This is an optimization exercise on Yosys and OpenROAD, whose aim is small area, not a production implementation. Function was checked by simulation only, so behaviour that the tests miss may differ from the original. The series may have gaps, and a smaller design here may also do less where the tests do not look. The clock port is modelled as an ideal driver; clocking choices that lean on that would not hold on a real chip.

File: design/flow/design.v
`timescale 1ns / 1ps
module CAN_TX(
        input wire clk,
        input wire rst,
        input wire sig,  
        output reg can_tx, output reg rst_n,
        output reg led,
        output reg [14:0] crc_reg,          
        output reg [3:0] dlc,               
        output reg [10:0] id,
        output reg [3:0] current_state,
        output reg [15:0]bit_counter ,
        output reg [63:0] data,
        output reg send_frame, sending_frame,idle      
    );
parameter IDLE = 0, SOF = 1, ID_STATE = 2, RTR = 3, IDE = 4, R0 = 5, DLC_STATE = 6, 
          DATA_STATE = 7, CRC_STATE = 8, DEL1 = 9, ACK_STATE = 10, DEL2 = 11, EOF_STATE = 12;
          parameter DEBOUNCE_MAX = 100000;  
          reg [16:0] debounce_counter;
          reg btn1_stable;
          reg btn1_last;
always @(posedge clk) begin
              if (sig != btn1_last) begin
                  debounce_counter <= DEBOUNCE_MAX;
              end else if (debounce_counter > 0) begin
                  debounce_counter <= debounce_counter - 1;
              end else begin
                  btn1_stable <= sig;
              end
              btn1_last <= sig;  
          end
wire SOF_BIT = 1'b0;
reg [3:0] next_state;
always @(posedge clk)
begin
  if (rst) begin
        rst_n <= 1'b0;
        led <= 1'b0;
        data <= 64'b0;
        id <= 11'b0;
        send_frame <= 1'b0;
        dlc <= 4'b0;
  end
  else if (sig) begin
        rst_n <= 1'b1;
        data <= 64'hAABBCCDDEEFF0001;
        id <= 11'b10000000001;
        send_frame <= 1'b1;
         led <= 1'b1;
        dlc[3:0] <=4'b1000;
    end        
    else begin
        rst_n <= 1'b0;
         led <= 1'b0;
        data <= 64'b0;  
        send_frame <= 1'b0;
     end   
end 
always @ (posedge clk) begin: STATE_MEMORY
    if (rst)
        current_state <= IDLE;
    else if (!send_frame)
        current_state <= IDLE;
    else if (send_frame)
        current_state <= next_state;
end	
always @(*) 
begin: NEXT_STATE_LOGIC
    case (current_state)
        IDLE: 
                next_state = SOF;
        SOF: 
            if (send_frame && !idle)
                next_state = ID_STATE;
            else 
                next_state = SOF;
        ID_STATE: 
            if (sending_frame && bit_counter == 11)begin 
                next_state = RTR; 
                end
            else 
                next_state = ID_STATE;
        RTR: 
            if (sending_frame) 
                next_state = IDE; 
            else 
                next_state = RTR;
        IDE: 
            if (sending_frame) 
                next_state = R0; 
            else 
                next_state = IDE;
        R0:
            if (sending_frame) 
                next_state = DLC_STATE; 
            else 
                next_state = R0;
        DLC_STATE: 
            if (sending_frame && bit_counter == 4) 
                next_state = DATA_STATE; 
            else 
                next_state = DLC_STATE;
        DATA_STATE: 
            if (sending_frame && bit_counter == (dlc * 8)) 
                next_state = CRC_STATE; 
            else 
                next_state = DATA_STATE;
        CRC_STATE: 
            if (sending_frame && bit_counter == 15) 
                next_state = DEL1; 
            else 
                next_state = CRC_STATE;
        DEL1:
            if (sending_frame) 
                next_state = ACK_STATE; 
            else 
                next_state = DEL1;        
        ACK_STATE: 
            if (sending_frame) 
                next_state = DEL2; 
            else 
                next_state = ACK_STATE;
        DEL2:
            if (sending_frame) 
                next_state = EOF_STATE; 
            else 
                next_state = DEL2;
        EOF_STATE: 
            if (sending_frame && bit_counter == 6) begin
                next_state = IDLE; 
                end
            else 
                next_state = EOF_STATE;
        default: 
            next_state = IDLE;
    endcase
end	
always @ (posedge clk) 
begin: OUTPUT_LOGIC
    if (rst) begin
        can_tx <= 1'b1;
        sending_frame <= 1'b0;
        bit_counter <= 0;
        crc_reg <= 15'b0;
        idle <= 1'b1;
    end else if (!rst_n) begin
        can_tx <= 1'b1;          
        sending_frame <= 1'b0;
        bit_counter <= 0;
        crc_reg <= 15'b0;
    end else begin
        case (current_state)
            IDLE: 
                if (send_frame && !sending_frame && idle) begin
                    sending_frame <= 1'b1;
                    idle<=1'b0;
                    can_tx <= SOF_BIT;    
                     end else begin
                        can_tx <= 1'b1;        
                end
            SOF: begin 
               can_tx <= id[10 - bit_counter];
               bit_counter <= bit_counter + 1;
            end
            ID_STATE: 
              begin
                can_tx <= id[10 - bit_counter];   
                bit_counter <= bit_counter + 1;
                if (bit_counter == 11) begin
                    can_tx <= 1'b0;
                    bit_counter <= 0;
                end        
              end
            RTR: 
              begin
                    can_tx <= 1'b0;
            end
            IDE: 
            begin
                can_tx <= 1'b0;   
            end
            R0:
              begin
                can_tx <= dlc[3 - bit_counter];
                 bit_counter <= bit_counter + 1;
            end
            DLC_STATE:
               begin
                can_tx <= dlc[3 - bit_counter];   
                bit_counter <= bit_counter + 1;
                if (bit_counter == 4) begin
                    bit_counter <= 1;
                    can_tx <= data[63];
                end  
            end
            DATA_STATE:  
              begin
                can_tx <= (bit_counter <= 63) ? data[63-bit_counter] : 1'b0;   
                bit_counter <= bit_counter + 1;
                if (bit_counter == (dlc * 8))
                    bit_counter <= 0;
            end
            CRC_STATE: 
            begin
                bit_counter <= bit_counter + 1;
                if (bit_counter == 15)
                    bit_counter <= 0;
            end
            DEL1:  
             begin
                can_tx <= 1'b1; 
            end
            ACK_STATE: 
                can_tx <= 1'b1;   
            DEL2:
            begin
                can_tx <= 1'b1;  
            end
            EOF_STATE:  
            begin
                can_tx <= 1'b1;   
                bit_counter <= bit_counter + 1;
                if (bit_counter == 6) begin
                    bit_counter <= 0;
                    sending_frame <= 0;
                    idle <=1'b1;
                end
            end
            default:
            can_tx <=1;
        endcase
  end  
end
function [14:0] nextCRC;
    input new_bit;
    input [14:0] crc_in;
    begin
        nextCRC[14] = crc_in[13] ^ new_bit;
        nextCRC[13] = crc_in[12] ^ crc_in[14] ^ new_bit;
        nextCRC[12] = crc_in[11];
        nextCRC[11] = crc_in[10] ^ crc_in[14] ^ new_bit;
        nextCRC[10] = crc_in[9];
        nextCRC[9]  = crc_in[8]  ^ crc_in[14] ^ new_bit;
        nextCRC[8]  = crc_in[7];
        nextCRC[7]  = crc_in[6];
        nextCRC[6]  = crc_in[5]  ^ crc_in[14] ^ new_bit;
        nextCRC[5]  = crc_in[4];
        nextCRC[4]  = crc_in[3]  ^ crc_in[14] ^ new_bit;
        nextCRC[3]  = crc_in[2];
        nextCRC[2]  = crc_in[1];
        nextCRC[1]  = crc_in[0]  ^ crc_in[14] ^ new_bit;
        nextCRC[0]  = new_bit;
    end
endfunction
endmodule
`timescale 1ns / 1ps
module CAN_RX (
    input wire clk,
    input wire rst,
    input wire can_rx_buf, 
    output reg SOF_detected,
    output reg receiving_frame,
    output reg can_rx,
    output reg [10:0] id_rx,     
    output reg [3:0] dlc_rx,     
    output reg [63:0] crc_rx,
    output reg [63:0] data_rx,   
    output reg [3:0] current_state,
    output reg [31:0] state_ascii,
    output reg red,
    output reg green,
    output reg blue,
    output reg debug_led,
    output reg [15:0]bit_counter, 
    output reg frame_valid  
);
    reg [14:0] crc_reg;
    reg rtr;
    reg r0;
    reg sof;
    reg [4:0] next_state;
    reg rst_n;
    parameter IDLE = 0, SOF = 1, ID_STATE = 2, RTR = 3, IDE = 4, R0 = 5, DLC_STATE = 6, 
              DATA_STATE = 7, CRC_STATE = 8, DEL1 = 9, ACK_STATE = 10, DEL2=11, EOF_STATE = 12;
    reg [3:0] data_length;
always @(*) begin
        case (current_state)
            IDLE:       state_ascii = "IDLE";  
            SOF:        state_ascii = "SOF ";  
            ID_STATE:   state_ascii = "ID  ";  
            RTR:        state_ascii = "RTR ";  
            IDE:        state_ascii = "IDE ";  
            R0:         state_ascii = "R0  ";  
            DLC_STATE:  state_ascii = "DLC ";  
            DATA_STATE: state_ascii = "DATA";  
            CRC_STATE:  state_ascii = "CRC ";  
            DEL1:       state_ascii = "DEL1";  
            ACK_STATE:  state_ascii = "ACK ";  
            DEL2:       state_ascii = "DEL2";  
            EOF_STATE:  state_ascii = "EOF ";  
            default:    state_ascii = "UNK ";  
        endcase
    end
always @(posedge clk)
begin   
    if (rst) begin
    SOF_detected <= 0;
    receiving_frame <= 0;
    end
    else begin
    if (current_state == IDLE && !can_rx && !SOF_detected)begin
    SOF_detected <=1;
    receiving_frame <= 1'b1;
    end
    else begin
    if (current_state != IDLE && SOF_detected)
    SOF_detected <=1;
    end
    if (current_state == EOF_STATE && bit_counter==6 && SOF_detected)
    SOF_detected <=0;
    end
end    
always @(posedge clk)
begin   
    if (rst) begin
        current_state <= IDLE;
    end
    else if (receiving_frame) begin       
        current_state <= next_state;
    end        
    else begin
        current_state <= IDLE;
     end
end      
    always @(*) begin
        can_rx = can_rx_buf; 
    end
    always @(*)
    begin: NEXT_STATE_LOGIC
        case (current_state)
            IDLE: 
                if (SOF_detected)
                    next_state = ID_STATE; 
                else 
                    next_state = IDLE;
            SOF: 
                if (bit_counter == 1) 
                    next_state = ID_STATE; 
                else 
                    next_state = SOF;
            ID_STATE: 
                if (frame_valid && bit_counter == 10) 
                    next_state = RTR; 
                else 
                    next_state = ID_STATE;
            RTR: 
                if (frame_valid)
                    next_state = IDE; 
                else 
                    next_state = RTR;
            IDE: 
                if (frame_valid) 
                    next_state = R0; 
                else 
                    next_state = IDE;
            R0:
                if (frame_valid) 
                    next_state = DLC_STATE; 
                else 
                    next_state = R0;
            DLC_STATE: 
                if (frame_valid && bit_counter == 3) 
                    next_state = DATA_STATE; 
                else 
                    next_state = DLC_STATE;
            DATA_STATE: 
                if (frame_valid && bit_counter == (data_length * 8)) 
                    next_state = CRC_STATE; 
                else 
                    next_state = DATA_STATE;
            CRC_STATE: 
                if (frame_valid && bit_counter == 14) 
                    next_state = DEL1; 
                else 
                    next_state = CRC_STATE;
            DEL1: 
                if (frame_valid) 
                    next_state = ACK_STATE; 
                else 
                    next_state = DEL1;        
            ACK_STATE: 
                if (frame_valid)
                    next_state = DEL2; 
                else 
                    next_state = ACK_STATE;
            DEL2: 
                if (frame_valid) 
                    next_state = EOF_STATE; 
                else 
                    next_state = DEL2;        
            EOF_STATE: 
                if (frame_valid && bit_counter == 6) 
                    next_state = IDLE; 
                else 
                    next_state = EOF_STATE;
            default: 
                next_state = IDLE;
        endcase 
    end	
always @(posedge clk)
begin
  if (rst) begin
    frame_valid <= 1'b0;
    debug_led <= 1'b0;
    id_rx <= 11'b0;
    dlc_rx <= 4'b0;
    data_rx <= 64'b0;
    crc_rx <= 64'b0;
    bit_counter <= 0;
    red <= 1'b0;
    green <= 1'b0;
    blue <= 1'b0;
    data_length = 4'b0;
  end
  else
  case (current_state)
  IDLE: begin
             if (receiving_frame && !frame_valid) begin
                 frame_valid <= 1'b1;
                 debug_led <= 1'b0;
                 id_rx[10 - bit_counter] <= can_rx;   
                 bit_counter <= bit_counter + 1;
                end else begin
                end 
                end
  SOF: begin
                            red <= 1'b1;
                            green <= 1'b0; 
                            blue <= 1'b1;  
                   id_rx[10 - bit_counter] <= can_rx;          
                   bit_counter <= bit_counter + 1;  
                end
  ID_STATE:  begin
                    id_rx[10 - bit_counter] <= can_rx;
                    bit_counter <= bit_counter + 1;
                    if (bit_counter == 10) begin
                        bit_counter <= 0;
                    end
                end
   RTR:   begin
                end
                IDE:   begin                           
                end
                R0:   begin                        
                end
  DLC_STATE: begin 
                    case (bit_counter)
                        0: dlc_rx[3] <= can_rx;   
                        1: dlc_rx[2] <= can_rx;
                        2: dlc_rx[1] <= can_rx;
                        3: dlc_rx[0] <= can_rx;   
                    endcase
                    bit_counter <= bit_counter + 1;
                    if (bit_counter == 3) begin
                        bit_counter <= 1;
                        red <= 1'b1;
                         green <= 1'b1; 
                         blue <= 1'b0;  
                    end
                end
                DATA_STATE:  begin
                    case (dlc_rx)
                                    4'b0000: data_length = 0;        
                                    4'b0001: data_length = 1;        
                                    4'b0010: data_length = 2;       
                                    4'b0011: data_length = 3;       
                                    4'b0100: data_length = 4;       
                                    4'b0101: data_length = 5;       
                                    4'b0110: data_length = 6;       
                                    4'b0111: data_length = 7;       
                                    4'b1000: data_length = 8;       
                           default: data_length = 0;     
                     endcase
                    if (((data_length*8))-bit_counter <= 63)
                    data_rx[((data_length*8))-bit_counter] <= can_rx;
                    bit_counter <= bit_counter + 1;
                    if (bit_counter == (data_length * 8) ) begin
                        bit_counter <= 0;
                        red <= 1'b1;
                            green <= 1'b0; 
                            blue <= 1'b0;  
                    end
                end
                CRC_STATE:  begin
                    crc_rx[bit_counter] <= can_rx;
                    bit_counter <= bit_counter + 1;
                    if (bit_counter == 14) begin
                        bit_counter <= 0;
                    end
                end
                DEL1:  begin
                end
                ACK_STATE:   begin
                end
                DEL2:  begin
                   red <= 1'b1;
                   green <= 1'b0; 
                   blue <= 1'b0;  
                end
                EOF_STATE:  begin
                    if (can_rx == 1'b1)    
                    bit_counter <= bit_counter + 1;
                    if (bit_counter == 4) begin
                        id_rx <= 11'b00000000000;
                        dlc_rx <= 4'b0000;
                    end      
                    if (bit_counter == 6) begin
                        bit_counter <= 0;
                        frame_valid <= 1'b0;   
                        debug_led <= 1'b1;
                        red <= 1'b0;
                        green <= 1'b1; 
                        blue <= 1'b1;
                    end
   end
   endcase                 
end   
endmodule
module can_node (
    input  wire        clk,
    input  wire        rst,
    input  wire        tx_sig,
    output wire        tx_can_tx,
    output wire        tx_rst_n,
    output wire        tx_led,
    output wire [14:0] tx_crc_reg,
    output wire [3:0]  tx_dlc,
    output wire [10:0] tx_id,
    output wire [3:0]  tx_current_state,
    output wire [15:0] tx_bit_counter,
    output wire [63:0] tx_data,
    output wire        tx_send_frame,
    output wire        tx_sending_frame,
    output wire        tx_idle,
    input  wire        rx_can_rx_buf,
    output wire        rx_SOF_detected,
    output wire        rx_receiving_frame,
    output wire        rx_can_rx,
    output wire [10:0] rx_id_rx,
    output wire [3:0]  rx_dlc_rx,
    output wire [63:0] rx_crc_rx,
    output wire [63:0] rx_data_rx,
    output wire [3:0]  rx_current_state,
    output wire [31:0] rx_state_ascii,
    output wire        rx_red,
    output wire        rx_green,
    output wire        rx_blue,
    output wire        rx_debug_led,
    output wire [15:0] rx_bit_counter,
    output wire        rx_frame_valid
);
    CAN_TX u_tx (
        .clk(clk), .rst(rst), .sig(tx_sig),
        .can_tx(tx_can_tx), .rst_n(tx_rst_n), .led(tx_led),
        .crc_reg(tx_crc_reg), .dlc(tx_dlc), .id(tx_id),
        .current_state(tx_current_state), .bit_counter(tx_bit_counter),
        .data(tx_data), .send_frame(tx_send_frame),
        .sending_frame(tx_sending_frame), .idle(tx_idle)
    );
    CAN_RX u_rx (
        .clk(clk), .rst(rst), .can_rx_buf(rx_can_rx_buf),
        .SOF_detected(rx_SOF_detected), .receiving_frame(rx_receiving_frame),
        .can_rx(rx_can_rx), .id_rx(rx_id_rx), .dlc_rx(rx_dlc_rx),
        .crc_rx(rx_crc_rx), .data_rx(rx_data_rx),
        .current_state(rx_current_state), .state_ascii(rx_state_ascii),
        .red(rx_red), .green(rx_green), .blue(rx_blue),
        .debug_led(rx_debug_led), .bit_counter(rx_bit_counter),
        .frame_valid(rx_frame_valid)
    );
endmodule
File: design/flow/run.sh
#!/bin/bash
# synth_recipe.tcl (not shown) runs the flow's synth.tcl, then flattens the netlist and writes it again
# the make line also repeats each setting of config.mk as NAME=value (left out here)
make -C /OpenROAD-flow-scripts/flow DESIGN_CONFIG=/design/flow/config.mk WORK_HOME=/design/flow/orfs CLKGATE_MAP_FILE= SYNTH_SCRIPT=/design/flow/synth_recipe.tcl finish
File: design/flow/config.mk
export PLATFORM = sky130hd
export DESIGN_NAME = can_node
export DESIGN_NICKNAME = can_node
export VERILOG_FILES = /design/flow/design.v
export SDC_FILE = /design/flow/constraint.sdc
export NUM_CORES = 4
export LEC_CHECK = 0
export CAP_MARGIN = 20
export CORE_MARGIN = 2
export CORE_UTILIZATION = 40
export SLEW_MARGIN = 20
File: design/flow/constraint.sdc
create_clock -name core_clock -period 7.0 [get_ports {clk}]
set_input_delay 1.4000 -clock core_clock [delete_from_list [all_inputs] [get_ports {clk}]]
set_output_delay 1.4000 -clock core_clock [all_outputs]
set_load 0.01 [all_outputs]
Figure 1. The clock tree on the layout (run 1).
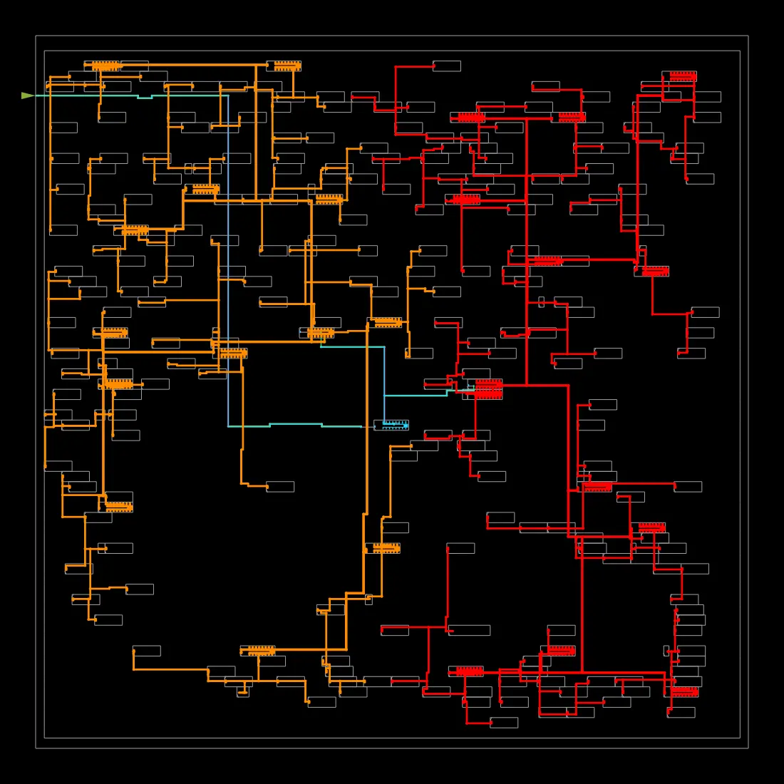
Clock Tree Root: clkbuf_16
total number of sequential cells: 224
TritonCTS Buffers: 27
CTS HTree Levels: 1

Figure 2. Cell classes on the final placement (run 1).
(2 px per um) Fill, decap, tap and diode cells in grey.
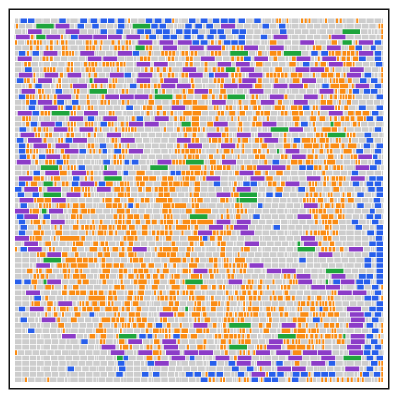
colour	class	cells	share of their area
green	clock drivers and dummy loads	47	5.3%
blue	other buffers and delay cells	278	17%
purple	flops	224	28%
orange	all other logic	1,420	50%

==> key figures, run 1 <==
Yosys
  – Largest family of logic cells by synthesized area: simple AND/OR/NAND/NOR gates
  – Mapped Cells: ~1,800
  – Simple-Gate Fraction of Synth Area: roughly 28%
  – Share of Yosys cell area claimed by the top area cell type: between 30% and 40%
  – Compound-Gate Fraction of Synth Area: approximately 18%
  – Synth cell types: 90
  – Top cells by count, synth: 241 x nand2_1, 224 x dfxtp_1, 163 x nor2_1, 153 x a21oi_1, 139 x nand3_1
  – Sequential area share after synthesis: roughly 33%
  – Fraction of synthesized area in multiplexers: between 3 and 4%
  – Ys async rst share: 0%
  – Mapped Area: about 0.014 sq mm
  – Most area-hungry cell type in the Yosys netlist: dfxtp_1
  – Xor/xnor share of the synthesized area: around 5.3%
  – Leading cell type by number of instances after synthesis: nand2_1
  – Synth Warn #: 2
  – Leading register cell type out of synthesis: dfxtp_1
  – EDFF count, synth: 0
  – Synthesized area per cell: roughly 7.6 sq um
  – Adder-cell area share of the yosys netlist: approximately 2.6%

Clocking
  – CTS max path bufs: 3
  – CTS tree: done
  – CTS sink cnt: between 200 and 250
  – Clock Latency Late Sink: 540 ps
  – CTS clk-pin slew, worst paths: 60 ps

STA
  – Actual slew at the worst max-slew pin: roughly 1100 ps
  – Slew headroom: 28.0%
  – Setup TNS: 0 ps
  – Tmin final: 5630 ps
  – Pins Over Slew Limit: 0
  – # setup viols final: 0
  – Crit share post-route: between 80% and 90%
  – WHS: around 450 ps
  – F_max: approximately 180 MHz
  – RSZ-0062 raised after global routing: no

Drt
  – Drt pass-1 iters: 8
  – Drt total wl: approximately 45,000 um
  – Antenna-violating nets left: 0
  – Post-DR vias/cell: roughly 5.6
  – Vias: about 13,000

Placed design
  – PortBufs: about 260
  – RePlAce Congestion: 0.925
  – Post-DP HPWL: between 30,000 and 40,000 um

Setup path
  – Start point of the critical path: u_rx.bit_counter[0]$_SDFFE_PP0P_
  – Reg2reg start: u_rx.bit_counter[0]$_SDFFE_PP0P_
  – CP startpoint kind: flip-flop
  – WP data arrival: 6020 ps
  – Path depth of the worst reg2reg path: 16
  – Critical path endpoint: u_rx.data_rx[9]$_SDFFE_PP0P_
  – CP max FO: 24
  – CP required: about 7400 ps

Global routing
  – Aggregate global routing overflow: 0
  – Initial antenna violation count: 0
  – Largest net degree at the start of global routing: between 80 and 90
  – Overall global routing resource usage: 24.0%
  – M1 GR Usage: between 30% and 40%
  – Number of global-route vias before repair: 12,600

Final layout
  – Ratio of cells with drive above 1 in the final layout: around 5.4%
  – Area grow syn2layout: 23.0%
  – N_diodes: 0
  – Finished Core Util: 50.1%
  – Fin cells: between 2,000 and 2,500
  – Total Nets Final: roughly 2,000

Status
  – Status: timing/DRC/antenna clean

Floorplan
  – Row Count: 67
  – Die height: around 190 um
  – Core area: ~0.034 sq mm
  – Die Area: approximately 0.036 sq mm
  – DIE WIDTH: between 150 and 200 um
  – Starting Density: between 40 and 50%
  – # IOs: 327

Min path
  – Hold path depth: 2
  – HP Class: flip-flop to flip-flop
  – Min-Delay Endpoint: u_rx.crc_rx[33]$_SDFFE_PP0P_

Run
  – Max cap viols: 0
Figure 3. Routed clock nets over the placement (run 1).
(4 px per um)
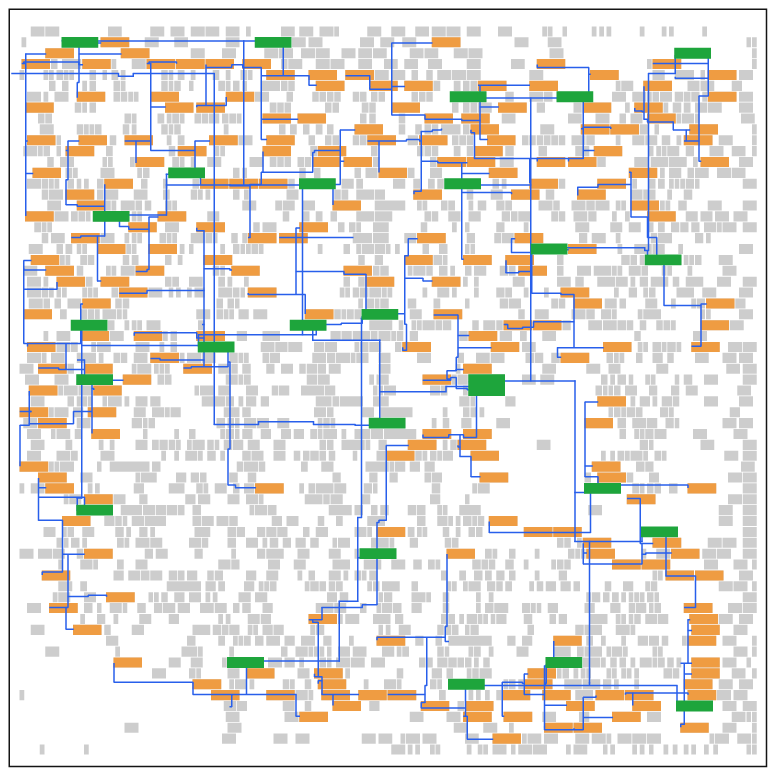
[orange] flip-flops | count: 224
[green] cells driving clock nets | count: 27
[blue] clock wires | length: 3,330 um
flops lie	all over the die
routed clock nets	28

==> run 1: per-layer routing <==
metal	up-vias	share of wire, %
met5	-	0
met4	0	3.0
met3	86	8.0
met2	569	46
met1	6352	43
li1	6476	-
==> run 1: registers in the layout, indices dropped and copies added (netlist names), 4 cells and up <==
| signal | cells |
|---|---|
| u_tx.bit_counter | 16 |
| u_rx.data_rx | 64 |
| u_rx.dlc_rx | 4 |
| u_rx.crc_rx | 64 |
| u_rx.data_length | 4 |
| u_rx.id_rx | 11 |
| u_rx.bit_counter | 16 |
| u_tx.current_state | 4 |
| u_rx.current_state | 4 |
| rx_state_ascii | 25 |
==> run 1: critical path, cell delays in order, from the launching register on <==
cell	delay (ps)
dfxtp_1	900
inv_1	280
ha_1	360
nor2b_1	260
maj3_2	350
xnor2_1	290
nand2_1	150
or4b_1	530
nor3_1	240
o211a_1	170
ha_1	240
nor4bb_1	290
a32oi_1	150
buf_4	210
or4_1	770
o21ai_2	210
a21oi_1	90
==> run 1: cell type report <==
cell class              instances  area, sq um  area share, %
clock buffers                  37          773           4.59
repair buffers                278         2740           16.3
clock inverters                10         81.3          0.483
flip-flops and latches        224         4480           26.6
inverters                      40          150          0.892
well taps                     448          561           3.33
multi-input cells            1380         8040           47.8
==> run 1: kinds of logic (layout without fill, tap and decap cells) <==
logic type               Yosys count  in the layout
AO/OA/AOI/OAI                    381            381
XOR/XNOR                          78             78
adder cells (fa/ha/maj)           29             29
buffers and inverters            253            365
flip-flops                       224            224
multiplexers                      41             41
other                              2             63
AND/OR/NAND/NOR                  788            788
==> run 1: through the flow <==
stage / cell area, sq um / worst slack (ps)
floorplan: 13900 / 1940
global placement: 16000 / 1640
detailed placement: 16000 / 1460
CTS: 16800 / 1440
global route: 16800 / 992
finish: 16800 / 1370
==> run 1: placed cells by master, fill, tap and decap left out, types with 43 or more instances in the layout <==
cell type        count
nor3_1              53
nor2_1             161
nand3_1            139
xnor2_1             43
nand2_1            241
conb_1              63
a21oi_1            153
dfxtp_1            224
clkdlybuf4s50_1    261
## Run 2: files that changed since run 1, shown whole
removed: design/flow/run.sh
==> design/flow/design.v <==
module can_node (
    input  wire        clk,
    input  wire        rst,
    input  wire        tx_sig,
    output wire        tx_can_tx,
    output wire        tx_rst_n,
    output wire        tx_led,
    output wire [14:0] tx_crc_reg,
    output wire [3:0]  tx_dlc,
    output wire [10:0] tx_id,
    output wire [3:0]  tx_current_state,
    output wire [15:0] tx_bit_counter,
    output wire [63:0] tx_data,
    output wire        tx_send_frame,
    output wire        tx_sending_frame,
    output wire        tx_idle,
    input  wire        rx_can_rx_buf,
    output wire        rx_SOF_detected,
    output wire        rx_receiving_frame,
    output wire        rx_can_rx,
    output wire [10:0] rx_id_rx,
    output wire [3:0]  rx_dlc_rx,
    output wire [63:0] rx_crc_rx,
    output wire [63:0] rx_data_rx,
    output wire [3:0]  rx_current_state,
    output wire [31:0] rx_state_ascii,
    output wire        rx_red,
    output wire        rx_green,
    output wire        rx_blue,
    output wire        rx_debug_led,
    output wire [15:0] rx_bit_counter,
    output wire        rx_frame_valid
);
    localparam [3:0] IDLE = 0, SOF = 1, ID_STATE = 2, RTR = 3, IDE = 4, R0 = 5,
                     DLC_STATE = 6, DATA_STATE = 7, CRC_STATE = 8, DEL1 = 9,
                     ACK_STATE = 10, DEL2 = 11, EOF_STATE = 12;
    localparam [63:0] DATA_C = 64'hAABBCCDDEEFF0001;
    reg       tx_sf_q;      
    reg       tx_idv;       
    reg [3:0] tx_st;
    reg [6:0] tx_bc;
    reg       tx_sending;
    reg       tx_idle_q;
    assign tx_rst_n = tx_sf_q;
    assign tx_led = tx_sf_q;
    assign tx_send_frame = tx_sf_q;
    assign tx_data = tx_sf_q ? DATA_C : 64'd0;
    assign tx_id = {tx_idv, 9'd0, tx_idv};
    assign tx_dlc = {tx_idv, 3'd0};
    assign tx_crc_reg = 15'd0;
    assign tx_current_state = tx_st;
    assign tx_bit_counter = {9'd0, tx_bc};
    assign tx_sending_frame = tx_sending;
    assign tx_idle = tx_idle_q;
    always @(posedge clk) begin
        tx_sf_q <= ~rst & tx_sig;
        tx_idv <= ~rst & (tx_sig | tx_idv);
    end
    wire tx_s_idle = (tx_st == IDLE);
    wire tx_s_id   = (tx_st == ID_STATE);
    wire tx_s_r0   = (tx_st == R0);
    wire tx_s_dlc  = (tx_st == DLC_STATE);
    wire tx_s_data = (tx_st == DATA_STATE);
    wire tx_s_crc  = (tx_st == CRC_STATE);
    wire tx_s_eof  = (tx_st == EOF_STATE);
    wire tx_end_eof = tx_s_eof & tx_bc[2] & tx_bc[1];
    wire tx_end = (tx_s_id & tx_bc[3] & tx_bc[1] & tx_bc[0]) |
                  (tx_s_dlc & tx_bc[2]) |
                  (tx_s_data & tx_bc[6]) |
                  (tx_s_crc & (&tx_bc[3:0])) |
                  tx_end_eof;
    wire tx_wait = tx_s_id | tx_s_dlc | tx_s_data | tx_s_crc | tx_s_eof;
    wire tx_count = tx_wait | (tx_st == SOF) | tx_s_r0;
    wire tx_adv = ~tx_wait | (tx_end & (tx_sending | ~tx_s_id));
    wire tx_run = ~rst & tx_sf_q;
    wire tx_start = tx_s_idle & tx_idle_q;    
    wire tx_inc = tx_run & tx_count & ~tx_end;
    wire [6:0] tx_bc1 = tx_bc + 7'd1;
    always @(posedge clk) begin
        if (~tx_run)
            tx_st <= IDLE;
        else if (tx_adv)
            tx_st <= tx_s_eof ? IDLE : tx_st + 4'd1;
        tx_bc <= tx_inc ? tx_bc1 : {6'd0, tx_run & tx_s_dlc & tx_end};
        tx_sending <= tx_run & (tx_start | (tx_sending & ~tx_end_eof));
        tx_idle_q <= rst | (tx_sf_q ? ((tx_idle_q & ~tx_s_idle) | tx_end_eof) : tx_idle_q);
    end
    reg tx_bit;
    always @(*) begin
        case (tx_st)
            SOF:        tx_bit = ~tx_sending;
            ID_STATE:   tx_bit = (tx_bc == 7'd1) | (tx_bc == 7'd11);
            DLC_STATE:  tx_bit = (tx_bc == 7'd1);
            DATA_STATE: tx_bit = DATA_C[6'd0 - tx_bc[5:0]];
            RTR, IDE, R0, CRC_STATE, DEL1: tx_bit = 1'b0;
            default:    tx_bit = 1'b1;
        endcase
    end
    assign tx_can_tx = tx_bit;
    reg [3:0]  rx_st;
    reg [15:0] rx_bc;
    reg        rx_sof_q;
    reg        rx_fv;
    reg        rx_done;      
    reg [14:0] rx_crc_q;
    reg [10:0] rx_id_q;
    reg [3:0]  rx_dlc_q;
    reg [63:0] rx_data_q;
    assign rx_id_rx = rx_id_q;
    assign rx_dlc_rx = rx_dlc_q;
    assign rx_data_rx = rx_data_q;
    assign rx_can_rx = rx_can_rx_buf;
    assign rx_current_state = rx_st;
    assign rx_bit_counter = rx_bc;
    assign rx_SOF_detected = rx_sof_q;
    assign rx_frame_valid = rx_fv;
    assign rx_receiving_frame = rx_sof_q | rx_done;
    assign rx_crc_rx = {49'd0, rx_crc_q};
    wire rx_late = rx_st[3] | (rx_st[2] & rx_st[1] & rx_st[0]);    
    assign rx_red = rx_late;
    assign rx_blue = rx_done & ~rx_late;
    assign rx_green = (rx_st == DATA_STATE) | rx_blue;
    assign rx_debug_led = rx_done & ~rx_fv;
    assign rx_state_ascii[0] = ~((rx_st[3] & ~rx_st[0]) | (~rx_st[2] & rx_st[1]) | (rx_st[2] & ~rx_st[1]) | (rx_st[2] & ~rx_st[0]));
    assign rx_state_ascii[1] = (rx_st[3] & rx_st[1] & rx_st[0]);
    assign rx_state_ascii[2] = (~rx_st[3] & ~rx_st[2] & ~rx_st[1]);
    assign rx_state_ascii[3] = 1'b0;
    assign rx_state_ascii[4] = (rx_st[3] & rx_st[0]);
    assign rx_state_ascii[5] = ~((~rx_st[3] & ~rx_st[2] & ~rx_st[1]) | (rx_st[2] & rx_st[1] & rx_st[0]));
    assign rx_state_ascii[6] = (~rx_st[3] & ~rx_st[2] & ~rx_st[1]) | (rx_st[2] & rx_st[1] & rx_st[0]);
    assign rx_state_ascii[7] = 1'b0;
    assign rx_state_ascii[8] = ~((~rx_st[3] & ~rx_st[2]) | (rx_st[3] & rx_st[2]) | (rx_st[0]));
    assign rx_state_ascii[9] = (~rx_st[3] & ~rx_st[2] & rx_st[0]) | (rx_st[3] & ~rx_st[0]) | (rx_st[2] & rx_st[1] & ~rx_st[0]);
    assign rx_state_ascii[10] = (~rx_st[3] & ~rx_st[1] & ~rx_st[0]) | (rx_st[3] & rx_st[2]) | (rx_st[3] & rx_st[0]) | (rx_st[2] & rx_st[1] & rx_st[0]);
    assign rx_state_ascii[11] = ~((~rx_st[3] & rx_st[1]) | (rx_st[3] & ~rx_st[1] & ~rx_st[0]) | (rx_st[2]));
    assign rx_state_ascii[12] = (~rx_st[3] & rx_st[1] & rx_st[0]);
    assign rx_state_ascii[13] = (~rx_st[3] & ~rx_st[2] & rx_st[1] & ~rx_st[0]) | (~rx_st[3] & ~rx_st[1] & rx_st[0]);
    assign rx_state_ascii[14] = (rx_st[3]) | (~rx_st[2] & ~rx_st[1]) | (rx_st[2] & ~rx_st[0]) | (rx_st[1] & rx_st[0]);
    assign rx_state_ascii[15] = 1'b0;
    assign rx_state_ascii[16] = (rx_st[3] & rx_st[2]) | (rx_st[3] & rx_st[1]) | (rx_st[3] & rx_st[0]) | (rx_st[2] & rx_st[1] & rx_st[0]);
    assign rx_state_ascii[17] = (rx_st[3] & ~rx_st[0]);
    assign rx_state_ascii[18] = ~((rx_st[3] & ~rx_st[2] & ~rx_st[0]) | (rx_st[2] & rx_st[0]));
    assign rx_state_ascii[19] = ~((~rx_st[3] & ~rx_st[1]) | (~rx_st[2]) | (rx_st[0]));
    assign rx_state_ascii[20] = (~rx_st[3] & ~rx_st[2] & rx_st[0]) | (~rx_st[3] & ~rx_st[1] & rx_st[0]) | (rx_st[3] & ~rx_st[2] & ~rx_st[1] & ~rx_st[0]);
    assign rx_state_ascii[21] = (~rx_st[3] & ~rx_st[1] & rx_st[0]);
    assign rx_state_ascii[22] = (rx_st[3]) | (rx_st[1]) | (~rx_st[0]);
    assign rx_state_ascii[23] = 1'b0;
    assign rx_state_ascii[24] = ~((rx_st[2] & rx_st[1]) | (rx_st[0]));
    assign rx_state_ascii[25] = (~rx_st[3] & ~rx_st[2] & rx_st[0]) | (~rx_st[3] & ~rx_st[1] & rx_st[0]) | (rx_st[3] & ~rx_st[2] & ~rx_st[1] & ~rx_st[0]);
    assign rx_state_ascii[26] = (rx_st[3] & rx_st[2]) | (rx_st[3] & rx_st[0]) | (rx_st[2] & rx_st[1]);
    assign rx_state_ascii[27] = ~((rx_st[3]) | (rx_st[2] & rx_st[1]) | (rx_st[0]));
    assign rx_state_ascii[28] = ~((rx_st[3]) | (rx_st[2] & rx_st[1]) | (~rx_st[0]));
    assign rx_state_ascii[29] = 1'b0;
    assign rx_state_ascii[30] = 1'b1;
    assign rx_state_ascii[31] = 1'b0;
    wire rx_s_idle = (rx_st == IDLE);
    wire rx_s_id   = (rx_st == ID_STATE);
    wire rx_s_dlc  = (rx_st == DLC_STATE);
    wire rx_s_data = (rx_st == DATA_STATE);
    wire rx_s_crc  = (rx_st == CRC_STATE);
    wire rx_s_eof  = (rx_st == EOF_STATE);
    wire rx_dl_nz = rx_dlc_q[3] ? (rx_dlc_q[2:0] == 3'd0) : (rx_dlc_q[2:0] != 3'd0);
    wire [2:0] rx_dl3 = rx_dlc_q[3] ? 3'd0 : rx_dlc_q[2:0];    
    wire [5:0] rx_didx = {rx_dl3, 3'd0} - rx_bc[5:0];
    wire rx_d_wr = rx_s_data & (rx_dl_nz | (rx_bc == 16'd0));
    wire rx_end_data = rx_d_wr & (rx_didx == 6'd0);
    wire rx_end_dlc = rx_s_dlc & rx_bc[1] & rx_bc[0];
    wire rx_end_eof = rx_s_eof & rx_bc[2] & rx_bc[1];
    wire rx_end = (rx_s_id & rx_bc[3] & rx_bc[1]) | rx_end_dlc | rx_end_data |
                  (rx_s_crc & rx_bc[3] & rx_bc[2] & rx_bc[1]) | rx_end_eof;
    wire rx_wait = rx_s_id | rx_s_dlc | rx_s_data | rx_s_crc | rx_s_eof;
    wire rx_adv = (rx_s_idle & rx_sof_q) | (~rx_s_idle & ~rx_wait) | rx_end;
    wire rx_idle_cap = rx_s_idle & (rx_sof_q | rx_done) & ~rx_fv;
    wire rx_inc = ~rst & ((rx_wait & ~rx_end & (rx_can_rx_buf | ~rx_s_eof)) | rx_idle_cap);
    wire rx_hold = ~rst & ((rx_s_eof & ~rx_end & ~rx_can_rx_buf) | (rx_s_idle & ~rx_idle_cap));
    wire [15:0] rx_bc1 = rx_bc + 16'd1;
    always @(posedge clk) begin
        if (rst)
            rx_st <= IDLE;
        else if (rx_adv)
            rx_st <= rx_s_idle ? ID_STATE : rx_s_eof ? IDLE : rx_st + 4'd1;
        rx_bc <= ({16{rx_inc}} & rx_bc1) | ({16{rx_hold}} & rx_bc) |
                 {15'd0, ~rst & rx_end_dlc};
        rx_sof_q <= ~rst & ((rx_s_idle & ~rx_can_rx_buf) | (rx_sof_q & ~rx_end_eof));
        rx_fv <= ~rst & ((rx_fv & ~rx_end_eof) | rx_idle_cap);
        rx_done <= ~rst & (rx_done | rx_end_eof);
    end
    wire rx_eof_clr = rx_s_eof & rx_bc[2] & ~rx_bc[1] & ~rx_bc[0];
    wire rx_clr = rst | rx_eof_clr;
    wire rx_x_rst = rx_can_rx_buf & ~rst;
    wire rx_x_clr = rx_can_rx_buf & ~rx_clr;
    genvar g;
    wire [3:0] rx_bc_hi, rx_bc_lo;        
    generate
        for (g = 0; g < 4; g = g + 1) begin : g_pre
            assign rx_bc_hi[g] = (rx_bc[3:2] == g);
            assign rx_bc_lo[g] = (rx_bc[1:0] == g);
        end
    endgenerate
    wire [3:0] rx_id_hi = {4{rx_clr}} | ({4{rx_s_id}} & rx_bc_hi);
    wire [3:0] rx_id_lo = {4{rx_clr}} | rx_bc_lo;
    wire [3:0] rx_crc_hi = {4{rst}} | ({4{rx_s_crc}} & rx_bc_hi);
    wire [3:0] rx_crc_lo = {4{rst}} | rx_bc_lo;
    wire [10:0] rx_id_en;
    assign rx_id_en[10] = rx_clr | rx_idle_cap;
    generate
        for (g = 0; g < 10; g = g + 1) begin : g_id
            assign rx_id_en[g] = rx_id_hi[(10 - g) / 4] & rx_id_lo[(10 - g) % 4];
        end
    endgenerate
    wire [3:0] rx_dlc_en;
    generate
        for (g = 0; g < 4; g = g + 1) begin : g_dlc
            assign rx_dlc_en[g] = rx_clr | (rx_s_dlc & rx_bc_lo[3 - g]);
        end
    endgenerate
    wire [7:0] rx_d_hi, rx_d_lo;
    generate
        for (g = 0; g < 8; g = g + 1) begin : g_dpre
            assign rx_d_hi[g] = rst | (rx_d_wr & (rx_didx[5:3] == g));
            assign rx_d_lo[g] = rst | (rx_didx[2:0] == g);
        end
    endgenerate
    wire [63:0] rx_d_en;
    generate
        for (g = 0; g < 64; g = g + 1) begin : g_den
            assign rx_d_en[g] = rx_d_hi[g / 8] & rx_d_lo[g % 8];
        end
    endgenerate
    wire [14:0] rx_crc_en;
    generate
        for (g = 0; g < 15; g = g + 1) begin : g_crc
            assign rx_crc_en[g] = rx_crc_hi[g / 4] & rx_crc_lo[g % 4];
        end
    endgenerate
    integer i;
    always @(posedge clk) begin
        for (i = 0; i < 11; i = i + 1)
            if (rx_id_en[i]) rx_id_q[i] <= rx_x_clr;
        for (i = 0; i < 4; i = i + 1)
            if (rx_dlc_en[i]) rx_dlc_q[i] <= rx_x_clr;
        for (i = 0; i < 64; i = i + 1)
            if (rx_d_en[i]) rx_data_q[i] <= rx_x_rst;
        for (i = 0; i < 15; i = i + 1)
            if (rx_crc_en[i]) rx_crc_q[i] <= rx_x_rst;
    end
endmodule
==> design/flow/flow/run.sh <==
#!/bin/bash
# Layout flow: the standard ORFS flow (standard.sh) with
#  * the standard synthesis's combinational logic re-mapped by ABC for area
#    (registers untouched: same instances, names and cell types),
#  * buf_1 port buffers,
#  * a clock tree of clkbuf_8 without dummy loads,
#  * the constant outputs buffered from a few shared tie cells.
# Logs: flow_make_synth.log / flow_make.log (make), flow_reabc.log (Yosys),
# and each ORFS step's own log under orfs/logs/.
set -euo pipefail
here=$(pwd)
res=$here/orfs/results/$FLOW_PLATFORM/can_node/base

bash standard.sh synth > flow_make_synth.log 2>&1

cp $res/1_2_yosys.v $here/flow_synth_standard.v
REABC_LIB=$FLOW_HOME/platforms/$FLOW_PLATFORM/lib/sky130_fd_sc_hd__tt_025C_1v80.lib \
REABC_IN=$here/flow_synth_standard.v \
REABC_OUT=$here/flow_synth_reabc.v \
REABC_SCRIPT=$here/flow/reabc.abc \
REABC_STAT=$here/flow_reabc_stat.txt \
  yosys -c $here/flow/reabc.tcl > flow_reabc.log 2>&1
cp $here/flow_synth_reabc.v $res/1_2_yosys.v
rm -f $res/1_synth.odb

export BUFFER_PORTS_ARGS="-buffer_cell sky130_fd_sc_hd__buf_1"
export CTS_ARGS="-sink_clustering_enable -repair_clock_nets -buf_list sky130_fd_sc_hd__clkbuf_8 -dont_use_dummy_load"
export POST_GLOBAL_PLACE_TCL=$here/flow/ties.tcl
bash standard.sh > flow_make.log 2>&1
==> design/flow/flow/reabc.abc <==
strash
dch
map -a
topo
==> design/flow/flow/reabc.tcl <==
# Re-map the standard synthesis's combinational logic for area.  The
# registers (and tie cells) are kept exactly as the standard synthesis made
# them: same instances, names and cell types.  Reads REABC_IN, writes
# REABC_OUT; REABC_LIB is the liberty file, REABC_SCRIPT the ABC script.
yosys -import
set lib $::env(REABC_LIB)
read_liberty -ignore_miss_func $lib
# sequential cells and tie cells stay black boxes
set fh [open $lib]
set cells {}
foreach {all c} [regexp -all -inline {cell \("(\w+)"\)} [read $fh]] { lappend cells $c }
close $fh
foreach m $cells {
  if {[regexp {__(df|edf|sdf|dl|sdl|conb)} $m]} { catch { setattr -mod -set blackbox 1 $m } }
}
read_verilog $::env(REABC_IN)
hierarchy -top $::env(FLOW_TOP)
setattr -set keep 1 t:sky130_fd_sc_hd__df* t:sky130_fd_sc_hd__edf* t:sky130_fd_sc_hd__conb*
flatten
hierarchy -top $::env(FLOW_TOP)
opt_clean -purge
set dont_use {}
foreach m $cells {
  if {[regexp {lpflow|probe} $m]} { lappend dont_use -dont_use $m }
}
abc -liberty $lib {*}$dont_use -script $::env(REABC_SCRIPT)
opt_clean -purge
splitnets
opt_clean -purge
insbuf -buf sky130_fd_sc_hd__buf_4 A X
hilomap -singleton -hicell sky130_fd_sc_hd__conb_1 HI -locell sky130_fd_sc_hd__conb_1 LO
tee -o $::env(REABC_STAT) stat -liberty $lib
check
write_verilog -noattr -nohex -nodec $::env(REABC_OUT)
==> design/flow/flow/ties.tcl <==
# POST_GLOBAL_PLACE hook: the constant outputs.  The standard flow gives each
# constant output port its own tie cell and no buffer.  Here each such port
# gets a buf_1 port buffer instead (in the tie cell's place), and the buffers
# of up to TIE_GROUP neighbouring ports share one tie cell.
set tie_group 16
set block [ord::get_db_block]
set db [ord::get_db]
set buf_master [$db findMaster sky130_fd_sc_hd__buf_1]
set tie_master [$db findMaster sky130_fd_sc_hd__conb_1]
set die [$block getDieArea]
set W [expr {[$die xMax] - [$die xMin]}]
set H [expr {[$die yMax] - [$die yMin]}]

# constant output ports: port net driven by a conb_1 pin that drives nothing else
set consts {}
foreach bterm [$block getBTerms] {
  if {[$bterm getIoType] ne "OUTPUT"} continue
  set net [$bterm getNet]
  if {$net eq "NULL" || [$net getSigType] ne "SIGNAL"} continue
  set its [$net getITerms]
  if {[llength $its] != 1 || [llength [$net getBTerms]] != 1} continue
  set it [lindex $its 0]
  set inst [$it getInst]
  if {[[$inst getMaster] getName] ne "sky130_fd_sc_hd__conb_1"} continue
  set bb [$bterm getBBox]
  set x [expr {([$bb xMin] + [$bb xMax]) / 2}]
  set y [expr {([$bb yMin] + [$bb yMax]) / 2}]
  # position along the die's edge, counter-clockwise from the lower left
  if {$y <= [$die yMin] + 1000} {
    set t $x
  } elseif {$x >= [$die xMax] - 1000} {
    set t [expr {$W + $y}]
  } elseif {$y >= [$die yMax] - 1000} {
    set t [expr {$W + $H + ($W - $x)}]
  } else {
    set t [expr {2 * $W + $H + ($H - $y)}]
  }
  lappend consts [list $t [[$it getMTerm] getName] $bterm $net $inst]
}
puts "ties.tcl: [llength $consts] constant output ports"

set n_tie 0
set n_buf 0
foreach value {LO HI} {
  set ports {}
  foreach c [lsort -integer -index 0 $consts] {
    if {[lindex $c 1] eq $value} { lappend ports $c }
  }
  set ngroups [expr {([llength $ports] + $tie_group - 1) / $tie_group}]
  for {set g 0} {$g < $ngroups} {incr g} {
    # spread the ports evenly over the groups
    set lo [expr {$g * [llength $ports] / $ngroups}]
    set hi [expr {($g + 1) * [llength $ports] / $ngroups - 1}]
    set tnet [odb::dbNet_create $block "tie_${value}_net_$g"]
    set tie [odb::dbInst_create $block $tie_master "tie_${value}_$g"]
    [$tie findITerm $value] connect $tnet
    set sx 0
    set sy 0
    set k 0
    foreach c [lrange $ports $lo $hi] {
      lassign $c t v bterm net old
      lassign [$old getLocation] ox oy
      [$old findITerm $value] disconnect
      odb::dbInst_destroy $old
      set b [odb::dbInst_create $block $buf_master "tiebuf_${value}_${g}_$k"]
      [$b findITerm A] connect $tnet
      [$b findITerm X] connect $net
      $b setLocation $ox $oy
      $b setPlacementStatus PLACED
      set sx [expr {$sx + $ox}]
      set sy [expr {$sy + $oy}]
      incr k
      incr n_buf
    }
    $tie setLocation [expr {$sx / $k}] [expr {$sy / $k}]
    $tie setPlacementStatus PLACED
    incr n_tie
  }
}
puts "ties.tcl: $n_buf port buffers on $n_tie shared tie cells"
==> design/flow/standard.sh <==
#!/bin/bash
# synth_recipe.tcl (not shown) runs the flow's synth.tcl, then flattens the netlist and writes it again
# the make line also repeats each setting of config.mk as NAME=value (left out here)
make -C /OpenROAD-flow-scripts/flow DESIGN_CONFIG=/design/flow/config.mk WORK_HOME=/design/flow/orfs CLKGATE_MAP_FILE= SYNTH_SCRIPT=/design/flow/synth_recipe.tcl "${@:-finish}"
Figure 4. Cell classes on the final placement (run 2).
(3 px per um) Fill, decap, tap and diode cells in grey.
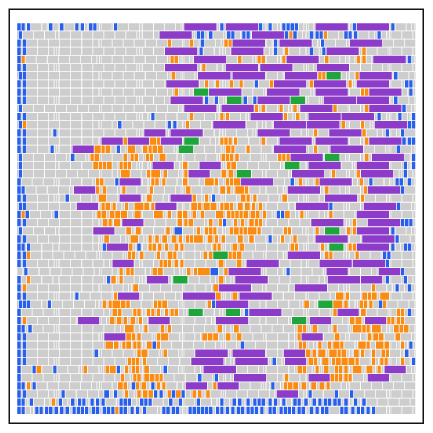
colour	class	cells	share of their area
blue	other buffers and delay cells	328	17%
green	cells driving clock nets	17	3.3%
orange	all other logic	477	29%
purple	flops	132	50%

==> key figures, run 2 <==
Status
  – Status: timing/DRC/antenna clean

Placed design
  – PortBufs: 205
  – Post-DP HPWL: ~13,000 um
  – Dpl cell area: approximately 0.0072 sq mm

Floorplan
  – DIE WIDTH: about 140 um
  – Row Count: 48
  – Starting Density: about two fifths
  – Die Area: approximately 0.019 sq mm
  – # IOs: around 330
  – Core area: between 0.015 and 0.02 sq mm
  – Die height: around 140 um

Setup path
  – CP max-delay cell: o311ai_0
  – Path depth of the worst reg2reg path: 17
  – CP required: roughly 5600 ps
  – Worst path max stage delay: approximately 350 ps
  – CP Cell Sequence: nor2_1 -> clkinv_1 -> nor3_1 -> clkinv_1 -> nor2_1 -> nor2_1 -> o21ai_0 -> a21oi_1 -> o311ai_0 -> o2111ai_1 -> buf_1
  – CP max FO: 5
  – WP data arrival: 2480 ps
  – CP startpoint kind: flip-flop

Final layout
  – Most frequent cells in the layout: 325 x buf_1, 185 x nor2_1, 94 x edfxtp_1
  – Max reg flops: 64
  – Total Nets Final: 960
  – Leading cell type in the layout, fill and taps excluded: buf_1
  – Ratio of cells with drive above 1 in the final layout: 2.31%
  – Finished Core Util: a little over two fifths
  – Final instance area: between 0.007 and 0.008 sq mm
  – Largest reg by FF count: rx_data_q
  – Area grow syn2layout: 4.25%
  – N_diodes: 0

Global routing
  – Initial antenna violation count: 0
  – Aggregate global routing overflow: 0
  – Overall global routing resource usage: between 10% and 20%
  – Met2 Track Usage GR: between 20 and 30%
  – Largest net degree at the start of global routing: 80
  – Number of global-route vias before repair: approximately 4,700
  – GRT met3 Usage: 5.33%
  – M1 GR Usage: a little under a quarter

STA
  – Setup WS post-layout: 3120 ps
  – Setup TNS: 0 ps
  – Crit share post-route: approximately 55%
  – Actual slew at the worst max-slew pin: between 900 and 1000 ps
  – # setup viols final: 0
  – Tmin final: between 3000 and 4000 ps
  – RSZ-0062 raised after global routing: no
  – Slew headroom: 34.8%
  – Pins Over Slew Limit: 0
  – F_max: approximately 260 MHz

Drt
  – Vias: 5,524
  – Drt total wl: roughly 17,000 um
  – Drt pass-1 iters: 5
  – Post-DR vias/cell: 4.69
  – Antenna-violating nets left: 0

Clocking
  – CTS clk-pin slew, worst paths: about 70 ps
  – CTS HTree Levels: 4
  – CTS tree: done
  – Clock Tree Root: clkbuf_8
  – CTS max path bufs: 2
  – Clock Latency Late Sink: ~450 ps

Yosys
  – Mapped Cells: 800
  – Mapped Area: between 0.007 and 0.008 sq mm
  – Synthesized area per cell: between 8 and 9 sq um
  – Synth Warn #: 1

Run
  – Max cap viols: 0

Min path
  – HP Class: flip-flop to flip-flop
  – Hold path depth: 2
Figure 5. The clock tree on the layout (run 2).
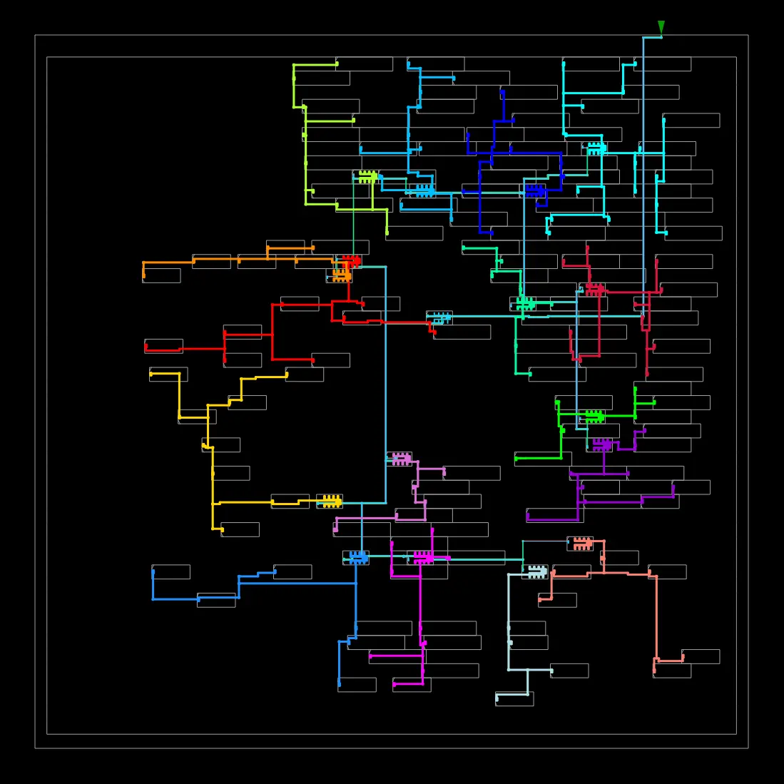
TritonCTS Buffers: 17
CTS sink cnt: 132
total number of sequential cells: 132

run 2: worst paths after layout:
check | startpoint | to | slack, ps
worst min-delay path | rx_done$_DFF_P_ | rx_done$_DFF_P_ | 480
worst max-delay path | tx_bc[0]$_DFF_P_ | tx_can_tx | 3120
worst min register to register | rx_done$_DFF_P_ | rx_done$_DFF_P_ | 480
worst max register to register | rx_bc[1]$_DFF_P_ | rx_bc[4]$_DFF_P_ | 3410
run 2: stage by stage:
step | instances | hold WS [ps]
2_1_floorplan | 919 | 448
3_3_place_gp | 1153 | 456
3_5_place_dp | 1162 | 467
4_1_cts | 1179 | 483
5_1_grt | 1179 | 504
6_report | 1179 | 477
run 2: layout make-up:
type / count / area, sq um
plain buffers: 121 / 454
clock buffers: 17 / 234
fillers: 1829 / 9920
inverters: 84 / 315
multi-input cells: 393 / 1780
flip-flops and latches: 132 / 3580
well taps: 225 / 282
repair buffers: 207 / 786
run 2: per-layer routing:
metal  routed length, um  part of all wire (%)  up-vias
met5                   0                     0        -
met3                1520                   8.9       14
met1                7370                    43     2526
met2                8100                    47      230
met4                 159                  0.93        0
li1                    -                     -     2754
run 2: worst max-delay path, delay by kind of cell, from the launching register on:
family	cells	cell delay [ps]
AND/OR/NAND/NOR	4	600
buffers and inverters	3	370
AO/OA/AOI/OAI	4	740
flip-flops	1	340
==> run 3: changes to the inputs <==
--- a/design/flow/design.v
+++ b/design/flow/design.v
@@ -39,8 +39,7 @@
     reg       tx_idv;       
     reg [3:0] tx_st;
     reg [6:0] tx_bc;
-    reg       tx_sending;
-    reg       tx_idle_q;
+    reg       tx_stuck;
     assign tx_rst_n = tx_sf_q;
     assign tx_led = tx_sf_q;
     assign tx_send_frame = tx_sf_q;
@@ -50,13 +49,13 @@
     assign tx_crc_reg = 15'd0;
     assign tx_current_state = tx_st;
     assign tx_bit_counter = {9'd0, tx_bc};
-    assign tx_sending_frame = tx_sending;
-    assign tx_idle = tx_idle_q;
+    wire tx_s_idle = (tx_st == IDLE);
+    assign tx_sending_frame = ~tx_s_idle & ~tx_stuck;
+    assign tx_idle = tx_s_idle & ~tx_stuck;
     always @(posedge clk) begin
         tx_sf_q <= ~rst & tx_sig;
         tx_idv <= ~rst & (tx_sig | tx_idv);
     end
-    wire tx_s_idle = (tx_st == IDLE);
     wire tx_s_id   = (tx_st == ID_STATE);
     wire tx_s_r0   = (tx_st == R0);
     wire tx_s_dlc  = (tx_st == DLC_STATE);
@@ -71,9 +70,8 @@
                   tx_end_eof;
     wire tx_wait = tx_s_id | tx_s_dlc | tx_s_data | tx_s_crc | tx_s_eof;
     wire tx_count = tx_wait | (tx_st == SOF) | tx_s_r0;
-    wire tx_adv = ~tx_wait | (tx_end & (tx_sending | ~tx_s_id));
+    wire tx_adv = ~tx_wait | (tx_end & (~tx_stuck | ~tx_s_id));
     wire tx_run = ~rst & tx_sf_q;
-    wire tx_start = tx_s_idle & tx_idle_q;    
     wire tx_inc = tx_run & tx_count & ~tx_end;
     wire [6:0] tx_bc1 = tx_bc + 7'd1;
     always @(posedge clk) begin
@@ -82,13 +80,12 @@
         else if (tx_adv)
             tx_st <= tx_s_eof ? IDLE : tx_st + 4'd1;
         tx_bc <= tx_inc ? tx_bc1 : {6'd0, tx_run & tx_s_dlc & tx_end};
-        tx_sending <= tx_run & (tx_start | (tx_sending & ~tx_end_eof));
-        tx_idle_q <= rst | (tx_sf_q ? ((tx_idle_q & ~tx_s_idle) | tx_end_eof) : tx_idle_q);
+        tx_stuck <= ~rst & (tx_stuck | (~tx_sf_q & ~tx_s_idle));
     end
     reg tx_bit;
     always @(*) begin
         case (tx_st)
-            SOF:        tx_bit = ~tx_sending;
+            SOF:        tx_bit = tx_stuck;
             ID_STATE:   tx_bit = (tx_bc == 7'd1) | (tx_bc == 7'd11);
             DLC_STATE:  tx_bit = (tx_bc == 7'd1);
             DATA_STATE: tx_bit = DATA_C[6'd0 - tx_bc[5:0]];
@@ -100,7 +97,6 @@
     reg [3:0]  rx_st;
     reg [15:0] rx_bc;
     reg        rx_sof_q;
-    reg        rx_fv;
     reg        rx_done;      
     reg [14:0] rx_crc_q;
     reg [10:0] rx_id_q;
@@ -113,6 +109,7 @@
     assign rx_current_state = rx_st;
     assign rx_bit_counter = rx_bc;
     assign rx_SOF_detected = rx_sof_q;
+    wire rx_fv = (rx_st != IDLE) | rx_bc[0];
     assign rx_frame_valid = rx_fv;
     assign rx_receiving_frame = rx_sof_q | rx_done;
     assign rx_crc_rx = {49'd0, rx_crc_q};
@@ -179,10 +176,9 @@
             rx_st <= IDLE;
         else if (rx_adv)
             rx_st <= rx_s_idle ? ID_STATE : rx_s_eof ? IDLE : rx_st + 4'd1;
-        rx_bc <= ({16{rx_inc}} & rx_bc1) | ({16{rx_hold}} & rx_bc) |
+        rx_bc <= ({16{rx_inc}} & rx_bc1) | {13'd0, {3{rx_hold}} & rx_bc[2:0]} |
                  {15'd0, ~rst & rx_end_dlc};
         rx_sof_q <= ~rst & ((rx_s_idle & ~rx_can_rx_buf) | (rx_sof_q & ~rx_end_eof));
-        rx_fv <= ~rst & ((rx_fv & ~rx_end_eof) | rx_idle_cap);
         rx_done <= ~rst & (rx_done | rx_end_eof);
     end
     wire rx_eof_clr = rx_s_eof & rx_bc[2] & ~rx_bc[1] & ~rx_bc[0];
--- a/design/flow/flow/run.sh
+++ b/design/flow/flow/run.sh
@@ -24,6 +24,6 @@
 rm -f $res/1_synth.odb
 
 export BUFFER_PORTS_ARGS="-buffer_cell sky130_fd_sc_hd__buf_1"
-export CTS_ARGS="-sink_clustering_enable -repair_clock_nets -buf_list sky130_fd_sc_hd__clkbuf_8 -dont_use_dummy_load"
+export CTS_ARGS="-sink_clustering_enable -repair_clock_nets -buf_list sky130_fd_sc_hd__${MY_CTS_BUF:-clkbuf_8} -dont_use_dummy_load"
 export POST_GLOBAL_PLACE_TCL=$here/flow/ties.tcl
 bash standard.sh > flow_make.log 2>&1
==> design/flow/flow/reabc.abc (replaced) <==
strash
balance
rewrite
refactor
balance
rewrite
rewrite -z
balance
refactor -z
rewrite -z
balance
strash
balance
rewrite
refactor
balance
rewrite
rewrite -z
balance
refactor -z
rewrite -z
balance
dch -f
map -a
==> key figures, run 3 <==
Final layout
  – Largest reg by FF count: rx_data_q
  – Most frequent cells in the layout: 326 x buf_1, 168 x nor2_1, 94 x edfxtp_1
  – Total Nets Final: roughly 940
  – Ratio of cells with drive above 1 in the final layout: 2.48%
  – FF+latch area: 0.00354 sq mm
  – N_diodes: 0
  – Area grow syn2layout: 4.31%
  – Fillcell total: ~1,800
  – Max reg flops: 64
  – Area of the multi-input gates: about 0.0017 sq mm
  – Final instance area: roughly 0.0073 sq mm
  – Leading cell type in the layout, fill and taps excluded: buf_1

Drt
  – Vias: about 5,500
  – WL/cell: 14.8 um
  – Drt pass-1 iters: 5
  – Antenna-violating nets left: 0
  – Post-DR vias/cell: 4.74
  – Drt total wl: approximately 17,000 um

STA
  – Crit share post-route: 54.6%
  – # setup viols final: 0
  – Tmin final: about 3800 ps
  – F_max: 261 MHz
  – Setup TNS: 0 ps
  – Slew headroom: approximately 36%
  – Pins Over Slew Limit: 0
  – Actual slew at the worst max-slew pin: 953 ps
  – RSZ-0062 raised after global routing: no

Global routing
  – GRT met3 Usage: under 10%
  – Initial antenna violation count: 0
  – First-pass GRT wire length: 25,000 um
  – M1 GR Usage: 23.0%
  – Number of global-route vias before repair: 4,596
  – Met2 Track Usage GR: 29.5%
  – Overall global routing resource usage: between 10% and 20%
  – Largest net degree at the start of global routing: 80

Status
  – Status: timing/DRC/antenna clean

Placed design
  – Dpl cell area: 0.00707 sq mm
  – PortBufs: 205
  – Post-DP HPWL: approximately 13,000 um

Clocking
  – CTS clk-pin slew, worst paths: 50 ps
  – CTS sink cnt: between 100 and 150
  – CTS max path bufs: 2
  – Clock Latency Late Sink: 430 ps
  – TritonCTS Buffers: 17
  – Clock Tree Root: clkbuf_8
  – CTS HTree Levels: 4
  – CTS tree: done

Run
  – Max cap viols: 0

Setup path
  – CP startpoint kind: flip-flop
  – CP max FO: 10
  – CP required: ~5600 ps
  – WP data arrival: 2420 ps

Floorplan
  – Row Count: between 40 and 50
  – DIE WIDTH: approximately 140 um
  – # IOs: 327
  – Die Area: ~0.019 sq mm
  – Starting Density: approximately two fifths
  – Core area: 0.0172 sq mm
  – Die height: roughly 140 um

Yosys
  – Synthesized area per cell: ~9.0 sq um
  – Synth Warn #: 1
  – Mapped Area: between 0.007 and 0.008 sq mm
  – Mapped Cells: roughly 780

Min path
  – HP Class: flip-flop to flip-flop
## run 3: per-stage QoR
stage	util, %	hold WS [ps]	worst slack (ps)	instances
detailed placement	41.1	488	3550	1137
floorplan	-	443	3090	894
finish	42.5	504	3180	1154
global placement	41.0	481	3610	1128
global route	42.5	512	2910	1154
CTS	42.5	503	3210	1154
## run 3: cell type report
class	count	share of cell area, %
clock buffer	17	3.20
multi-input combinational	376	23.4
buffer	121	6.22
timing repair buffer	207	10.7
tap	225	3.86
inverter	78	4.01
sequential	130	48.5
## run 3: path summary, 6_finish.rpt
| check | from | to | slack [ps] | depth (start not counted) |
|---|---|---|---|---|
| worst max-delay path | rx_st[0]$_SDFFE_PP0P_ | rx_debug_led | 3180 | 8 |
| worst min-delay path | rx_bc[15]$_DFF_P_ | rx_bc[15]$_DFF_P_ | 500 | 1 |
| worst max register to register | rx_bc[0]$_DFF_P_ | rx_bc[15]$_DFF_P_ | 3660 | 22 |
| worst min register to register | rx_bc[15]$_DFF_P_ | rx_bc[15]$_DFF_P_ | 500 | 1 |
## run 3: metal layers
metal	wire (um)	part of all wire, %	vias up
met5	0	0	-
met4	331	1.9	0
met3	1310	7.7	22
met2	8160	48	269
met1	7260	43	2501
li1	-	-	2673
## run 3: critical path, stage by stage, from the launching register on
cell and delay [ps]:
dfxtp_1 400, nor2_1 350, clkinv_1 220, nor2_1 360
clkinv_1 160, nor2_1 130, clkinv_1 120, nor2_1 110
buf_1 160
Figure 6. Where the registers sit (run 3).
(4 px per um)
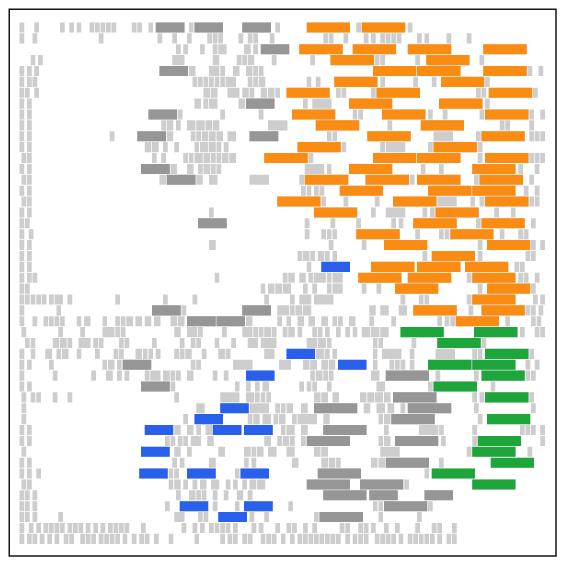
colour	name in the netlist	sequential cells
blue	`rx_bc`	16
orange	`rx_data_q`	64
green	`rx_crc_q`	15
not coloured	35

Figure 7. Cell classes on the final placement (run 3).
(3 px per um) Fill, decap, tap and diode cells in grey.
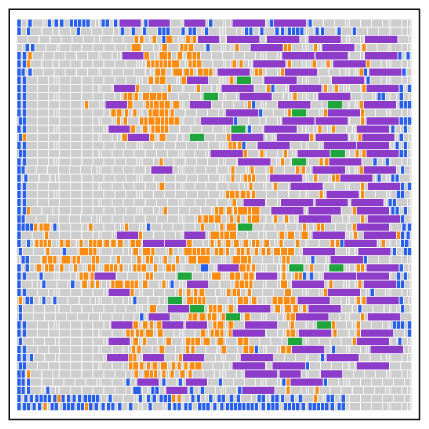
colour	class	cells	share of their area
blue	other buffers and delay cells	328	18%
green	cells driving clock nets	17	3.3%
purple	flops	130	50%
orange	all other logic	454	29%

==> run 4: changes to the inputs <==
==> design/flow/flow/run.sh (replaced) <==
#!/bin/bash
# Layout flow: the standard ORFS flow (standard.sh) with
#  * the standard synthesis's combinational logic re-mapped by ABC for area
#    (registers untouched: same instances, names and cell types); the
#    re-mapped netlist is used only if Yosys proves it equivalent to the
#    standard one,
#  * buf_1 port buffers,
#  * a clock tree of clkbuf_4 (about 8 flip-flops each), no dummy loads,
#  * the constant outputs buffered from a few shared tie cells.
# Logs: flow_make_synth.log / flow_make.log (make), flow_reabc.log and
# flow_eqcheck.log (Yosys), and each ORFS step's own log under orfs/logs/.
set -euo pipefail
here=$(pwd)
res=$here/orfs/results/$FLOW_PLATFORM/can_node/base
lib=$FLOW_HOME/platforms/$FLOW_PLATFORM/lib/sky130_fd_sc_hd__tt_025C_1v80.lib

bash standard.sh synth > flow_make_synth.log 2>&1

cp $res/1_2_yosys.v $here/flow_synth_standard.v
if REABC_LIB=$lib \
   REABC_IN=$here/flow_synth_standard.v \
   REABC_OUT=$here/flow_synth_reabc.v \
   REABC_SCRIPT=$here/flow/reabc.abc \
   REABC_STAT=$here/flow_reabc_stat.txt \
     timeout 900 yosys -c $here/flow/reabc.tcl > flow_reabc.log 2>&1; then
  sed -e "s#@LIB@#$lib#" -e "s#@A@#$here/flow_synth_standard.v#" \
      -e "s#@B@#$here/flow_synth_reabc.v#" -e "s#@TOP@#$FLOW_TOP#" \
      $here/flow/eqcheck.ys.in > $here/flow_eqcheck.ys
  if timeout 900 yosys $here/flow_eqcheck.ys > flow_eqcheck.log 2>&1; then
    echo "re-mapped netlist proven equivalent: using it" >> flow_eqcheck.log
    cp $here/flow_synth_reabc.v $res/1_2_yosys.v
    rm -f $res/1_synth.odb
  else
    echo "equivalence not proven: keeping the standard netlist" >> flow_eqcheck.log
  fi
fi

export BUFFER_PORTS_ARGS="-buffer_cell sky130_fd_sc_hd__buf_1"
export CTS_ARGS="-sink_clustering_enable -repair_clock_nets -buf_list sky130_fd_sc_hd__${MY_CTS_BUF:-clkbuf_4} -dont_use_dummy_load"
export PRE_CTS_TCL=$here/flow/cts_pre.tcl
export POST_CTS_TCL=$here/flow/cts_post.tcl
export POST_GLOBAL_PLACE_TCL=$here/flow/ties.tcl
bash standard.sh > flow_make.log 2>&1
==> design/flow/flow/cts_post.tcl (new file) <==
# POST_CTS hook: lift the fanout limit again before the constraints are saved
set_max_fanout 10000 [current_design]
==> design/flow/flow/cts_pre.tcl (new file) <==
# PRE_CTS hook: a fanout limit makes the clock tree's H-tree use more,
# smaller leaf clusters (about 8 flip-flops per clkbuf_4)
set_max_fanout 12 [current_design]
==> design/flow/flow/eqcheck.ys.in (new file) <==
read_liberty -ignore_miss_func @LIB@
read_verilog @A@
rename @TOP@ gold
read_verilog @B@
rename @TOP@ gate
proc
flatten gold gate
opt_clean
equiv_make gold gate equiv
hierarchy -top equiv
equiv_simple -seq 2
equiv_induct -seq 2
equiv_status -assert
==> design/flow/flow/reabc.abc (replaced) <==
&get -n
&st
&deepsyn -T 60
&put
dch -f
amap
--- a/design/flow/config.mk
+++ b/design/flow/config.mk
@@ -7,5 +7,5 @@
 export LEC_CHECK = 0
 export CAP_MARGIN = 20
 export CORE_MARGIN = 2
-export CORE_UTILIZATION = 40
+export CORE_UTILIZATION = 65
 export SLEW_MARGIN = 20
==> key figures, run 4 <==
Setup path
  – CP Cell Sequence: clkinv_1 -> nor2_1 -> nand2_1 -> clkinv_1 -> nor2_1 -> clkinv_1 -> nor2_1 -> a21oi_1 -> buf_1
  – Crit Path Class: flip-flop to primary output
  – WP data arrival: roughly 2600 ps
  – CP required: around 5600 ps
  – CP max FO: 8
  – CP max-delay cell: dfxtp_1
  – Setup crit end kind: primary output
  – CP startpoint kind: flip-flop
  – Worst path max stage delay: ~500 ps
  – Path depth of the worst reg2reg path: 18

Final layout
  – Leading cell type in the layout, fill and taps excluded: buf_1
  – Total Nets Final: around 880
  – Largest reg by FF count: rx_data_q
  – Ratio of cells with drive above 1 in the final layout: under 10%
  – N_diodes: 0
  – Most frequent cells in the layout: 326 x buf_1, 163 x nor2_1, 94 x edfxtp_1
  – Area grow syn2layout: 1.53%
  – Max reg flops: 64

Placed design
  – PortBufs: a little over 200
  – Post-DP HPWL: 12,200 um

Run
  – Max cap viols: 0

Global routing
  – Number of global-route vias before repair: between 4,000 and 5,000
  – Largest net degree at the start of global routing: 80
  – Overall global routing resource usage: 27.1%
  – First-pass GRT wire length: roughly 23,000 um
  – Aggregate global routing overflow: 0
  – Initial antenna violation count: 0

Drt
  – Routed length on met1: ~7000 um
  – Top sig layer: met4
  – Metal3 WL: between 1000 and 1500 um
  – Drt pass-1 iters: 7
  – Vias: between 5,000 and 6,000
  – Post-DR vias/cell: approximately 5.2
  – Routed length on met2: around 7500 um
  – Post-route DRC: 0
  – Drt total wl: 16,000 um
  – WL/cell: approximately 16 um
  – Antenna-violating nets left: 0

Yosys
  – Synthesized area per cell: roughly 9.5 sq um
  – Mapped Area: just under 0.007 sq mm
  – Synth Warn #: 1
  – Mapped Cells: approximately 710

STA
  – Setup TNS: 0 ps
  – Pins Over Slew Limit: 0
  – # setup viols final: 0
  – Tmin final: ~4000 ps
  – Actual slew at the worst max-slew pin: 1080 ps
  – F_max: around 250 MHz
  – RSZ-0062 raised after global routing: no
  – Crit share post-route: around 56%

Status
  – Status: timing/DRC/antenna clean

Clocking
  – CTS tree: done
  – CTS clk-pin slew, worst paths: around 100 ps
  – CTS sink cnt: 130
  – Clock Latency Late Sink: slightly below 500 ps

Floorplan
  – DIE WIDTH: 106 um
  – Die height: around 110 um
  – Starting Density: ~66%
  – Die Area: ~0.011 sq mm
  – # IOs: approximately 330

Min path
  – Hold path depth: 2
  – HP Class: flip-flop to flip-flop
-- run 4: worst paths after layout --
path / startpoint / to / slack, ps
setup reg to reg: rx_bc[0]$_DFF_P_ / rx_bc[1]$_DFF_P_ / 3070
hold reg to reg: rx_bc[9]$_DFF_P_ / rx_bc[9]$_DFF_P_ / 490
setup / recovery: rx_st[2]$_SDFFE_PP0P_ / rx_state_ascii[10] / 3050
hold / removal: rx_bc[9]$_DFF_P_ / rx_bc[9]$_DFF_P_ / 490
-- run 4: per-stage QoR --
| step | area, sq um | utilization (%) | worst slack (ps) | hold WS [ps] | cells |
|---|---|---|---|---|---|
| floorplan | 7230 | - | 3110 | 448 | 833 |
| global placement | 6720 | 65.7 | 3320 | 468 | 980 |
| detailed placement | 6760 | 66.1 | 3150 | 470 | 989 |
| global route | 6890 | 67.3 | 2570 | 515 | 1006 |
| finish | 6890 | 67.3 | 3050 | 488 | 1006 |
-- run 4: per-layer routing --
metal  GRT usage [%]  vias to the layer above
met5               0                        -
met4            7.24                        0
met3            4.97                       21
met2            41.3                      287
met1            40.2                     2419
li1                -                     2507
-- run 4: worst max-delay path, delay by kind of cell, from the launching register on --
family | cells | cell delay [ps]
AND/OR/NAND/NOR | 4 | 670
buffers and inverters | 4 | 650
flip-flops | 1 | 510
AO/OA/AOI/OAI | 1 | 230
-- run 4: cell type report, clock buffers not listed --
type	count	area [sq um]
buffer	121	454
fill	866	3340
inverter	58	218
multi-input combinational	335	1570
sequential	130	3540
tap	136	170
timing repair buffer	209	800
Figure 8. Cell classes on the final placement (run 4).
(4 px per um) Fill, decap, tap and diode cells in grey.
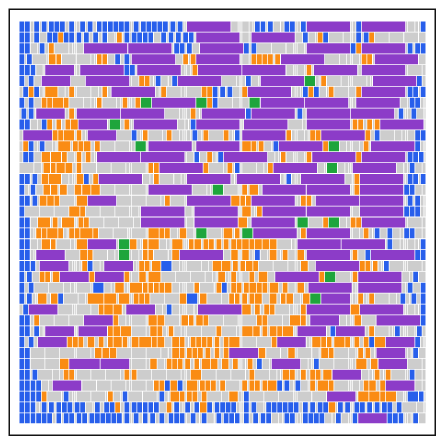
colour	class	cells	share of their area
green	cells driving clock nets	17	1.9%
purple	flops	130	53%
orange	all other logic	393	27%
blue	other buffers and delay cells	330	19%
sequential share of cell area: 51.5%
final instance area: 0.00689 sq mm
core area: 0.0102 sq mm
Row Count: 37
Finished Core Util: 67.3%

Figure 9. Where the registers sit (run 4).
(6 px per um)
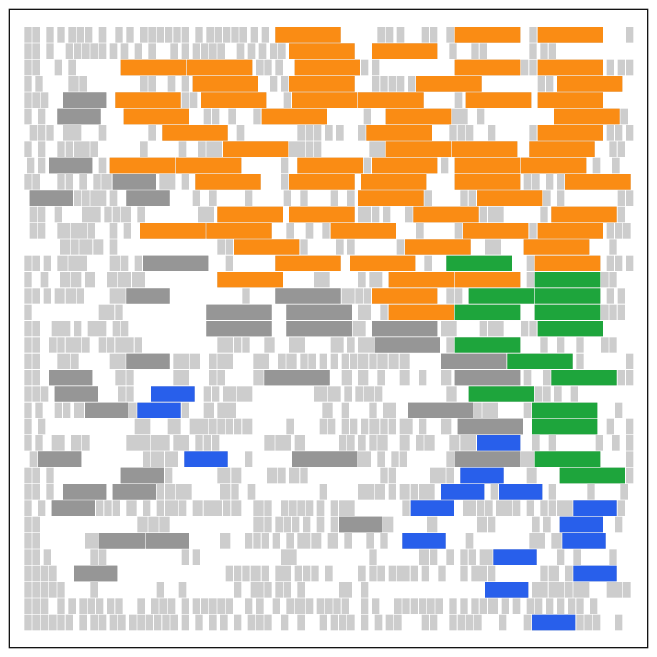
colour	name in the netlist	sequential cells
blue	`rx_bc`	16
orange	`rx_data_q`	64
green	`rx_crc_q`	15
not coloured	35

==> run 5: changes to the inputs <==
--- a/design/flow/design.v
+++ b/design/flow/design.v
@@ -57,11 +57,11 @@
         tx_idv <= ~rst & (tx_sig | tx_idv);
     end
     wire tx_s_id   = (tx_st == ID_STATE);
-    wire tx_s_r0   = (tx_st == R0);
-    wire tx_s_dlc  = (tx_st == DLC_STATE);
-    wire tx_s_data = (tx_st == DATA_STATE);
+    wire tx_s_r0   = tx_st[2] & ~tx_st[1] & tx_st[0];
+    wire tx_s_dlc  = tx_st[2] & tx_st[1] & ~tx_st[0];
+    wire tx_s_data = tx_st[2] & tx_st[1] & tx_st[0];
     wire tx_s_crc  = (tx_st == CRC_STATE);
-    wire tx_s_eof  = (tx_st == EOF_STATE);
+    wire tx_s_eof  = tx_st[3] & tx_st[2];
     wire tx_end_eof = tx_s_eof & tx_bc[2] & tx_bc[1];
     wire tx_end = (tx_s_id & tx_bc[3] & tx_bc[1] & tx_bc[0]) |
                   (tx_s_dlc & tx_bc[2]) |
@@ -109,16 +109,16 @@
     assign rx_current_state = rx_st;
     assign rx_bit_counter = rx_bc;
     assign rx_SOF_detected = rx_sof_q;
-    wire rx_fv = (rx_st != IDLE) | rx_bc[0];
+    wire rx_fv = rx_st[3] | rx_st[2] | rx_st[1] | rx_bc[0];
     assign rx_frame_valid = rx_fv;
     assign rx_receiving_frame = rx_sof_q | rx_done;
     assign rx_crc_rx = {49'd0, rx_crc_q};
     wire rx_late = rx_st[3] | (rx_st[2] & rx_st[1] & rx_st[0]);    
     assign rx_red = rx_late;
     assign rx_blue = rx_done & ~rx_late;
-    assign rx_green = (rx_st == DATA_STATE) | rx_blue;
+    assign rx_green = (rx_st[2] & rx_st[1] & rx_st[0]) | rx_blue;
     assign rx_debug_led = rx_done & ~rx_fv;
-    assign rx_state_ascii[0] = ~((rx_st[3] & ~rx_st[0]) | (~rx_st[2] & rx_st[1]) | (rx_st[2] & ~rx_st[1]) | (rx_st[2] & ~rx_st[0]));
+    assign rx_state_ascii[0] = (~rx_st[3] & ~rx_st[2] & ~rx_st[1]) | (~rx_st[3] & rx_st[2] & rx_st[1] & rx_st[0]) | (rx_st[3] & ~rx_st[1] & rx_st[0]);
     assign rx_state_ascii[1] = (rx_st[3] & rx_st[1] & rx_st[0]);
     assign rx_state_ascii[2] = (~rx_st[3] & ~rx_st[2] & ~rx_st[1]);
     assign rx_state_ascii[3] = 1'b0;
@@ -129,10 +129,10 @@
     assign rx_state_ascii[8] = ~((~rx_st[3] & ~rx_st[2]) | (rx_st[3] & rx_st[2]) | (rx_st[0]));
     assign rx_state_ascii[9] = (~rx_st[3] & ~rx_st[2] & rx_st[0]) | (rx_st[3] & ~rx_st[0]) | (rx_st[2] & rx_st[1] & ~rx_st[0]);
     assign rx_state_ascii[10] = (~rx_st[3] & ~rx_st[1] & ~rx_st[0]) | (rx_st[3] & rx_st[2]) | (rx_st[3] & rx_st[0]) | (rx_st[2] & rx_st[1] & rx_st[0]);
-    assign rx_state_ascii[11] = ~((~rx_st[3] & rx_st[1]) | (rx_st[3] & ~rx_st[1] & ~rx_st[0]) | (rx_st[2]));
+    assign rx_state_ascii[11] = (~rx_st[3] & ~rx_st[2] & ~rx_st[1] & ~rx_st[0]) | (rx_st[3] & rx_st[1]) | (rx_st[3] & rx_st[0]);
     assign rx_state_ascii[12] = (~rx_st[3] & rx_st[1] & rx_st[0]);
     assign rx_state_ascii[13] = (~rx_st[3] & ~rx_st[2] & rx_st[1] & ~rx_st[0]) | (~rx_st[3] & ~rx_st[1] & rx_st[0]);
-    assign rx_state_ascii[14] = (rx_st[3]) | (~rx_st[2] & ~rx_st[1]) | (rx_st[2] & ~rx_st[0]) | (rx_st[1] & rx_st[0]);
+    assign rx_state_ascii[14] = (rx_st[3]) | (rx_st[2] & rx_st[1]) | (~rx_st[1] & ~rx_st[0]) | (rx_st[1] & rx_st[0]);
     assign rx_state_ascii[15] = 1'b0;
     assign rx_state_ascii[16] = (rx_st[3] & rx_st[2]) | (rx_st[3] & rx_st[1]) | (rx_st[3] & rx_st[0]) | (rx_st[2] & rx_st[1] & rx_st[0]);
     assign rx_state_ascii[17] = (rx_st[3] & ~rx_st[0]);
@@ -150,12 +150,12 @@
     assign rx_state_ascii[29] = 1'b0;
     assign rx_state_ascii[30] = 1'b1;
     assign rx_state_ascii[31] = 1'b0;
-    wire rx_s_idle = (rx_st == IDLE);
+    wire rx_s_idle = ~rx_st[3] & ~rx_st[2] & ~rx_st[1];
     wire rx_s_id   = (rx_st == ID_STATE);
-    wire rx_s_dlc  = (rx_st == DLC_STATE);
-    wire rx_s_data = (rx_st == DATA_STATE);
+    wire rx_s_dlc  = rx_st[2] & rx_st[1] & ~rx_st[0];
+    wire rx_s_data = rx_st[2] & rx_st[1] & rx_st[0];
     wire rx_s_crc  = (rx_st == CRC_STATE);
-    wire rx_s_eof  = (rx_st == EOF_STATE);
+    wire rx_s_eof  = rx_st[3] & rx_st[2];
     wire rx_dl_nz = rx_dlc_q[3] ? (rx_dlc_q[2:0] == 3'd0) : (rx_dlc_q[2:0] != 3'd0);
     wire [2:0] rx_dl3 = rx_dlc_q[3] ? 3'd0 : rx_dlc_q[2:0];    
     wire [5:0] rx_didx = {rx_dl3, 3'd0} - rx_bc[5:0];
==> design/flow/flow/run.sh (replaced) <==
#!/bin/bash
# Layout flow: the standard ORFS flow (standard.sh) with
#  * the standard synthesis's combinational logic re-mapped by ABC for area
#    (registers untouched: same instances, names and cell types): four ABC
#    runs with different seeds, and the smallest result that Yosys proves
#    equivalent to the standard netlist is used (else the standard netlist),
#  * buf_1 port buffers,
#  * a clock tree of clkbuf_4 (about 8 flip-flops each), no dummy loads,
#  * the constant outputs buffered from a few shared tie cells.
# Logs: flow_make_synth.log / flow_make.log (make), flow_reabc_N.log and
# flow_eqcheck_N.log (Yosys), and each ORFS step's own log under orfs/logs/.
set -euo pipefail
here=$(pwd)
res=$here/orfs/results/$FLOW_PLATFORM/can_node/base
lib=$FLOW_HOME/platforms/$FLOW_PLATFORM/lib/sky130_fd_sc_hd__tt_025C_1v80.lib

bash standard.sh synth > flow_make_synth.log 2>&1
cp $res/1_2_yosys.v $here/flow_synth_standard.v

for n in 1 2 3 4; do
  ( REABC_LIB=$lib \
    REABC_IN=$here/flow_synth_standard.v \
    REABC_OUT=$here/flow_synth_reabc_$n.v \
    REABC_SCRIPT=$here/flow/reabc_$n.abc \
    REABC_STAT=$here/flow_reabc_stat_$n.txt \
      timeout 900 yosys -c $here/flow/reabc.tcl > flow_reabc_$n.log 2>&1 || true ) &
done
wait

# candidates, smallest first
cands=$(for n in 1 2 3 4; do
  a=$(grep -s "Chip area" $here/flow_reabc_stat_$n.txt | awk '{print $NF}')
  [[ -n "$a" && -s $here/flow_synth_reabc_$n.v ]] && echo "$a $n"
done | sort -g | awk '{print $2}')
echo "candidates (smallest first): $cands" > flow_reabc_choice.log
for n in $cands; do
  sed -e "s#@LIB@#$lib#" -e "s#@A@#$here/flow_synth_standard.v#" \
      -e "s#@B@#$here/flow_synth_reabc_$n.v#" -e "s#@TOP@#$FLOW_TOP#" \
      $here/flow/eqcheck.ys.in > $here/flow_eqcheck_$n.ys
  if timeout 900 yosys $here/flow_eqcheck_$n.ys > flow_eqcheck_$n.log 2>&1; then
    echo "using re-mapped netlist $n (proven equivalent)" >> flow_reabc_choice.log
    cp $here/flow_synth_reabc_$n.v $res/1_2_yosys.v
    rm -f $res/1_synth.odb
    break
  fi
  echo "netlist $n: equivalence not proven" >> flow_reabc_choice.log
done

export BUFFER_PORTS_ARGS="-buffer_cell sky130_fd_sc_hd__buf_1"
export CTS_ARGS="-sink_clustering_enable -repair_clock_nets -buf_list sky130_fd_sc_hd__${MY_CTS_BUF:-clkbuf_4} -dont_use_dummy_load"
export PRE_CTS_TCL=$here/flow/cts_pre.tcl
export POST_CTS_TCL=$here/flow/cts_post.tcl
export POST_GLOBAL_PLACE_TCL=$here/flow/ties.tcl
bash standard.sh > flow_make.log 2>&1
==> design/flow/flow/cts_post.tcl (replaced) <==
# POST_CTS hook: lift the fanout limit again before the constraints are
# saved, and give the clock buffers whose loads see the slowest clock edges
# (placement estimate above 95 ps) a stronger clkbuf_8.
set_max_fanout 10000 [current_design]
set_propagated_clock [all_clocks]
estimate_parasitics -placement
set upsized 0
foreach inst [get_cells *] {
  if {[get_property $inst ref_name] ne "sky130_fd_sc_hd__clkbuf_4"} continue
  set worst 0
  foreach opin [get_pins -of_objects $inst -filter "direction == output"] {
    foreach p [get_pins -of_objects [get_nets -of_objects $opin] -filter "direction == input"] {
      foreach e {rise fall} {
        set s [get_property $p slew_max_$e]
        if {$s > $worst} { set worst $s }
      }
    }
  }
  if {$worst > 0.095} {
    replace_cell $inst sky130_fd_sc_hd__clkbuf_8
    incr upsized
  }
}
puts "cts_post.tcl: $upsized clock buffers upsized to clkbuf_8"
if {$upsized} {
  detailed_placement
  estimate_parasitics -placement
}
==> design/flow/flow/reabc_1.abc (new file) <==
&get -n
&st
&deepsyn -T 60 -S 1
&put
dch -f
amap
==> design/flow/flow/reabc_2.abc (new file) <==
&get -n
&st
&deepsyn -T 60 -S 2
&put
dch -f
amap
==> design/flow/flow/reabc_3.abc (new file) <==
&get -n
&st
&deepsyn -T 60 -S 3
&put
dch -f
amap
==> design/flow/flow/reabc_4.abc (new file) <==
&get -n
&st
&deepsyn -T 60 -S 4
&put
dch -f
amap
removed: design/flow/flow/reabc.abc
Figure 10. Where the registers sit (run 5).
(6 px per um)
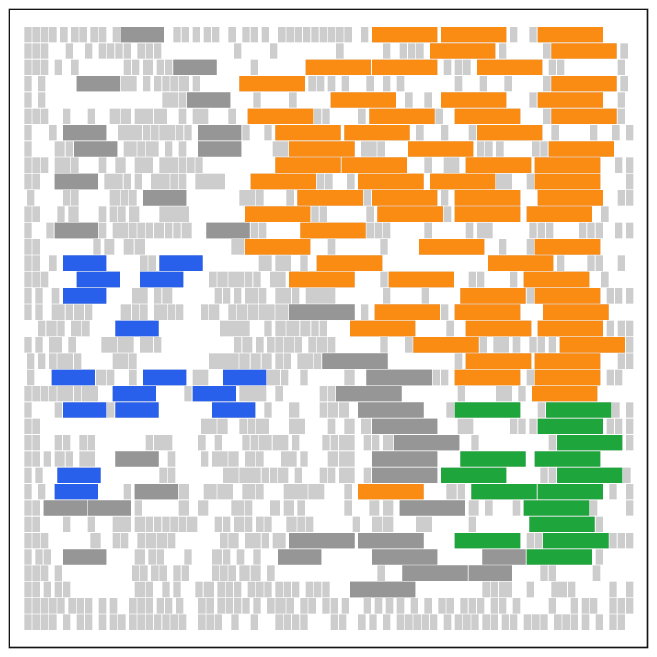
colour	name in the netlist	sequential cells
orange	`rx_data_q`	64
green	`rx_crc_q`	15
blue	`rx_bc`	16
not coloured	35
sequential share of cell area: 51.2%
FF+latch area: 0.00354 sq mm
Finished Core Util: 67.6%

==> key figures, run 5 <==
Status
  – Status: timing/DRC/antenna clean

Global routing
  – Largest net degree at the start of global routing: 80
  – First-pass GRT wire length: 21,900 um
  – Aggregate global routing overflow: 0
  – Overall global routing resource usage: about a quarter
  – Initial antenna violation count: 0
  – Number of global-route vias before repair: 4,126

Setup path
  – CP startpoint kind: flip-flop
  – Worst path max stage delay: a little over 700 ps
  – CP required: between 7000 and 8000 ps
  – Reg2reg start: rx_bc[0]$_DFF_P_
  – WP data arrival: between 4000 and 5000 ps
  – CP max FO: 16
  – Setup crit end kind: flip-flop
  – FF-to-FF End: rx_bc[1]$_DFF_P_
  – Path depth of the worst reg2reg path: 16
  – Crit Path Class: flip-flop to flip-flop
  – CP Cell Sequence: clkinv_1 -> nand2_1 -> nor2_1 -> clkinv_1 -> nor2_1 -> clkinv_1 -> or4_1 -> nor4_1 -> o21ai_0 -> nor2_1 -> nand3_1 -> o311a_1 -> a31oi_1 -> or2_0 -> nor2_1 -> o21a_1
  – R2R setup slack: between 2000 and 3000 ps
  – CP max-delay cell: or2_0
  – Most frequent CP cell: nor2_1

Drt
  – Vias: between 5,000 and 6,000
  – Drt total wl: between 10,000 and 15,000 um
  – 1st-iter DRT viols: just over 300
  – Post-DR vias/cell: about 5.1
  – Post-route DRC: 0
  – Drt pass-1 iters: 5
  – Antenna-violating nets left: 0
  – WL/cell: between 10 and 15 um

Clocking
  – CTS tree: done
  – CTS sink cnt: 130
  – CTS clk-pin slew, worst paths: 60 ps

Final layout
  – Fillcell total: between 800 and 900
  – Largest reg by FF count: rx_data_q
  – N_diodes: 0
  – Most frequent cells in the layout: 326 x buf_1, 175 x nor2_1, 94 x edfxtp_1
  – Ratio of cells with drive above 1 in the final layout: roughly 2.6%
  – Fin cells: 1,007
  – Total Nets Final: a little under 900
  – Leading cell type in the layout, fill and taps excluded: buf_1
  – Area of the multi-input gates: approximately 0.0016 sq mm
  – Max reg flops: 64
  – Area grow syn2layout: 2.01%

Floorplan
  – Die height: 106 um
  – Starting Density: approximately 66%
  – Row Count: 37
  – DIE WIDTH: ~110 um
  – # IOs: around 330
  – Core area: approximately 0.01 sq mm
  – Die Area: approximately 0.011 sq mm

STA
  – Tmin final: about 4000 ps
  – F_max: ~250 MHz
  – Actual slew at the worst max-slew pin: just under 1000 ps
  – Setup WS post-layout: 2970 ps
  – RSZ-0062 raised after global routing: no
  – Crit share post-route: 57.6%
  – Slew headroom: 34.2%
  – # setup viols final: 0
  – Pins Over Slew Limit: 0
  – Setup TNS: 0 ps
  – Final hold vios: 0

Yosys
  – Mapped Cells: between 700 and 800
  – Mapped Area: a little under 0.007 sq mm
  – Synth Warn #: 1
  – Synthesized area per cell: approximately 9.5 sq um

Min path
  – Hold path depth: 2
  – HP Class: flip-flop to flip-flop
  – Min-Delay Endpoint: rx_bc[12]$_DFF_P_
  – Hold path startpoint: rx_bc[12]$_DFF_P_

Placed design
  – Post-DP HPWL: around 11,000 um
  – PortBufs: between 200 and 250
  – Cell Count Post-Placement: between 900 and 1,000
  – DP Worst Slack: 3060 ps

Run
  – Max cap viols: 0
Figure 11. Routed clock nets over the placement (run 5).
(8 px per um)
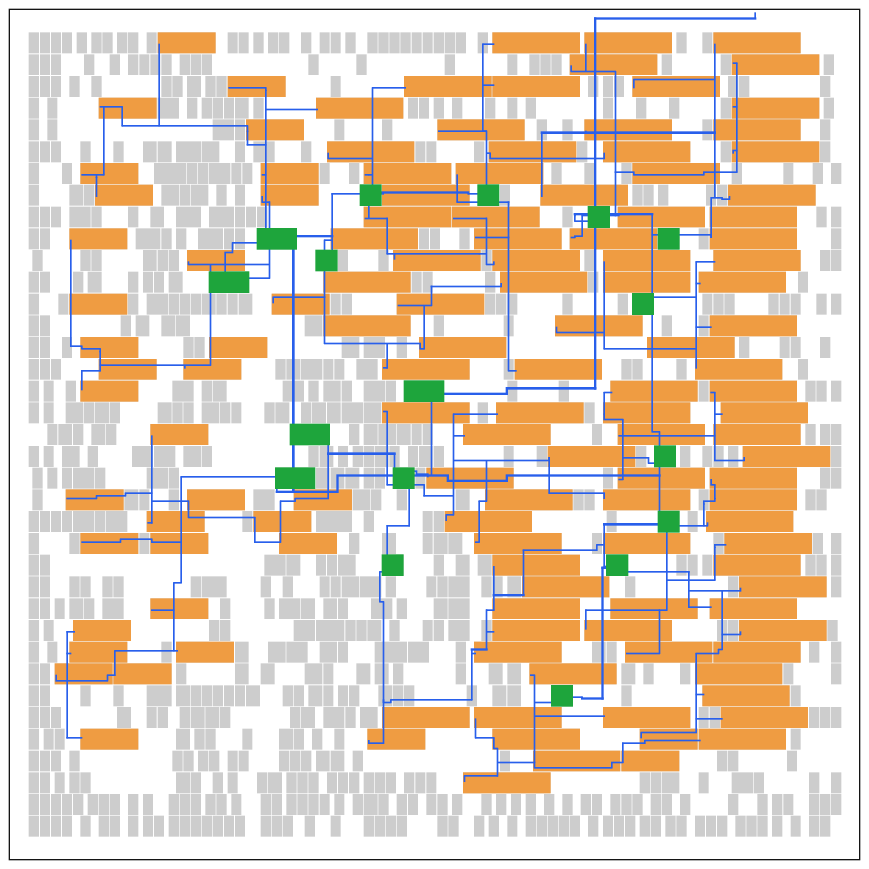
[blue] clock wires | length: 1,450 um
[green] cells driving clock nets | count: 17
[orange] flip-flops | count: 130
flops lie	all over the die
Clock Latency Late Sink: 400 ps
Final Skew: 32.8 ps

==> run 5: cell count changes in the layout (fill, tap and decap cells not counted), moves of 4 or more <==
cell      change
clkbuf_4      -5
clkbuf_8      +5
clkinv_1      -8
nor2_1       +12
o21a_1        +4
o21bai_1      +4
o22ai_1       -8
or2_0         -4
==> run 5: worst max path at each step <==
stage | cells past startpoint | start | endpoint | slack, ps
final | 16 | rx_bc[0]$_DFF_P_ | rx_bc[1]$_DFF_P_ | 2970
after global routing | 16 | rx_bc[1]$_DFF_P_ | rx_bc[1]$_DFF_P_ | 2520
after detailed placement | 16 | rx_bc[0]$_DFF_P_ | rx_bc[1]$_DFF_P_ | 3060
after global placement | 16 | rx_bc[1]$_DFF_P_ | rx_bc[1]$_DFF_P_ | 3350
after floorplan | 2 | rx_can_rx_buf | rx_crc_q[0]$_DFFE_PP_ | 3110
==> run 5: metrics by stage <==
step	hold slack (ps)	instance area, sq um	util [%]
after floorplan	448	7220	-
after global placement	465	6720	65.6
after detailed placement	472	6760	66.0
after global routing	508	6910	67.6
final	483	6910	67.6
==> run 5: routing by layer <==
metal  track usage (%)  vias to the layer above  part of all wire, %
li1                  -                     2501                    -
met1              34.2                     2337                   40
met2              40.3                      279                   48
met3              6.19                       25                  9.2
met4              9.59                        0                  2.2
met5                 0                        -                    0
==> run 5: layout make-up, clock buffers not listed <==
type,count,area share (%)
sequential,130,51.2
multi-input combinational,344,23.1
buffer,121,6.57
inverter,50,2.71
timing repair buffer,209,11.6
tap,136,2.46
==> run 5: worst max-delay path, delay by kind of cell (launching register included) <==
kind                   cells  cell delay (ps)
DFF                        1              350
AOI/OAI and AO/OA          4              780
buffers and inverters      3              380
and+or+nand+nor            9             2410
==> run 6: changes to the inputs <==
--- a/design/flow/design.v
+++ b/design/flow/design.v
@@ -38,7 +38,7 @@
     reg       tx_sf_q;      
     reg       tx_idv;       
     reg [3:0] tx_st;
-    reg [6:0] tx_bc;
+    reg [5:0] tx_bc;        
     reg       tx_stuck;
     assign tx_rst_n = tx_sf_q;
     assign tx_led = tx_sf_q;
@@ -48,7 +48,6 @@
     assign tx_dlc = {tx_idv, 3'd0};
     assign tx_crc_reg = 15'd0;
     assign tx_current_state = tx_st;
-    assign tx_bit_counter = {9'd0, tx_bc};
     wire tx_s_idle = (tx_st == IDLE);
     assign tx_sending_frame = ~tx_s_idle & ~tx_stuck;
     assign tx_idle = tx_s_idle & ~tx_stuck;
@@ -62,10 +61,12 @@
     wire tx_s_data = tx_st[2] & tx_st[1] & tx_st[0];
     wire tx_s_crc  = (tx_st == CRC_STATE);
     wire tx_s_eof  = tx_st[3] & tx_st[2];
+    wire tx_bc6 = tx_s_data & (tx_bc == 6'd0);
+    assign tx_bit_counter = {9'd0, tx_bc6, tx_bc};
     wire tx_end_eof = tx_s_eof & tx_bc[2] & tx_bc[1];
     wire tx_end = (tx_s_id & tx_bc[3] & tx_bc[1] & tx_bc[0]) |
                   (tx_s_dlc & tx_bc[2]) |
-                  (tx_s_data & tx_bc[6]) |
+                  tx_bc6 |
                   (tx_s_crc & (&tx_bc[3:0])) |
                   tx_end_eof;
     wire tx_wait = tx_s_id | tx_s_dlc | tx_s_data | tx_s_crc | tx_s_eof;
@@ -73,22 +74,22 @@
     wire tx_adv = ~tx_wait | (tx_end & (~tx_stuck | ~tx_s_id));
     wire tx_run = ~rst & tx_sf_q;
     wire tx_inc = tx_run & tx_count & ~tx_end;
-    wire [6:0] tx_bc1 = tx_bc + 7'd1;
+    wire [5:0] tx_bc1 = tx_bc + 6'd1;
     always @(posedge clk) begin
         if (~tx_run)
             tx_st <= IDLE;
         else if (tx_adv)
             tx_st <= tx_s_eof ? IDLE : tx_st + 4'd1;
-        tx_bc <= tx_inc ? tx_bc1 : {6'd0, tx_run & tx_s_dlc & tx_end};
+        tx_bc <= tx_inc ? tx_bc1 : {5'd0, tx_run & tx_s_dlc & tx_end};
         tx_stuck <= ~rst & (tx_stuck | (~tx_sf_q & ~tx_s_idle));
     end
     reg tx_bit;
     always @(*) begin
         case (tx_st)
             SOF:        tx_bit = tx_stuck;
-            ID_STATE:   tx_bit = (tx_bc == 7'd1) | (tx_bc == 7'd11);
-            DLC_STATE:  tx_bit = (tx_bc == 7'd1);
-            DATA_STATE: tx_bit = DATA_C[6'd0 - tx_bc[5:0]];
+            ID_STATE:   tx_bit = (tx_bc == 6'd1) | (tx_bc == 6'd11);
+            DLC_STATE:  tx_bit = (tx_bc == 6'd1);
+            DATA_STATE: tx_bit = DATA_C[6'd0 - tx_bc];
             RTR, IDE, R0, CRC_STATE, DEL1: tx_bit = 1'b0;
             default:    tx_bit = 1'b1;
         endcase
@@ -183,7 +184,6 @@
     end
     wire rx_eof_clr = rx_s_eof & rx_bc[2] & ~rx_bc[1] & ~rx_bc[0];
     wire rx_clr = rst | rx_eof_clr;
-    wire rx_x_rst = rx_can_rx_buf & ~rst;
     wire rx_x_clr = rx_can_rx_buf & ~rx_clr;
     genvar g;
     wire [3:0] rx_bc_hi, rx_bc_lo;        
@@ -196,7 +196,7 @@
     wire [3:0] rx_id_hi = {4{rx_clr}} | ({4{rx_s_id}} & rx_bc_hi);
     wire [3:0] rx_id_lo = {4{rx_clr}} | rx_bc_lo;
     wire [3:0] rx_crc_hi = {4{rst}} | ({4{rx_s_crc}} & rx_bc_hi);
-    wire [3:0] rx_crc_lo = {4{rst}} | rx_bc_lo;
+    wire [3:0] rx_crc_lo = rx_id_lo;
     wire [10:0] rx_id_en;
     assign rx_id_en[10] = rx_clr | rx_idle_cap;
     generate
@@ -207,7 +207,7 @@
     wire [3:0] rx_dlc_en;
     generate
         for (g = 0; g < 4; g = g + 1) begin : g_dlc
-            assign rx_dlc_en[g] = rx_clr | (rx_s_dlc & rx_bc_lo[3 - g]);
+            assign rx_dlc_en[g] = (rx_clr | rx_s_dlc) & rx_id_lo[3 - g];
         end
     endgenerate
     wire [7:0] rx_d_hi, rx_d_lo;
@@ -236,8 +236,8 @@
         for (i = 0; i < 4; i = i + 1)
             if (rx_dlc_en[i]) rx_dlc_q[i] <= rx_x_clr;
         for (i = 0; i < 64; i = i + 1)
-            if (rx_d_en[i]) rx_data_q[i] <= rx_x_rst;
+            if (rx_d_en[i]) rx_data_q[i] <= rx_x_clr;
         for (i = 0; i < 15; i = i + 1)
-            if (rx_crc_en[i]) rx_crc_q[i] <= rx_x_rst;
+            if (rx_crc_en[i]) rx_crc_q[i] <= rx_x_clr;
     end
 endmodule
--- a/design/flow/flow/run.sh
+++ b/design/flow/flow/run.sh
@@ -1,12 +1,15 @@
 #!/bin/bash
 # Layout flow: the standard ORFS flow (standard.sh) with
 #  * the standard synthesis's combinational logic re-mapped by ABC for area
-#    (registers untouched: same instances, names and cell types): four ABC
+#    (registers untouched: same instances, names and cell types): eight ABC
 #    runs with different seeds, and the smallest result that Yosys proves
 #    equivalent to the standard netlist is used (else the standard netlist),
 #  * buf_1 port buffers,
 #  * a clock tree of clkbuf_4 (about 8 flip-flops each), no dummy loads,
-#  * the constant outputs buffered from a few shared tie cells.
+#  * the constant outputs buffered from a few shared tie cells,
+#  * placement not timing-driven (the clock has slack to spare), so the
+#    buffers it would add are not needed; the buffer removal it does first
+#    is done by a hook.
 # Logs: flow_make_synth.log / flow_make.log (make), flow_reabc_N.log and
 # flow_eqcheck_N.log (Yosys), and each ORFS step's own log under orfs/logs/.
 set -euo pipefail
@@ -17,18 +20,20 @@
 bash standard.sh synth > flow_make_synth.log 2>&1
 cp $res/1_2_yosys.v $here/flow_synth_standard.v
 
-for n in 1 2 3 4; do
+for n in 1 2 3 4 5 6 7 8; do
   ( REABC_LIB=$lib \
     REABC_IN=$here/flow_synth_standard.v \
     REABC_OUT=$here/flow_synth_reabc_$n.v \
     REABC_SCRIPT=$here/flow/reabc_$n.abc \
     REABC_STAT=$here/flow_reabc_stat_$n.txt \
       timeout 900 yosys -c $here/flow/reabc.tcl > flow_reabc_$n.log 2>&1 || true ) &
+  # four at a time (the flow has four CPUs)
+  if [[ $n == 4 ]]; then wait; fi
 done
 wait
 
 # candidates, smallest first
-cands=$(for n in 1 2 3 4; do
+cands=$(for n in 1 2 3 4 5 6 7 8; do
   a=$(grep -s "Chip area" $here/flow_reabc_stat_$n.txt | awk '{print $NF}')
   [[ -n "$a" && -s $here/flow_synth_reabc_$n.v ]] && echo "$a $n"
 done | sort -g | awk '{print $2}')
@@ -50,5 +55,6 @@
 export CTS_ARGS="-sink_clustering_enable -repair_clock_nets -buf_list sky130_fd_sc_hd__${MY_CTS_BUF:-clkbuf_4} -dont_use_dummy_load"
 export PRE_CTS_TCL=$here/flow/cts_pre.tcl
 export POST_CTS_TCL=$here/flow/cts_post.tcl
+export PRE_GLOBAL_PLACE_TCL=$here/flow/gpl_pre.tcl
 export POST_GLOBAL_PLACE_TCL=$here/flow/ties.tcl
 bash standard.sh > flow_make.log 2>&1
--- a/design/flow/flow/cts_post.tcl
+++ b/design/flow/flow/cts_post.tcl
@@ -1,6 +1,6 @@
 # POST_CTS hook: lift the fanout limit again before the constraints are
 # saved, and give the clock buffers whose loads see the slowest clock edges
-# (placement estimate above 95 ps) a stronger clkbuf_8.
+# (placement estimate above 100 ps) a stronger clkbuf_8.
 set_max_fanout 10000 [current_design]
 set_propagated_clock [all_clocks]
 estimate_parasitics -placement
@@ -16,7 +16,7 @@
       }
     }
   }
-  if {$worst > 0.095} {
+  if {$worst > 0.100} {
     replace_cell $inst sky130_fd_sc_hd__clkbuf_8
     incr upsized
   }
==> design/flow/flow/gpl_pre.tcl (new file) <==
remove_buffers
==> design/flow/flow/reabc_5.abc (new file) <==
&get -n
&st
&deepsyn -T 60 -S 5
&put
dch -f
amap
==> design/flow/flow/reabc_6.abc (new file) <==
&get -n
&st
&deepsyn -T 60 -S 6
&put
dch -f
amap
==> design/flow/flow/reabc_7.abc (new file) <==
&get -n
&st
&deepsyn -T 60 -S 7
&put
dch -f
amap
==> design/flow/flow/reabc_8.abc (new file) <==
&get -n
&st
&deepsyn -T 60 -S 8
&put
dch -f
amap
--- a/design/flow/config.mk
+++ b/design/flow/config.mk
@@ -7,5 +7,6 @@
 export LEC_CHECK = 0
 export CAP_MARGIN = 20
 export CORE_MARGIN = 2
-export CORE_UTILIZATION = 65
+export CORE_UTILIZATION = 75
+export GPL_TIMING_DRIVEN = 0
 export SLEW_MARGIN = 20
==> key figures, run 6 <==
Clocking
  – CTS clk-pin slew, worst paths: approximately 90 ps
  – Clock Latency Late Sink: ~400 ps
  – CTS sink cnt: 129
  – CTS tree: done

Global routing
  – Initial antenna violation count: 0
  – GRT met3 Usage: under 10%
  – First-pass GRT wire length: between 20,000 and 25,000 um
  – Aggregate global routing overflow: 0
  – Met2 Track Usage GR: between 50% and 60%
  – Overall global routing resource usage: ~31%
  – Largest net degree at the start of global routing: 48
  – M1 GR Usage: 39.5%
  – Number of global-route vias before repair: approximately 4,500
  – Busiest grt layer: met2

Setup path
  – Crit Path Class: flip-flop to primary output
  – CP max-delay cell: dfxtp_1
  – Setup crit end kind: primary output
  – CP max FO: 7
  – Buf/Inv on CP: 4
  – R2R setup slack: 3300 ps
  – WP data arrival: approximately 2500 ps
  – Kind of cell adding the most delay to the critical path: simple AND/OR/NAND/NOR gates
  – CP startpoint kind: flip-flop
  – Path depth of the worst reg2reg path: 18
  – Worst path max stage delay: approximately 450 ps
  – CP required: 5600 ps
  – FF-to-FF End: rx_bc[15]$_DFF_P_
  – CP Cell Sequence: clkinv_1 -> nor2_1 -> nand2_1 -> clkinv_1 -> nor2_1 -> clkinv_1 -> nor2_1 -> or2_0 -> a21oi_1 -> buf_1
  – Reg2reg start: rx_bc[1]$_DFF_P_

Drt
  – 1st-iter DRT viols: 408
  – WL/cell: 16.5 um
  – Drt total wl: approximately 16,000 um
  – Drt pass-1 iters: 6
  – Post-route DRC: 0
  – Vias: ~5,300
  – Antenna-violating nets left: 0
  – Post-DR vias/cell: 5.43

Final layout
  – Fillcell total: between 600 and 700
  – Ratio of cells with drive above 1 in the final layout: roughly 2.8%
  – Leading cell type in the layout, fill and taps excluded: buf_1
  – Most frequent cells in the layout: 325 x buf_1, 168 x nor2_1, 94 x edfxtp_1
  – Largest reg by FF count: rx_data_q
  – Total Nets Final: 872
  – Fin cells: 974
  – N_diodes: 0
  – Max reg flops: 64
  – Area grow syn2layout: 1.80%

Floorplan
  – Die Area: 0.00977 sq mm
  – Starting Density: between 70 and 80%
  – Die height: 98.8 um
  – # IOs: ~330
  – DIE WIDTH: ~99 um

STA
  – Crit share post-route: between 50% and 60%
  – Tmin final: approximately 3900 ps
  – RSZ-0062 raised after global routing: no
  – Actual slew at the worst max-slew pin: around 1100 ps
  – WHS: roughly 500 ps
  – Final hold vios: 0
  – Slew headroom: 29.5%
  – F_max: between 200 and 300 MHz
  – # setup viols final: 0
  – Pins Over Slew Limit: 0

Yosys
  – Synth Warn #: 1
  – Synthesized area per cell: about 9.5 sq um
  – Mapped Cells: roughly 700
  – Mapped Area: just under 0.007 sq mm

Placed design
  – PortBufs: ~210
  – Dpl cell area: 0.00672 sq mm
  – Post-DP HPWL: approximately 12,000 um
  – Cell Count Post-Placement: approximately 960

Min path
  – Hold path startpoint: rx_bc[9]$_DFF_P_
  – HP Class: flip-flop to flip-flop
  – Min-Delay Endpoint: rx_bc[9]$_DFF_P_
  – Hold path depth: 2

Status
  – Status: timing/DRC/antenna clean

Run
  – Max cap viols: 0
==> run 6: worst reg2reg max path: stages (launching register included) <==
cell	delay (ps)
dfxtp_1	450
clkinv_1	220
nor2_1	360
clkinv_1	190
nor2_1	190
clkinv_1	170
nor2_1	210
nand2_1	130
nor2_1	200
and3_1	240
nand2_1	100
nor2_1	170
nand2_1	120
nor2_1	170
nand2_1	110
nor2_1	200
and2_0	210
o21ai_0	90
a21oi_1	130
==> run 6: per-stage QoR <==
| step | setup TNS (ps) | worst slack (ps) | utilization, % |
|---|---|---|---|
| 2_1_floorplan | 0 | 1860 | - |
| 3_3_place_gp | -45950 | -491 | 75.9 |
| 3_5_place_dp | 0 | 3260 | 77.0 |
| 5_1_grt | 0 | 2880 | 78.7 |
| 6_report | 0 | 3060 | 78.7 |
==> run 6: worst max-delay path by stage <==
stage                           from  depth (start not counted)                 endpoint
2_1_floorplan                    rst                          3    rx_crc_q[0]$_DFFE_PP_
5_1_grt             rx_bc[0]$_DFF_P_                         18        rx_bc[15]$_DFF_P_
3_3_place_gp                     rst                          4  rx_data_q[22]$_DFFE_PP_
6_report       rx_st[2]$_SDFFE_PP0P_                         10       rx_state_ascii[10]
3_5_place_dp                     rst                          8  rx_data_q[22]$_DFFE_PP_
==> run 6: area by class of cell, clock buffers not listed <==
| type | instances | area (sq um) | share of cell area, % |
|---|---|---|---|
| tap | 108 | 135 | 1.97 |
| buffer | 121 | 454 | 6.62 |
| sequential | 129 | 3520 | 51.3 |
| timing repair buffer | 207 | 818 | 11.9 |
| inverter | 53 | 199 | 2.90 |
| multi-input combinational | 339 | 1600 | 23.2 |
==> run 6: per-layer routing <==
metal	part of all wire, %	vias to the layer above	wire, um
li1	-	2497	-
met1	36	2397	5780
met2	51	369	8150
met3	11	22	1830
met4	1.7	0	277
met5	0	-	0
Figure 12. Routed clock nets over the placement (run 6).
(8 px per um)
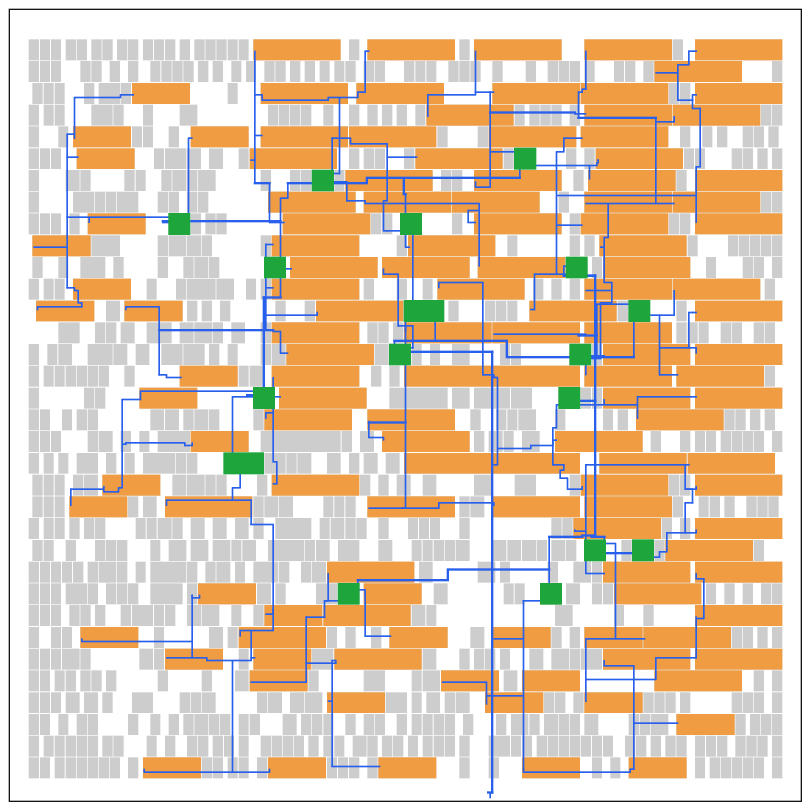
[green] cells driving clock nets | count: 17
[orange] flip-flops | count: 129
[blue] clock wires | length: 1,410 um
routed clock nets	18
flops lie	all over the die
Final Skew: 23.4 ps

Figure 13. Cell classes on the final placement (run 6).
(4 px per um) Fill, decap, tap and diode cells in grey.
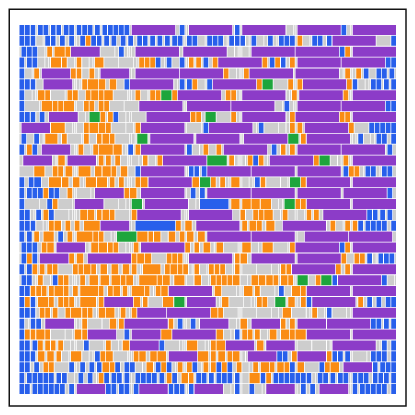
colour	class	cells	share of their area
green	cells driving clock nets	17	2.1%
purple	flops	129	52%
blue	other buffers and delay cells	328	19%
orange	all other logic	392	27%
core area: 0.00872 sq mm
final instance area: 0.00687 sq mm
Row Count: 34
sequential share of cell area: 51.3%

==> run 7: changes to the inputs <==
--- a/design/flow/flow/cts_post.tcl
+++ b/design/flow/flow/cts_post.tcl
@@ -1,6 +1,6 @@
 # POST_CTS hook: lift the fanout limit again before the constraints are
 # saved, and give the clock buffers whose loads see the slowest clock edges
-# (placement estimate above 100 ps) a stronger clkbuf_8.
+# (placement estimate above 105 ps) a stronger clkbuf_8.
 set_max_fanout 10000 [current_design]
 set_propagated_clock [all_clocks]
 estimate_parasitics -placement
@@ -16,7 +16,7 @@
       }
     }
   }
-  if {$worst > 0.100} {
+  if {$worst > 0.105} {
     replace_cell $inst sky130_fd_sc_hd__clkbuf_8
     incr upsized
   }
--- a/design/flow/flow/ties.tcl
+++ b/design/flow/flow/ties.tcl
@@ -1,8 +1,8 @@
 # POST_GLOBAL_PLACE hook: the constant outputs.  The standard flow gives each
 # constant output port its own tie cell and no buffer.  Here each such port
 # gets a buf_1 port buffer instead (in the tie cell's place), and the buffers
-# of up to TIE_GROUP neighbouring ports share one tie cell.
-set tie_group 16
+# of up to tie_group neighbouring ports share one tie cell.
+set tie_group 40
 set block [ord::get_db_block]
 set db [ord::get_db]
 set buf_master [$db findMaster sky130_fd_sc_hd__buf_1]
--- a/design/flow/config.mk
+++ b/design/flow/config.mk
@@ -5,8 +5,8 @@
 export SDC_FILE = /design/flow/constraint.sdc
 export NUM_CORES = 4
 export LEC_CHECK = 0
-export CAP_MARGIN = 20
+export CAP_MARGIN = 0
 export CORE_MARGIN = 2
 export CORE_UTILIZATION = 75
 export GPL_TIMING_DRIVEN = 0
-export SLEW_MARGIN = 20
+export SLEW_MARGIN = 0
Figure 14. Cells by drive strength (run 7).
(6 px per um)
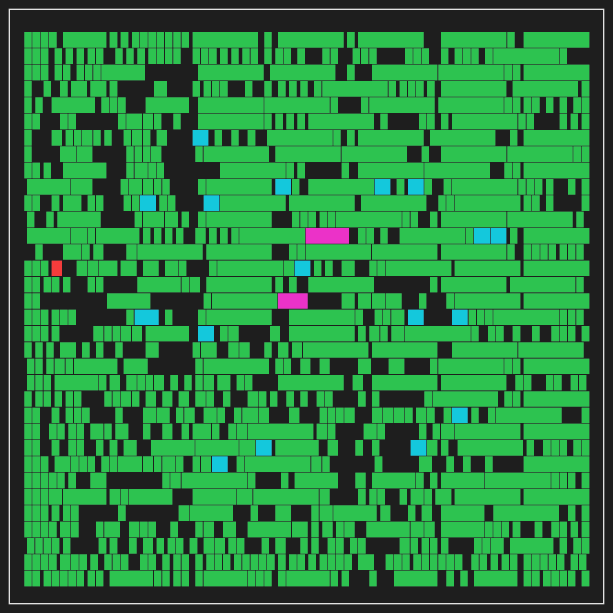
colour	size	cells
red	drive 2	1
magenta	drive 6 and up	2
green	drive 1 or less	840
cyan	drive 3 to 4	17

Figure 15. Where the registers sit (run 7).
(6 px per um)
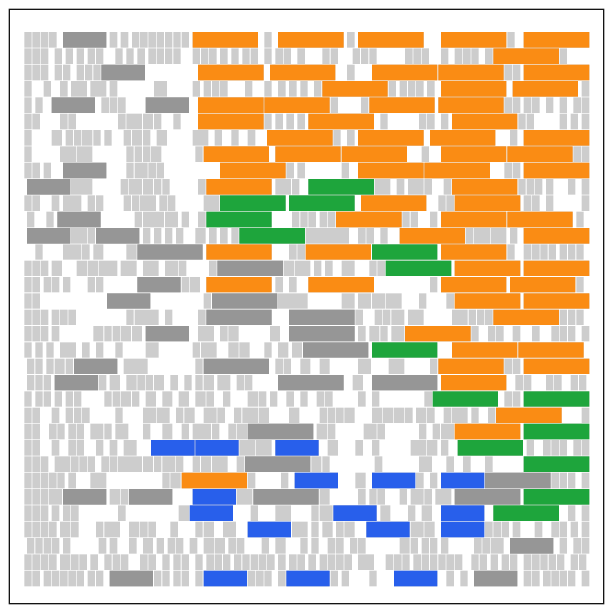
colour	name in the netlist	sequential cells
blue	`rx_bc`	16
orange	`rx_data_q`	64
green	`rx_crc_q`	15

==> key figures, run 7 <==
Setup path
  – CP max FO: 10
  – WP data arrival: around 2600 ps
  – Buf/Inv on CP: 2
  – CP Cell Sequence: clkinv_1 -> nor4_1 -> or2_0 -> a21oi_1 -> buf_1
  – CP startpoint kind: flip-flop
  – CP max-delay cell: nor4_1
  – Setup crit end kind: primary output
  – CP required: 5600 ps
  – Worst path max stage delay: roughly 950 ps

Final layout
  – Max reg flops: 64
  – Largest reg by FF count: rx_data_q
  – Fin cells: approximately 970
  – N_diodes: 0
  – Total Nets Final: 866
  – Leading cell type in the layout, fill and taps excluded: buf_1
  – Most frequent cells in the layout: 325 x buf_1, 168 x nor2_1, 94 x edfxtp_1
  – Finished Core Util: between 70 and 80%
  – Ratio of cells with drive above 1 in the final layout: about 2.3%
  – Area grow syn2layout: 0.742%

Floorplan
  – Die height: between 90 and 100 um
  – Row Count: 34
  – Starting Density: ~77%
  – Die Area: 0.00977 sq mm

Clocking
  – Clock Latency Late Sink: ~400 ps
  – CTS tree: done
  – CTS clk-pin slew, worst paths: around 90 ps

STA
  – F_max: 250 MHz
  – Final hold vios: 0
  – Setup WS post-layout: about 3000 ps
  – Pins Over Slew Limit: 0
  – RSZ-0062 raised after global routing: no
  – Tmin final: 3990 ps
  – Final Skew: about 19 ps
  – Crit share post-route: between 50% and 60%

Drt
  – Vias: 5,304
  – Post-route DRC: 0
  – Post-DR vias/cell: around 5.5
  – WL/cell: roughly 17 um
  – 1st-iter DRT viols: ~410
  – Drt total wl: 16,000 um

Placed design
  – Cell Count Post-Placement: approximately 950
  – Post-DP HPWL: ~12,000 um
  – PortBufs: 205
  – DP Worst Slack: ~2200 ps

Status
  – Status: timing/DRC/antenna clean

Yosys
  – Mapped Area: between 0.006 and 0.007 sq mm
  – Mapped Cells: about 710
  – Synthesized area per cell: approximately 9.5 sq um

Run
  – Max cap viols: 0

Min path
  – HP Class: flip-flop to flip-flop

Global routing
  – Initial antenna violation count: 0
  – Largest net degree at the start of global routing: 49
  – Overall global routing resource usage: 31.1%
  – Aggregate global routing overflow: 0
  – Number of global-route vias before repair: ~4,600
[run 7: final timing paths]
kind                          from                  to  slack [ps]  depth (start not counted)
min                rx_done$_DFF_P_     rx_done$_DFF_P_         500                          2
min reg2reg        rx_done$_DFF_P_     rx_done$_DFF_P_         500                          2
max reg2reg       rx_bc[0]$_DFF_P_   rx_bc[15]$_DFF_P_        3300                         18
max          rx_st[3]$_SDFFE_PP0P_  rx_state_ascii[10]        3010                          5
[run 7: cell type report, clock buffers not listed]
class	instances	area, sq um
Sequential cell	129	3520
Buffer	121	454
Tap cell	108	135
Inverter	53	199
Multi-Input combinational cell	334	1560
Fill cell	635	1930
Timing Repair Buffer	206	791
[run 7: through the flow]
stage	hold slack (ps)	area, sq um
after floorplan	443	7190
after global routing	526	6790
after global placement	465	6620
final	499	6790
after detailed placement	477	6660
[run 7: worst register-to-register path: stages, from the launching register on]
cell and delay, ps:
dfxtp_1 490, clkinv_1 210, nor2_1 340, clkinv_1 180
nor2_1 190, clkinv_1 190, nor2_1 220, nand2_1 120
nor2_1 190, and3_1 240, nand2_1 100, nor2_1 170
nand2_1 120, nor2_1 170, nand2_1 110, nor2_1 200
and2_0 210, o21ai_0 90, a21oi_1 120
[run 7: per-layer routing]
layer  part of all wire [%]  GRT usage (%)  vias up  wire length [um]
met5                      0              0        -                 0
met4                    1.5           7.48        0               247
met3                     11           7.52       26              1770
met2                     51           54.4      350              8230
met1                     36           39.3     2440              5790
li1                       -              -     2488                 -

==> screenshots <==
Routed clock nets over the placement.
shot_01.png
(8 px per um)
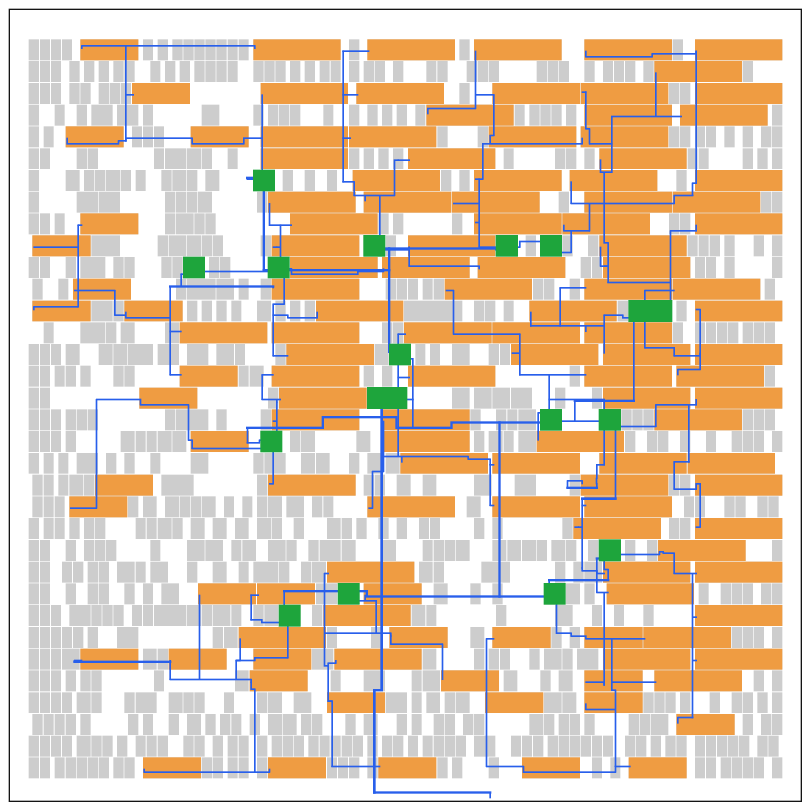
shot_02.png
(6 px per um)
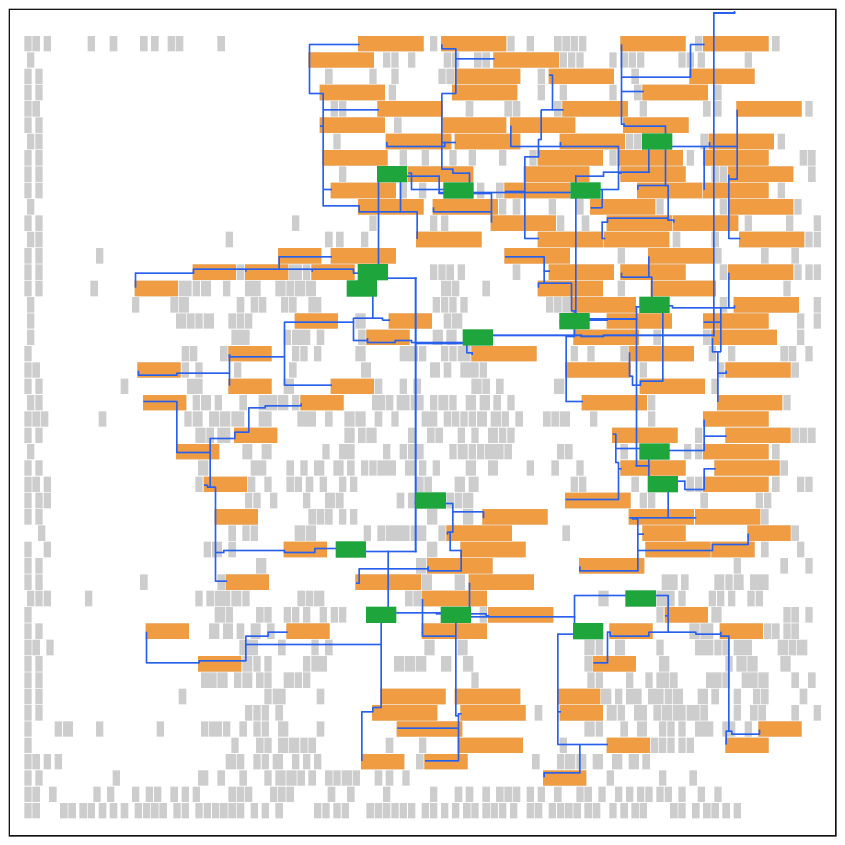
shot_03.png
(6 px per um)
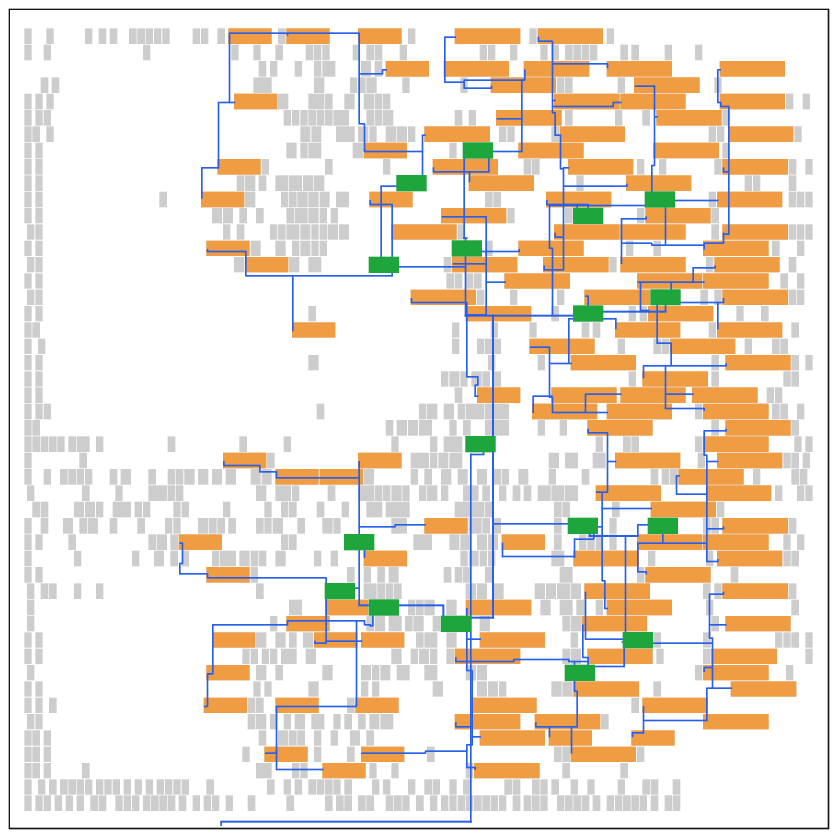
shot_04.png
(8 px per um)
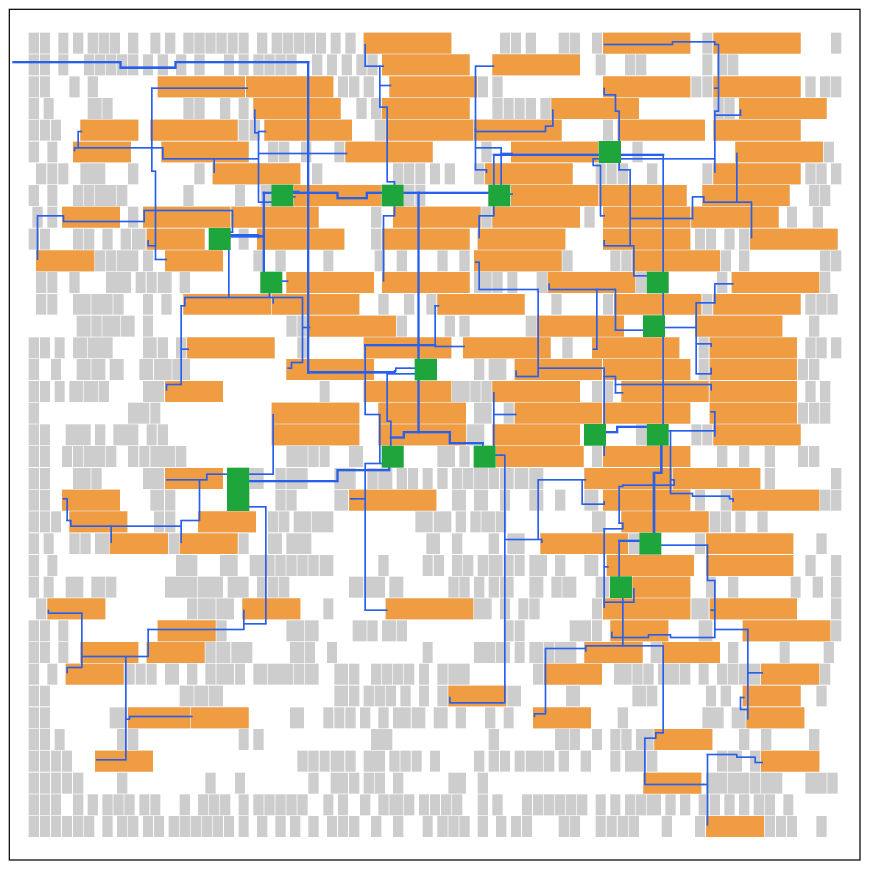
Of these, smallest die: shot_01.png
| from | picture |
|---|---|
| run 2 | shot_02.png |
| run 7 | shot_01.png |
| run 4 | shot_04.png |
| run 3 | shot_03.png |

Key to shot_02.png:
[orange] flip-flops | count: 132
[blue] clock wires | length: 1,570 um
[green] cells driving clock nets | count: 17
routed clock nets	18


## Gallery

Where the registers sit.
panel A
(6 px per um)
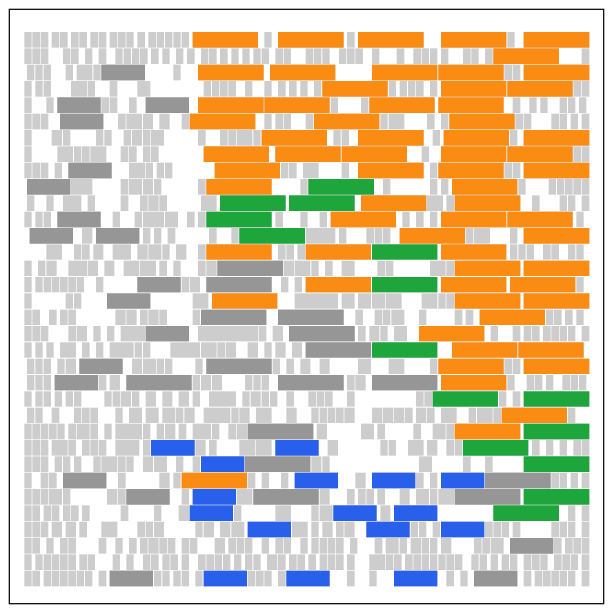
panel B
(4 px per um)
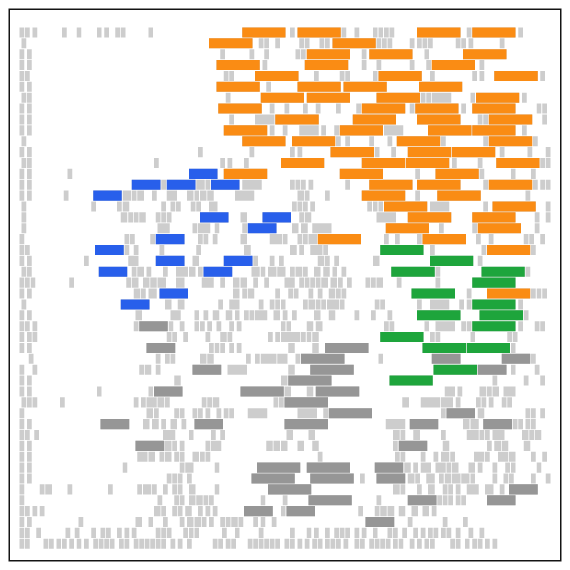
panel C
(3 px per um)
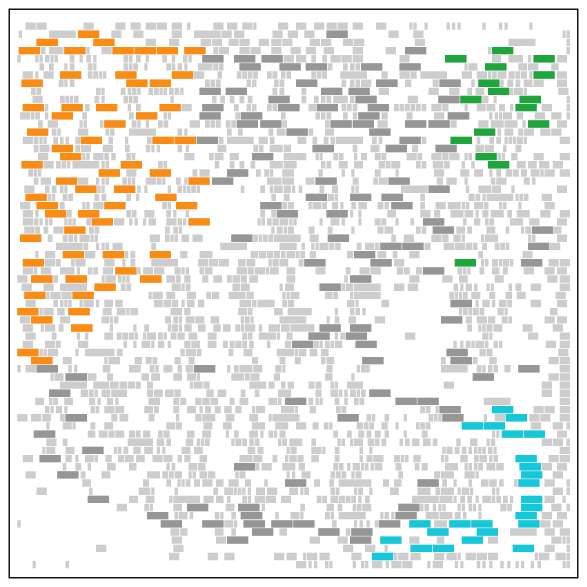
- smallest die: panel A
- largest die: panel C
| from | picture |
|---|---|
| run 2 | panel B |
| run 1 | panel C |
| run 6 | panel A |

## static timing again, ports no longer ideal
In the flow no input, the clock included, has a driving cell. The finished layouts below were timed again as built, in two steps.
Step 1: set_driving_cell puts a clkbuf_16 on clk and a buf_2 on each other input, an assumption about the parent block.
Step 2 moves the port delays by t, midway between the first and last clock arrival at a register: inputs arrive t later, outputs are due t later. That takes back most of the time a late clock gives input paths.
Slacks: no drivers / after step 1 / after step 2; pairs: no drivers / after step 1.
run	t, ns	setup WS [ns]	hold WS [ns]	clock arrival spread, ns
run 1	0.589	1.371 / 1.371 / 1.371	0.454 / 0.454 / 0.454	0.020 / 0.021
run 2	0.459	3.118 / 3.082 / 3.409	0.477 / 0.477 / 0.477	0.047 / 0.048
run 3	0.456	3.175 / 3.139 / 3.513	0.504 / 0.504 / 0.504	0.030 / 0.030
run 4	0.509	3.045 / 3.015 / 3.067	0.488 / 0.488 / 0.488	0.020 / 0.020
run 5	0.419	2.967 / 2.967 / 2.967	0.483 / 0.483 / 0.483	0.034 / 0.034
run 6	0.418	3.062 / 3.030 / 3.201	0.501 / 0.501 / 0.501	0.024 / 0.024
run 7	0.416	3.007 / 2.977 / 2.741	0.499 / 0.499 / 0.499	0.020 / 0.019
After both steps setup and hold are still met in every run listed. For run 7, which loses most, drivers alone change the setup slack by -0.030 ns; drivers and shift together by -0.266 ns.
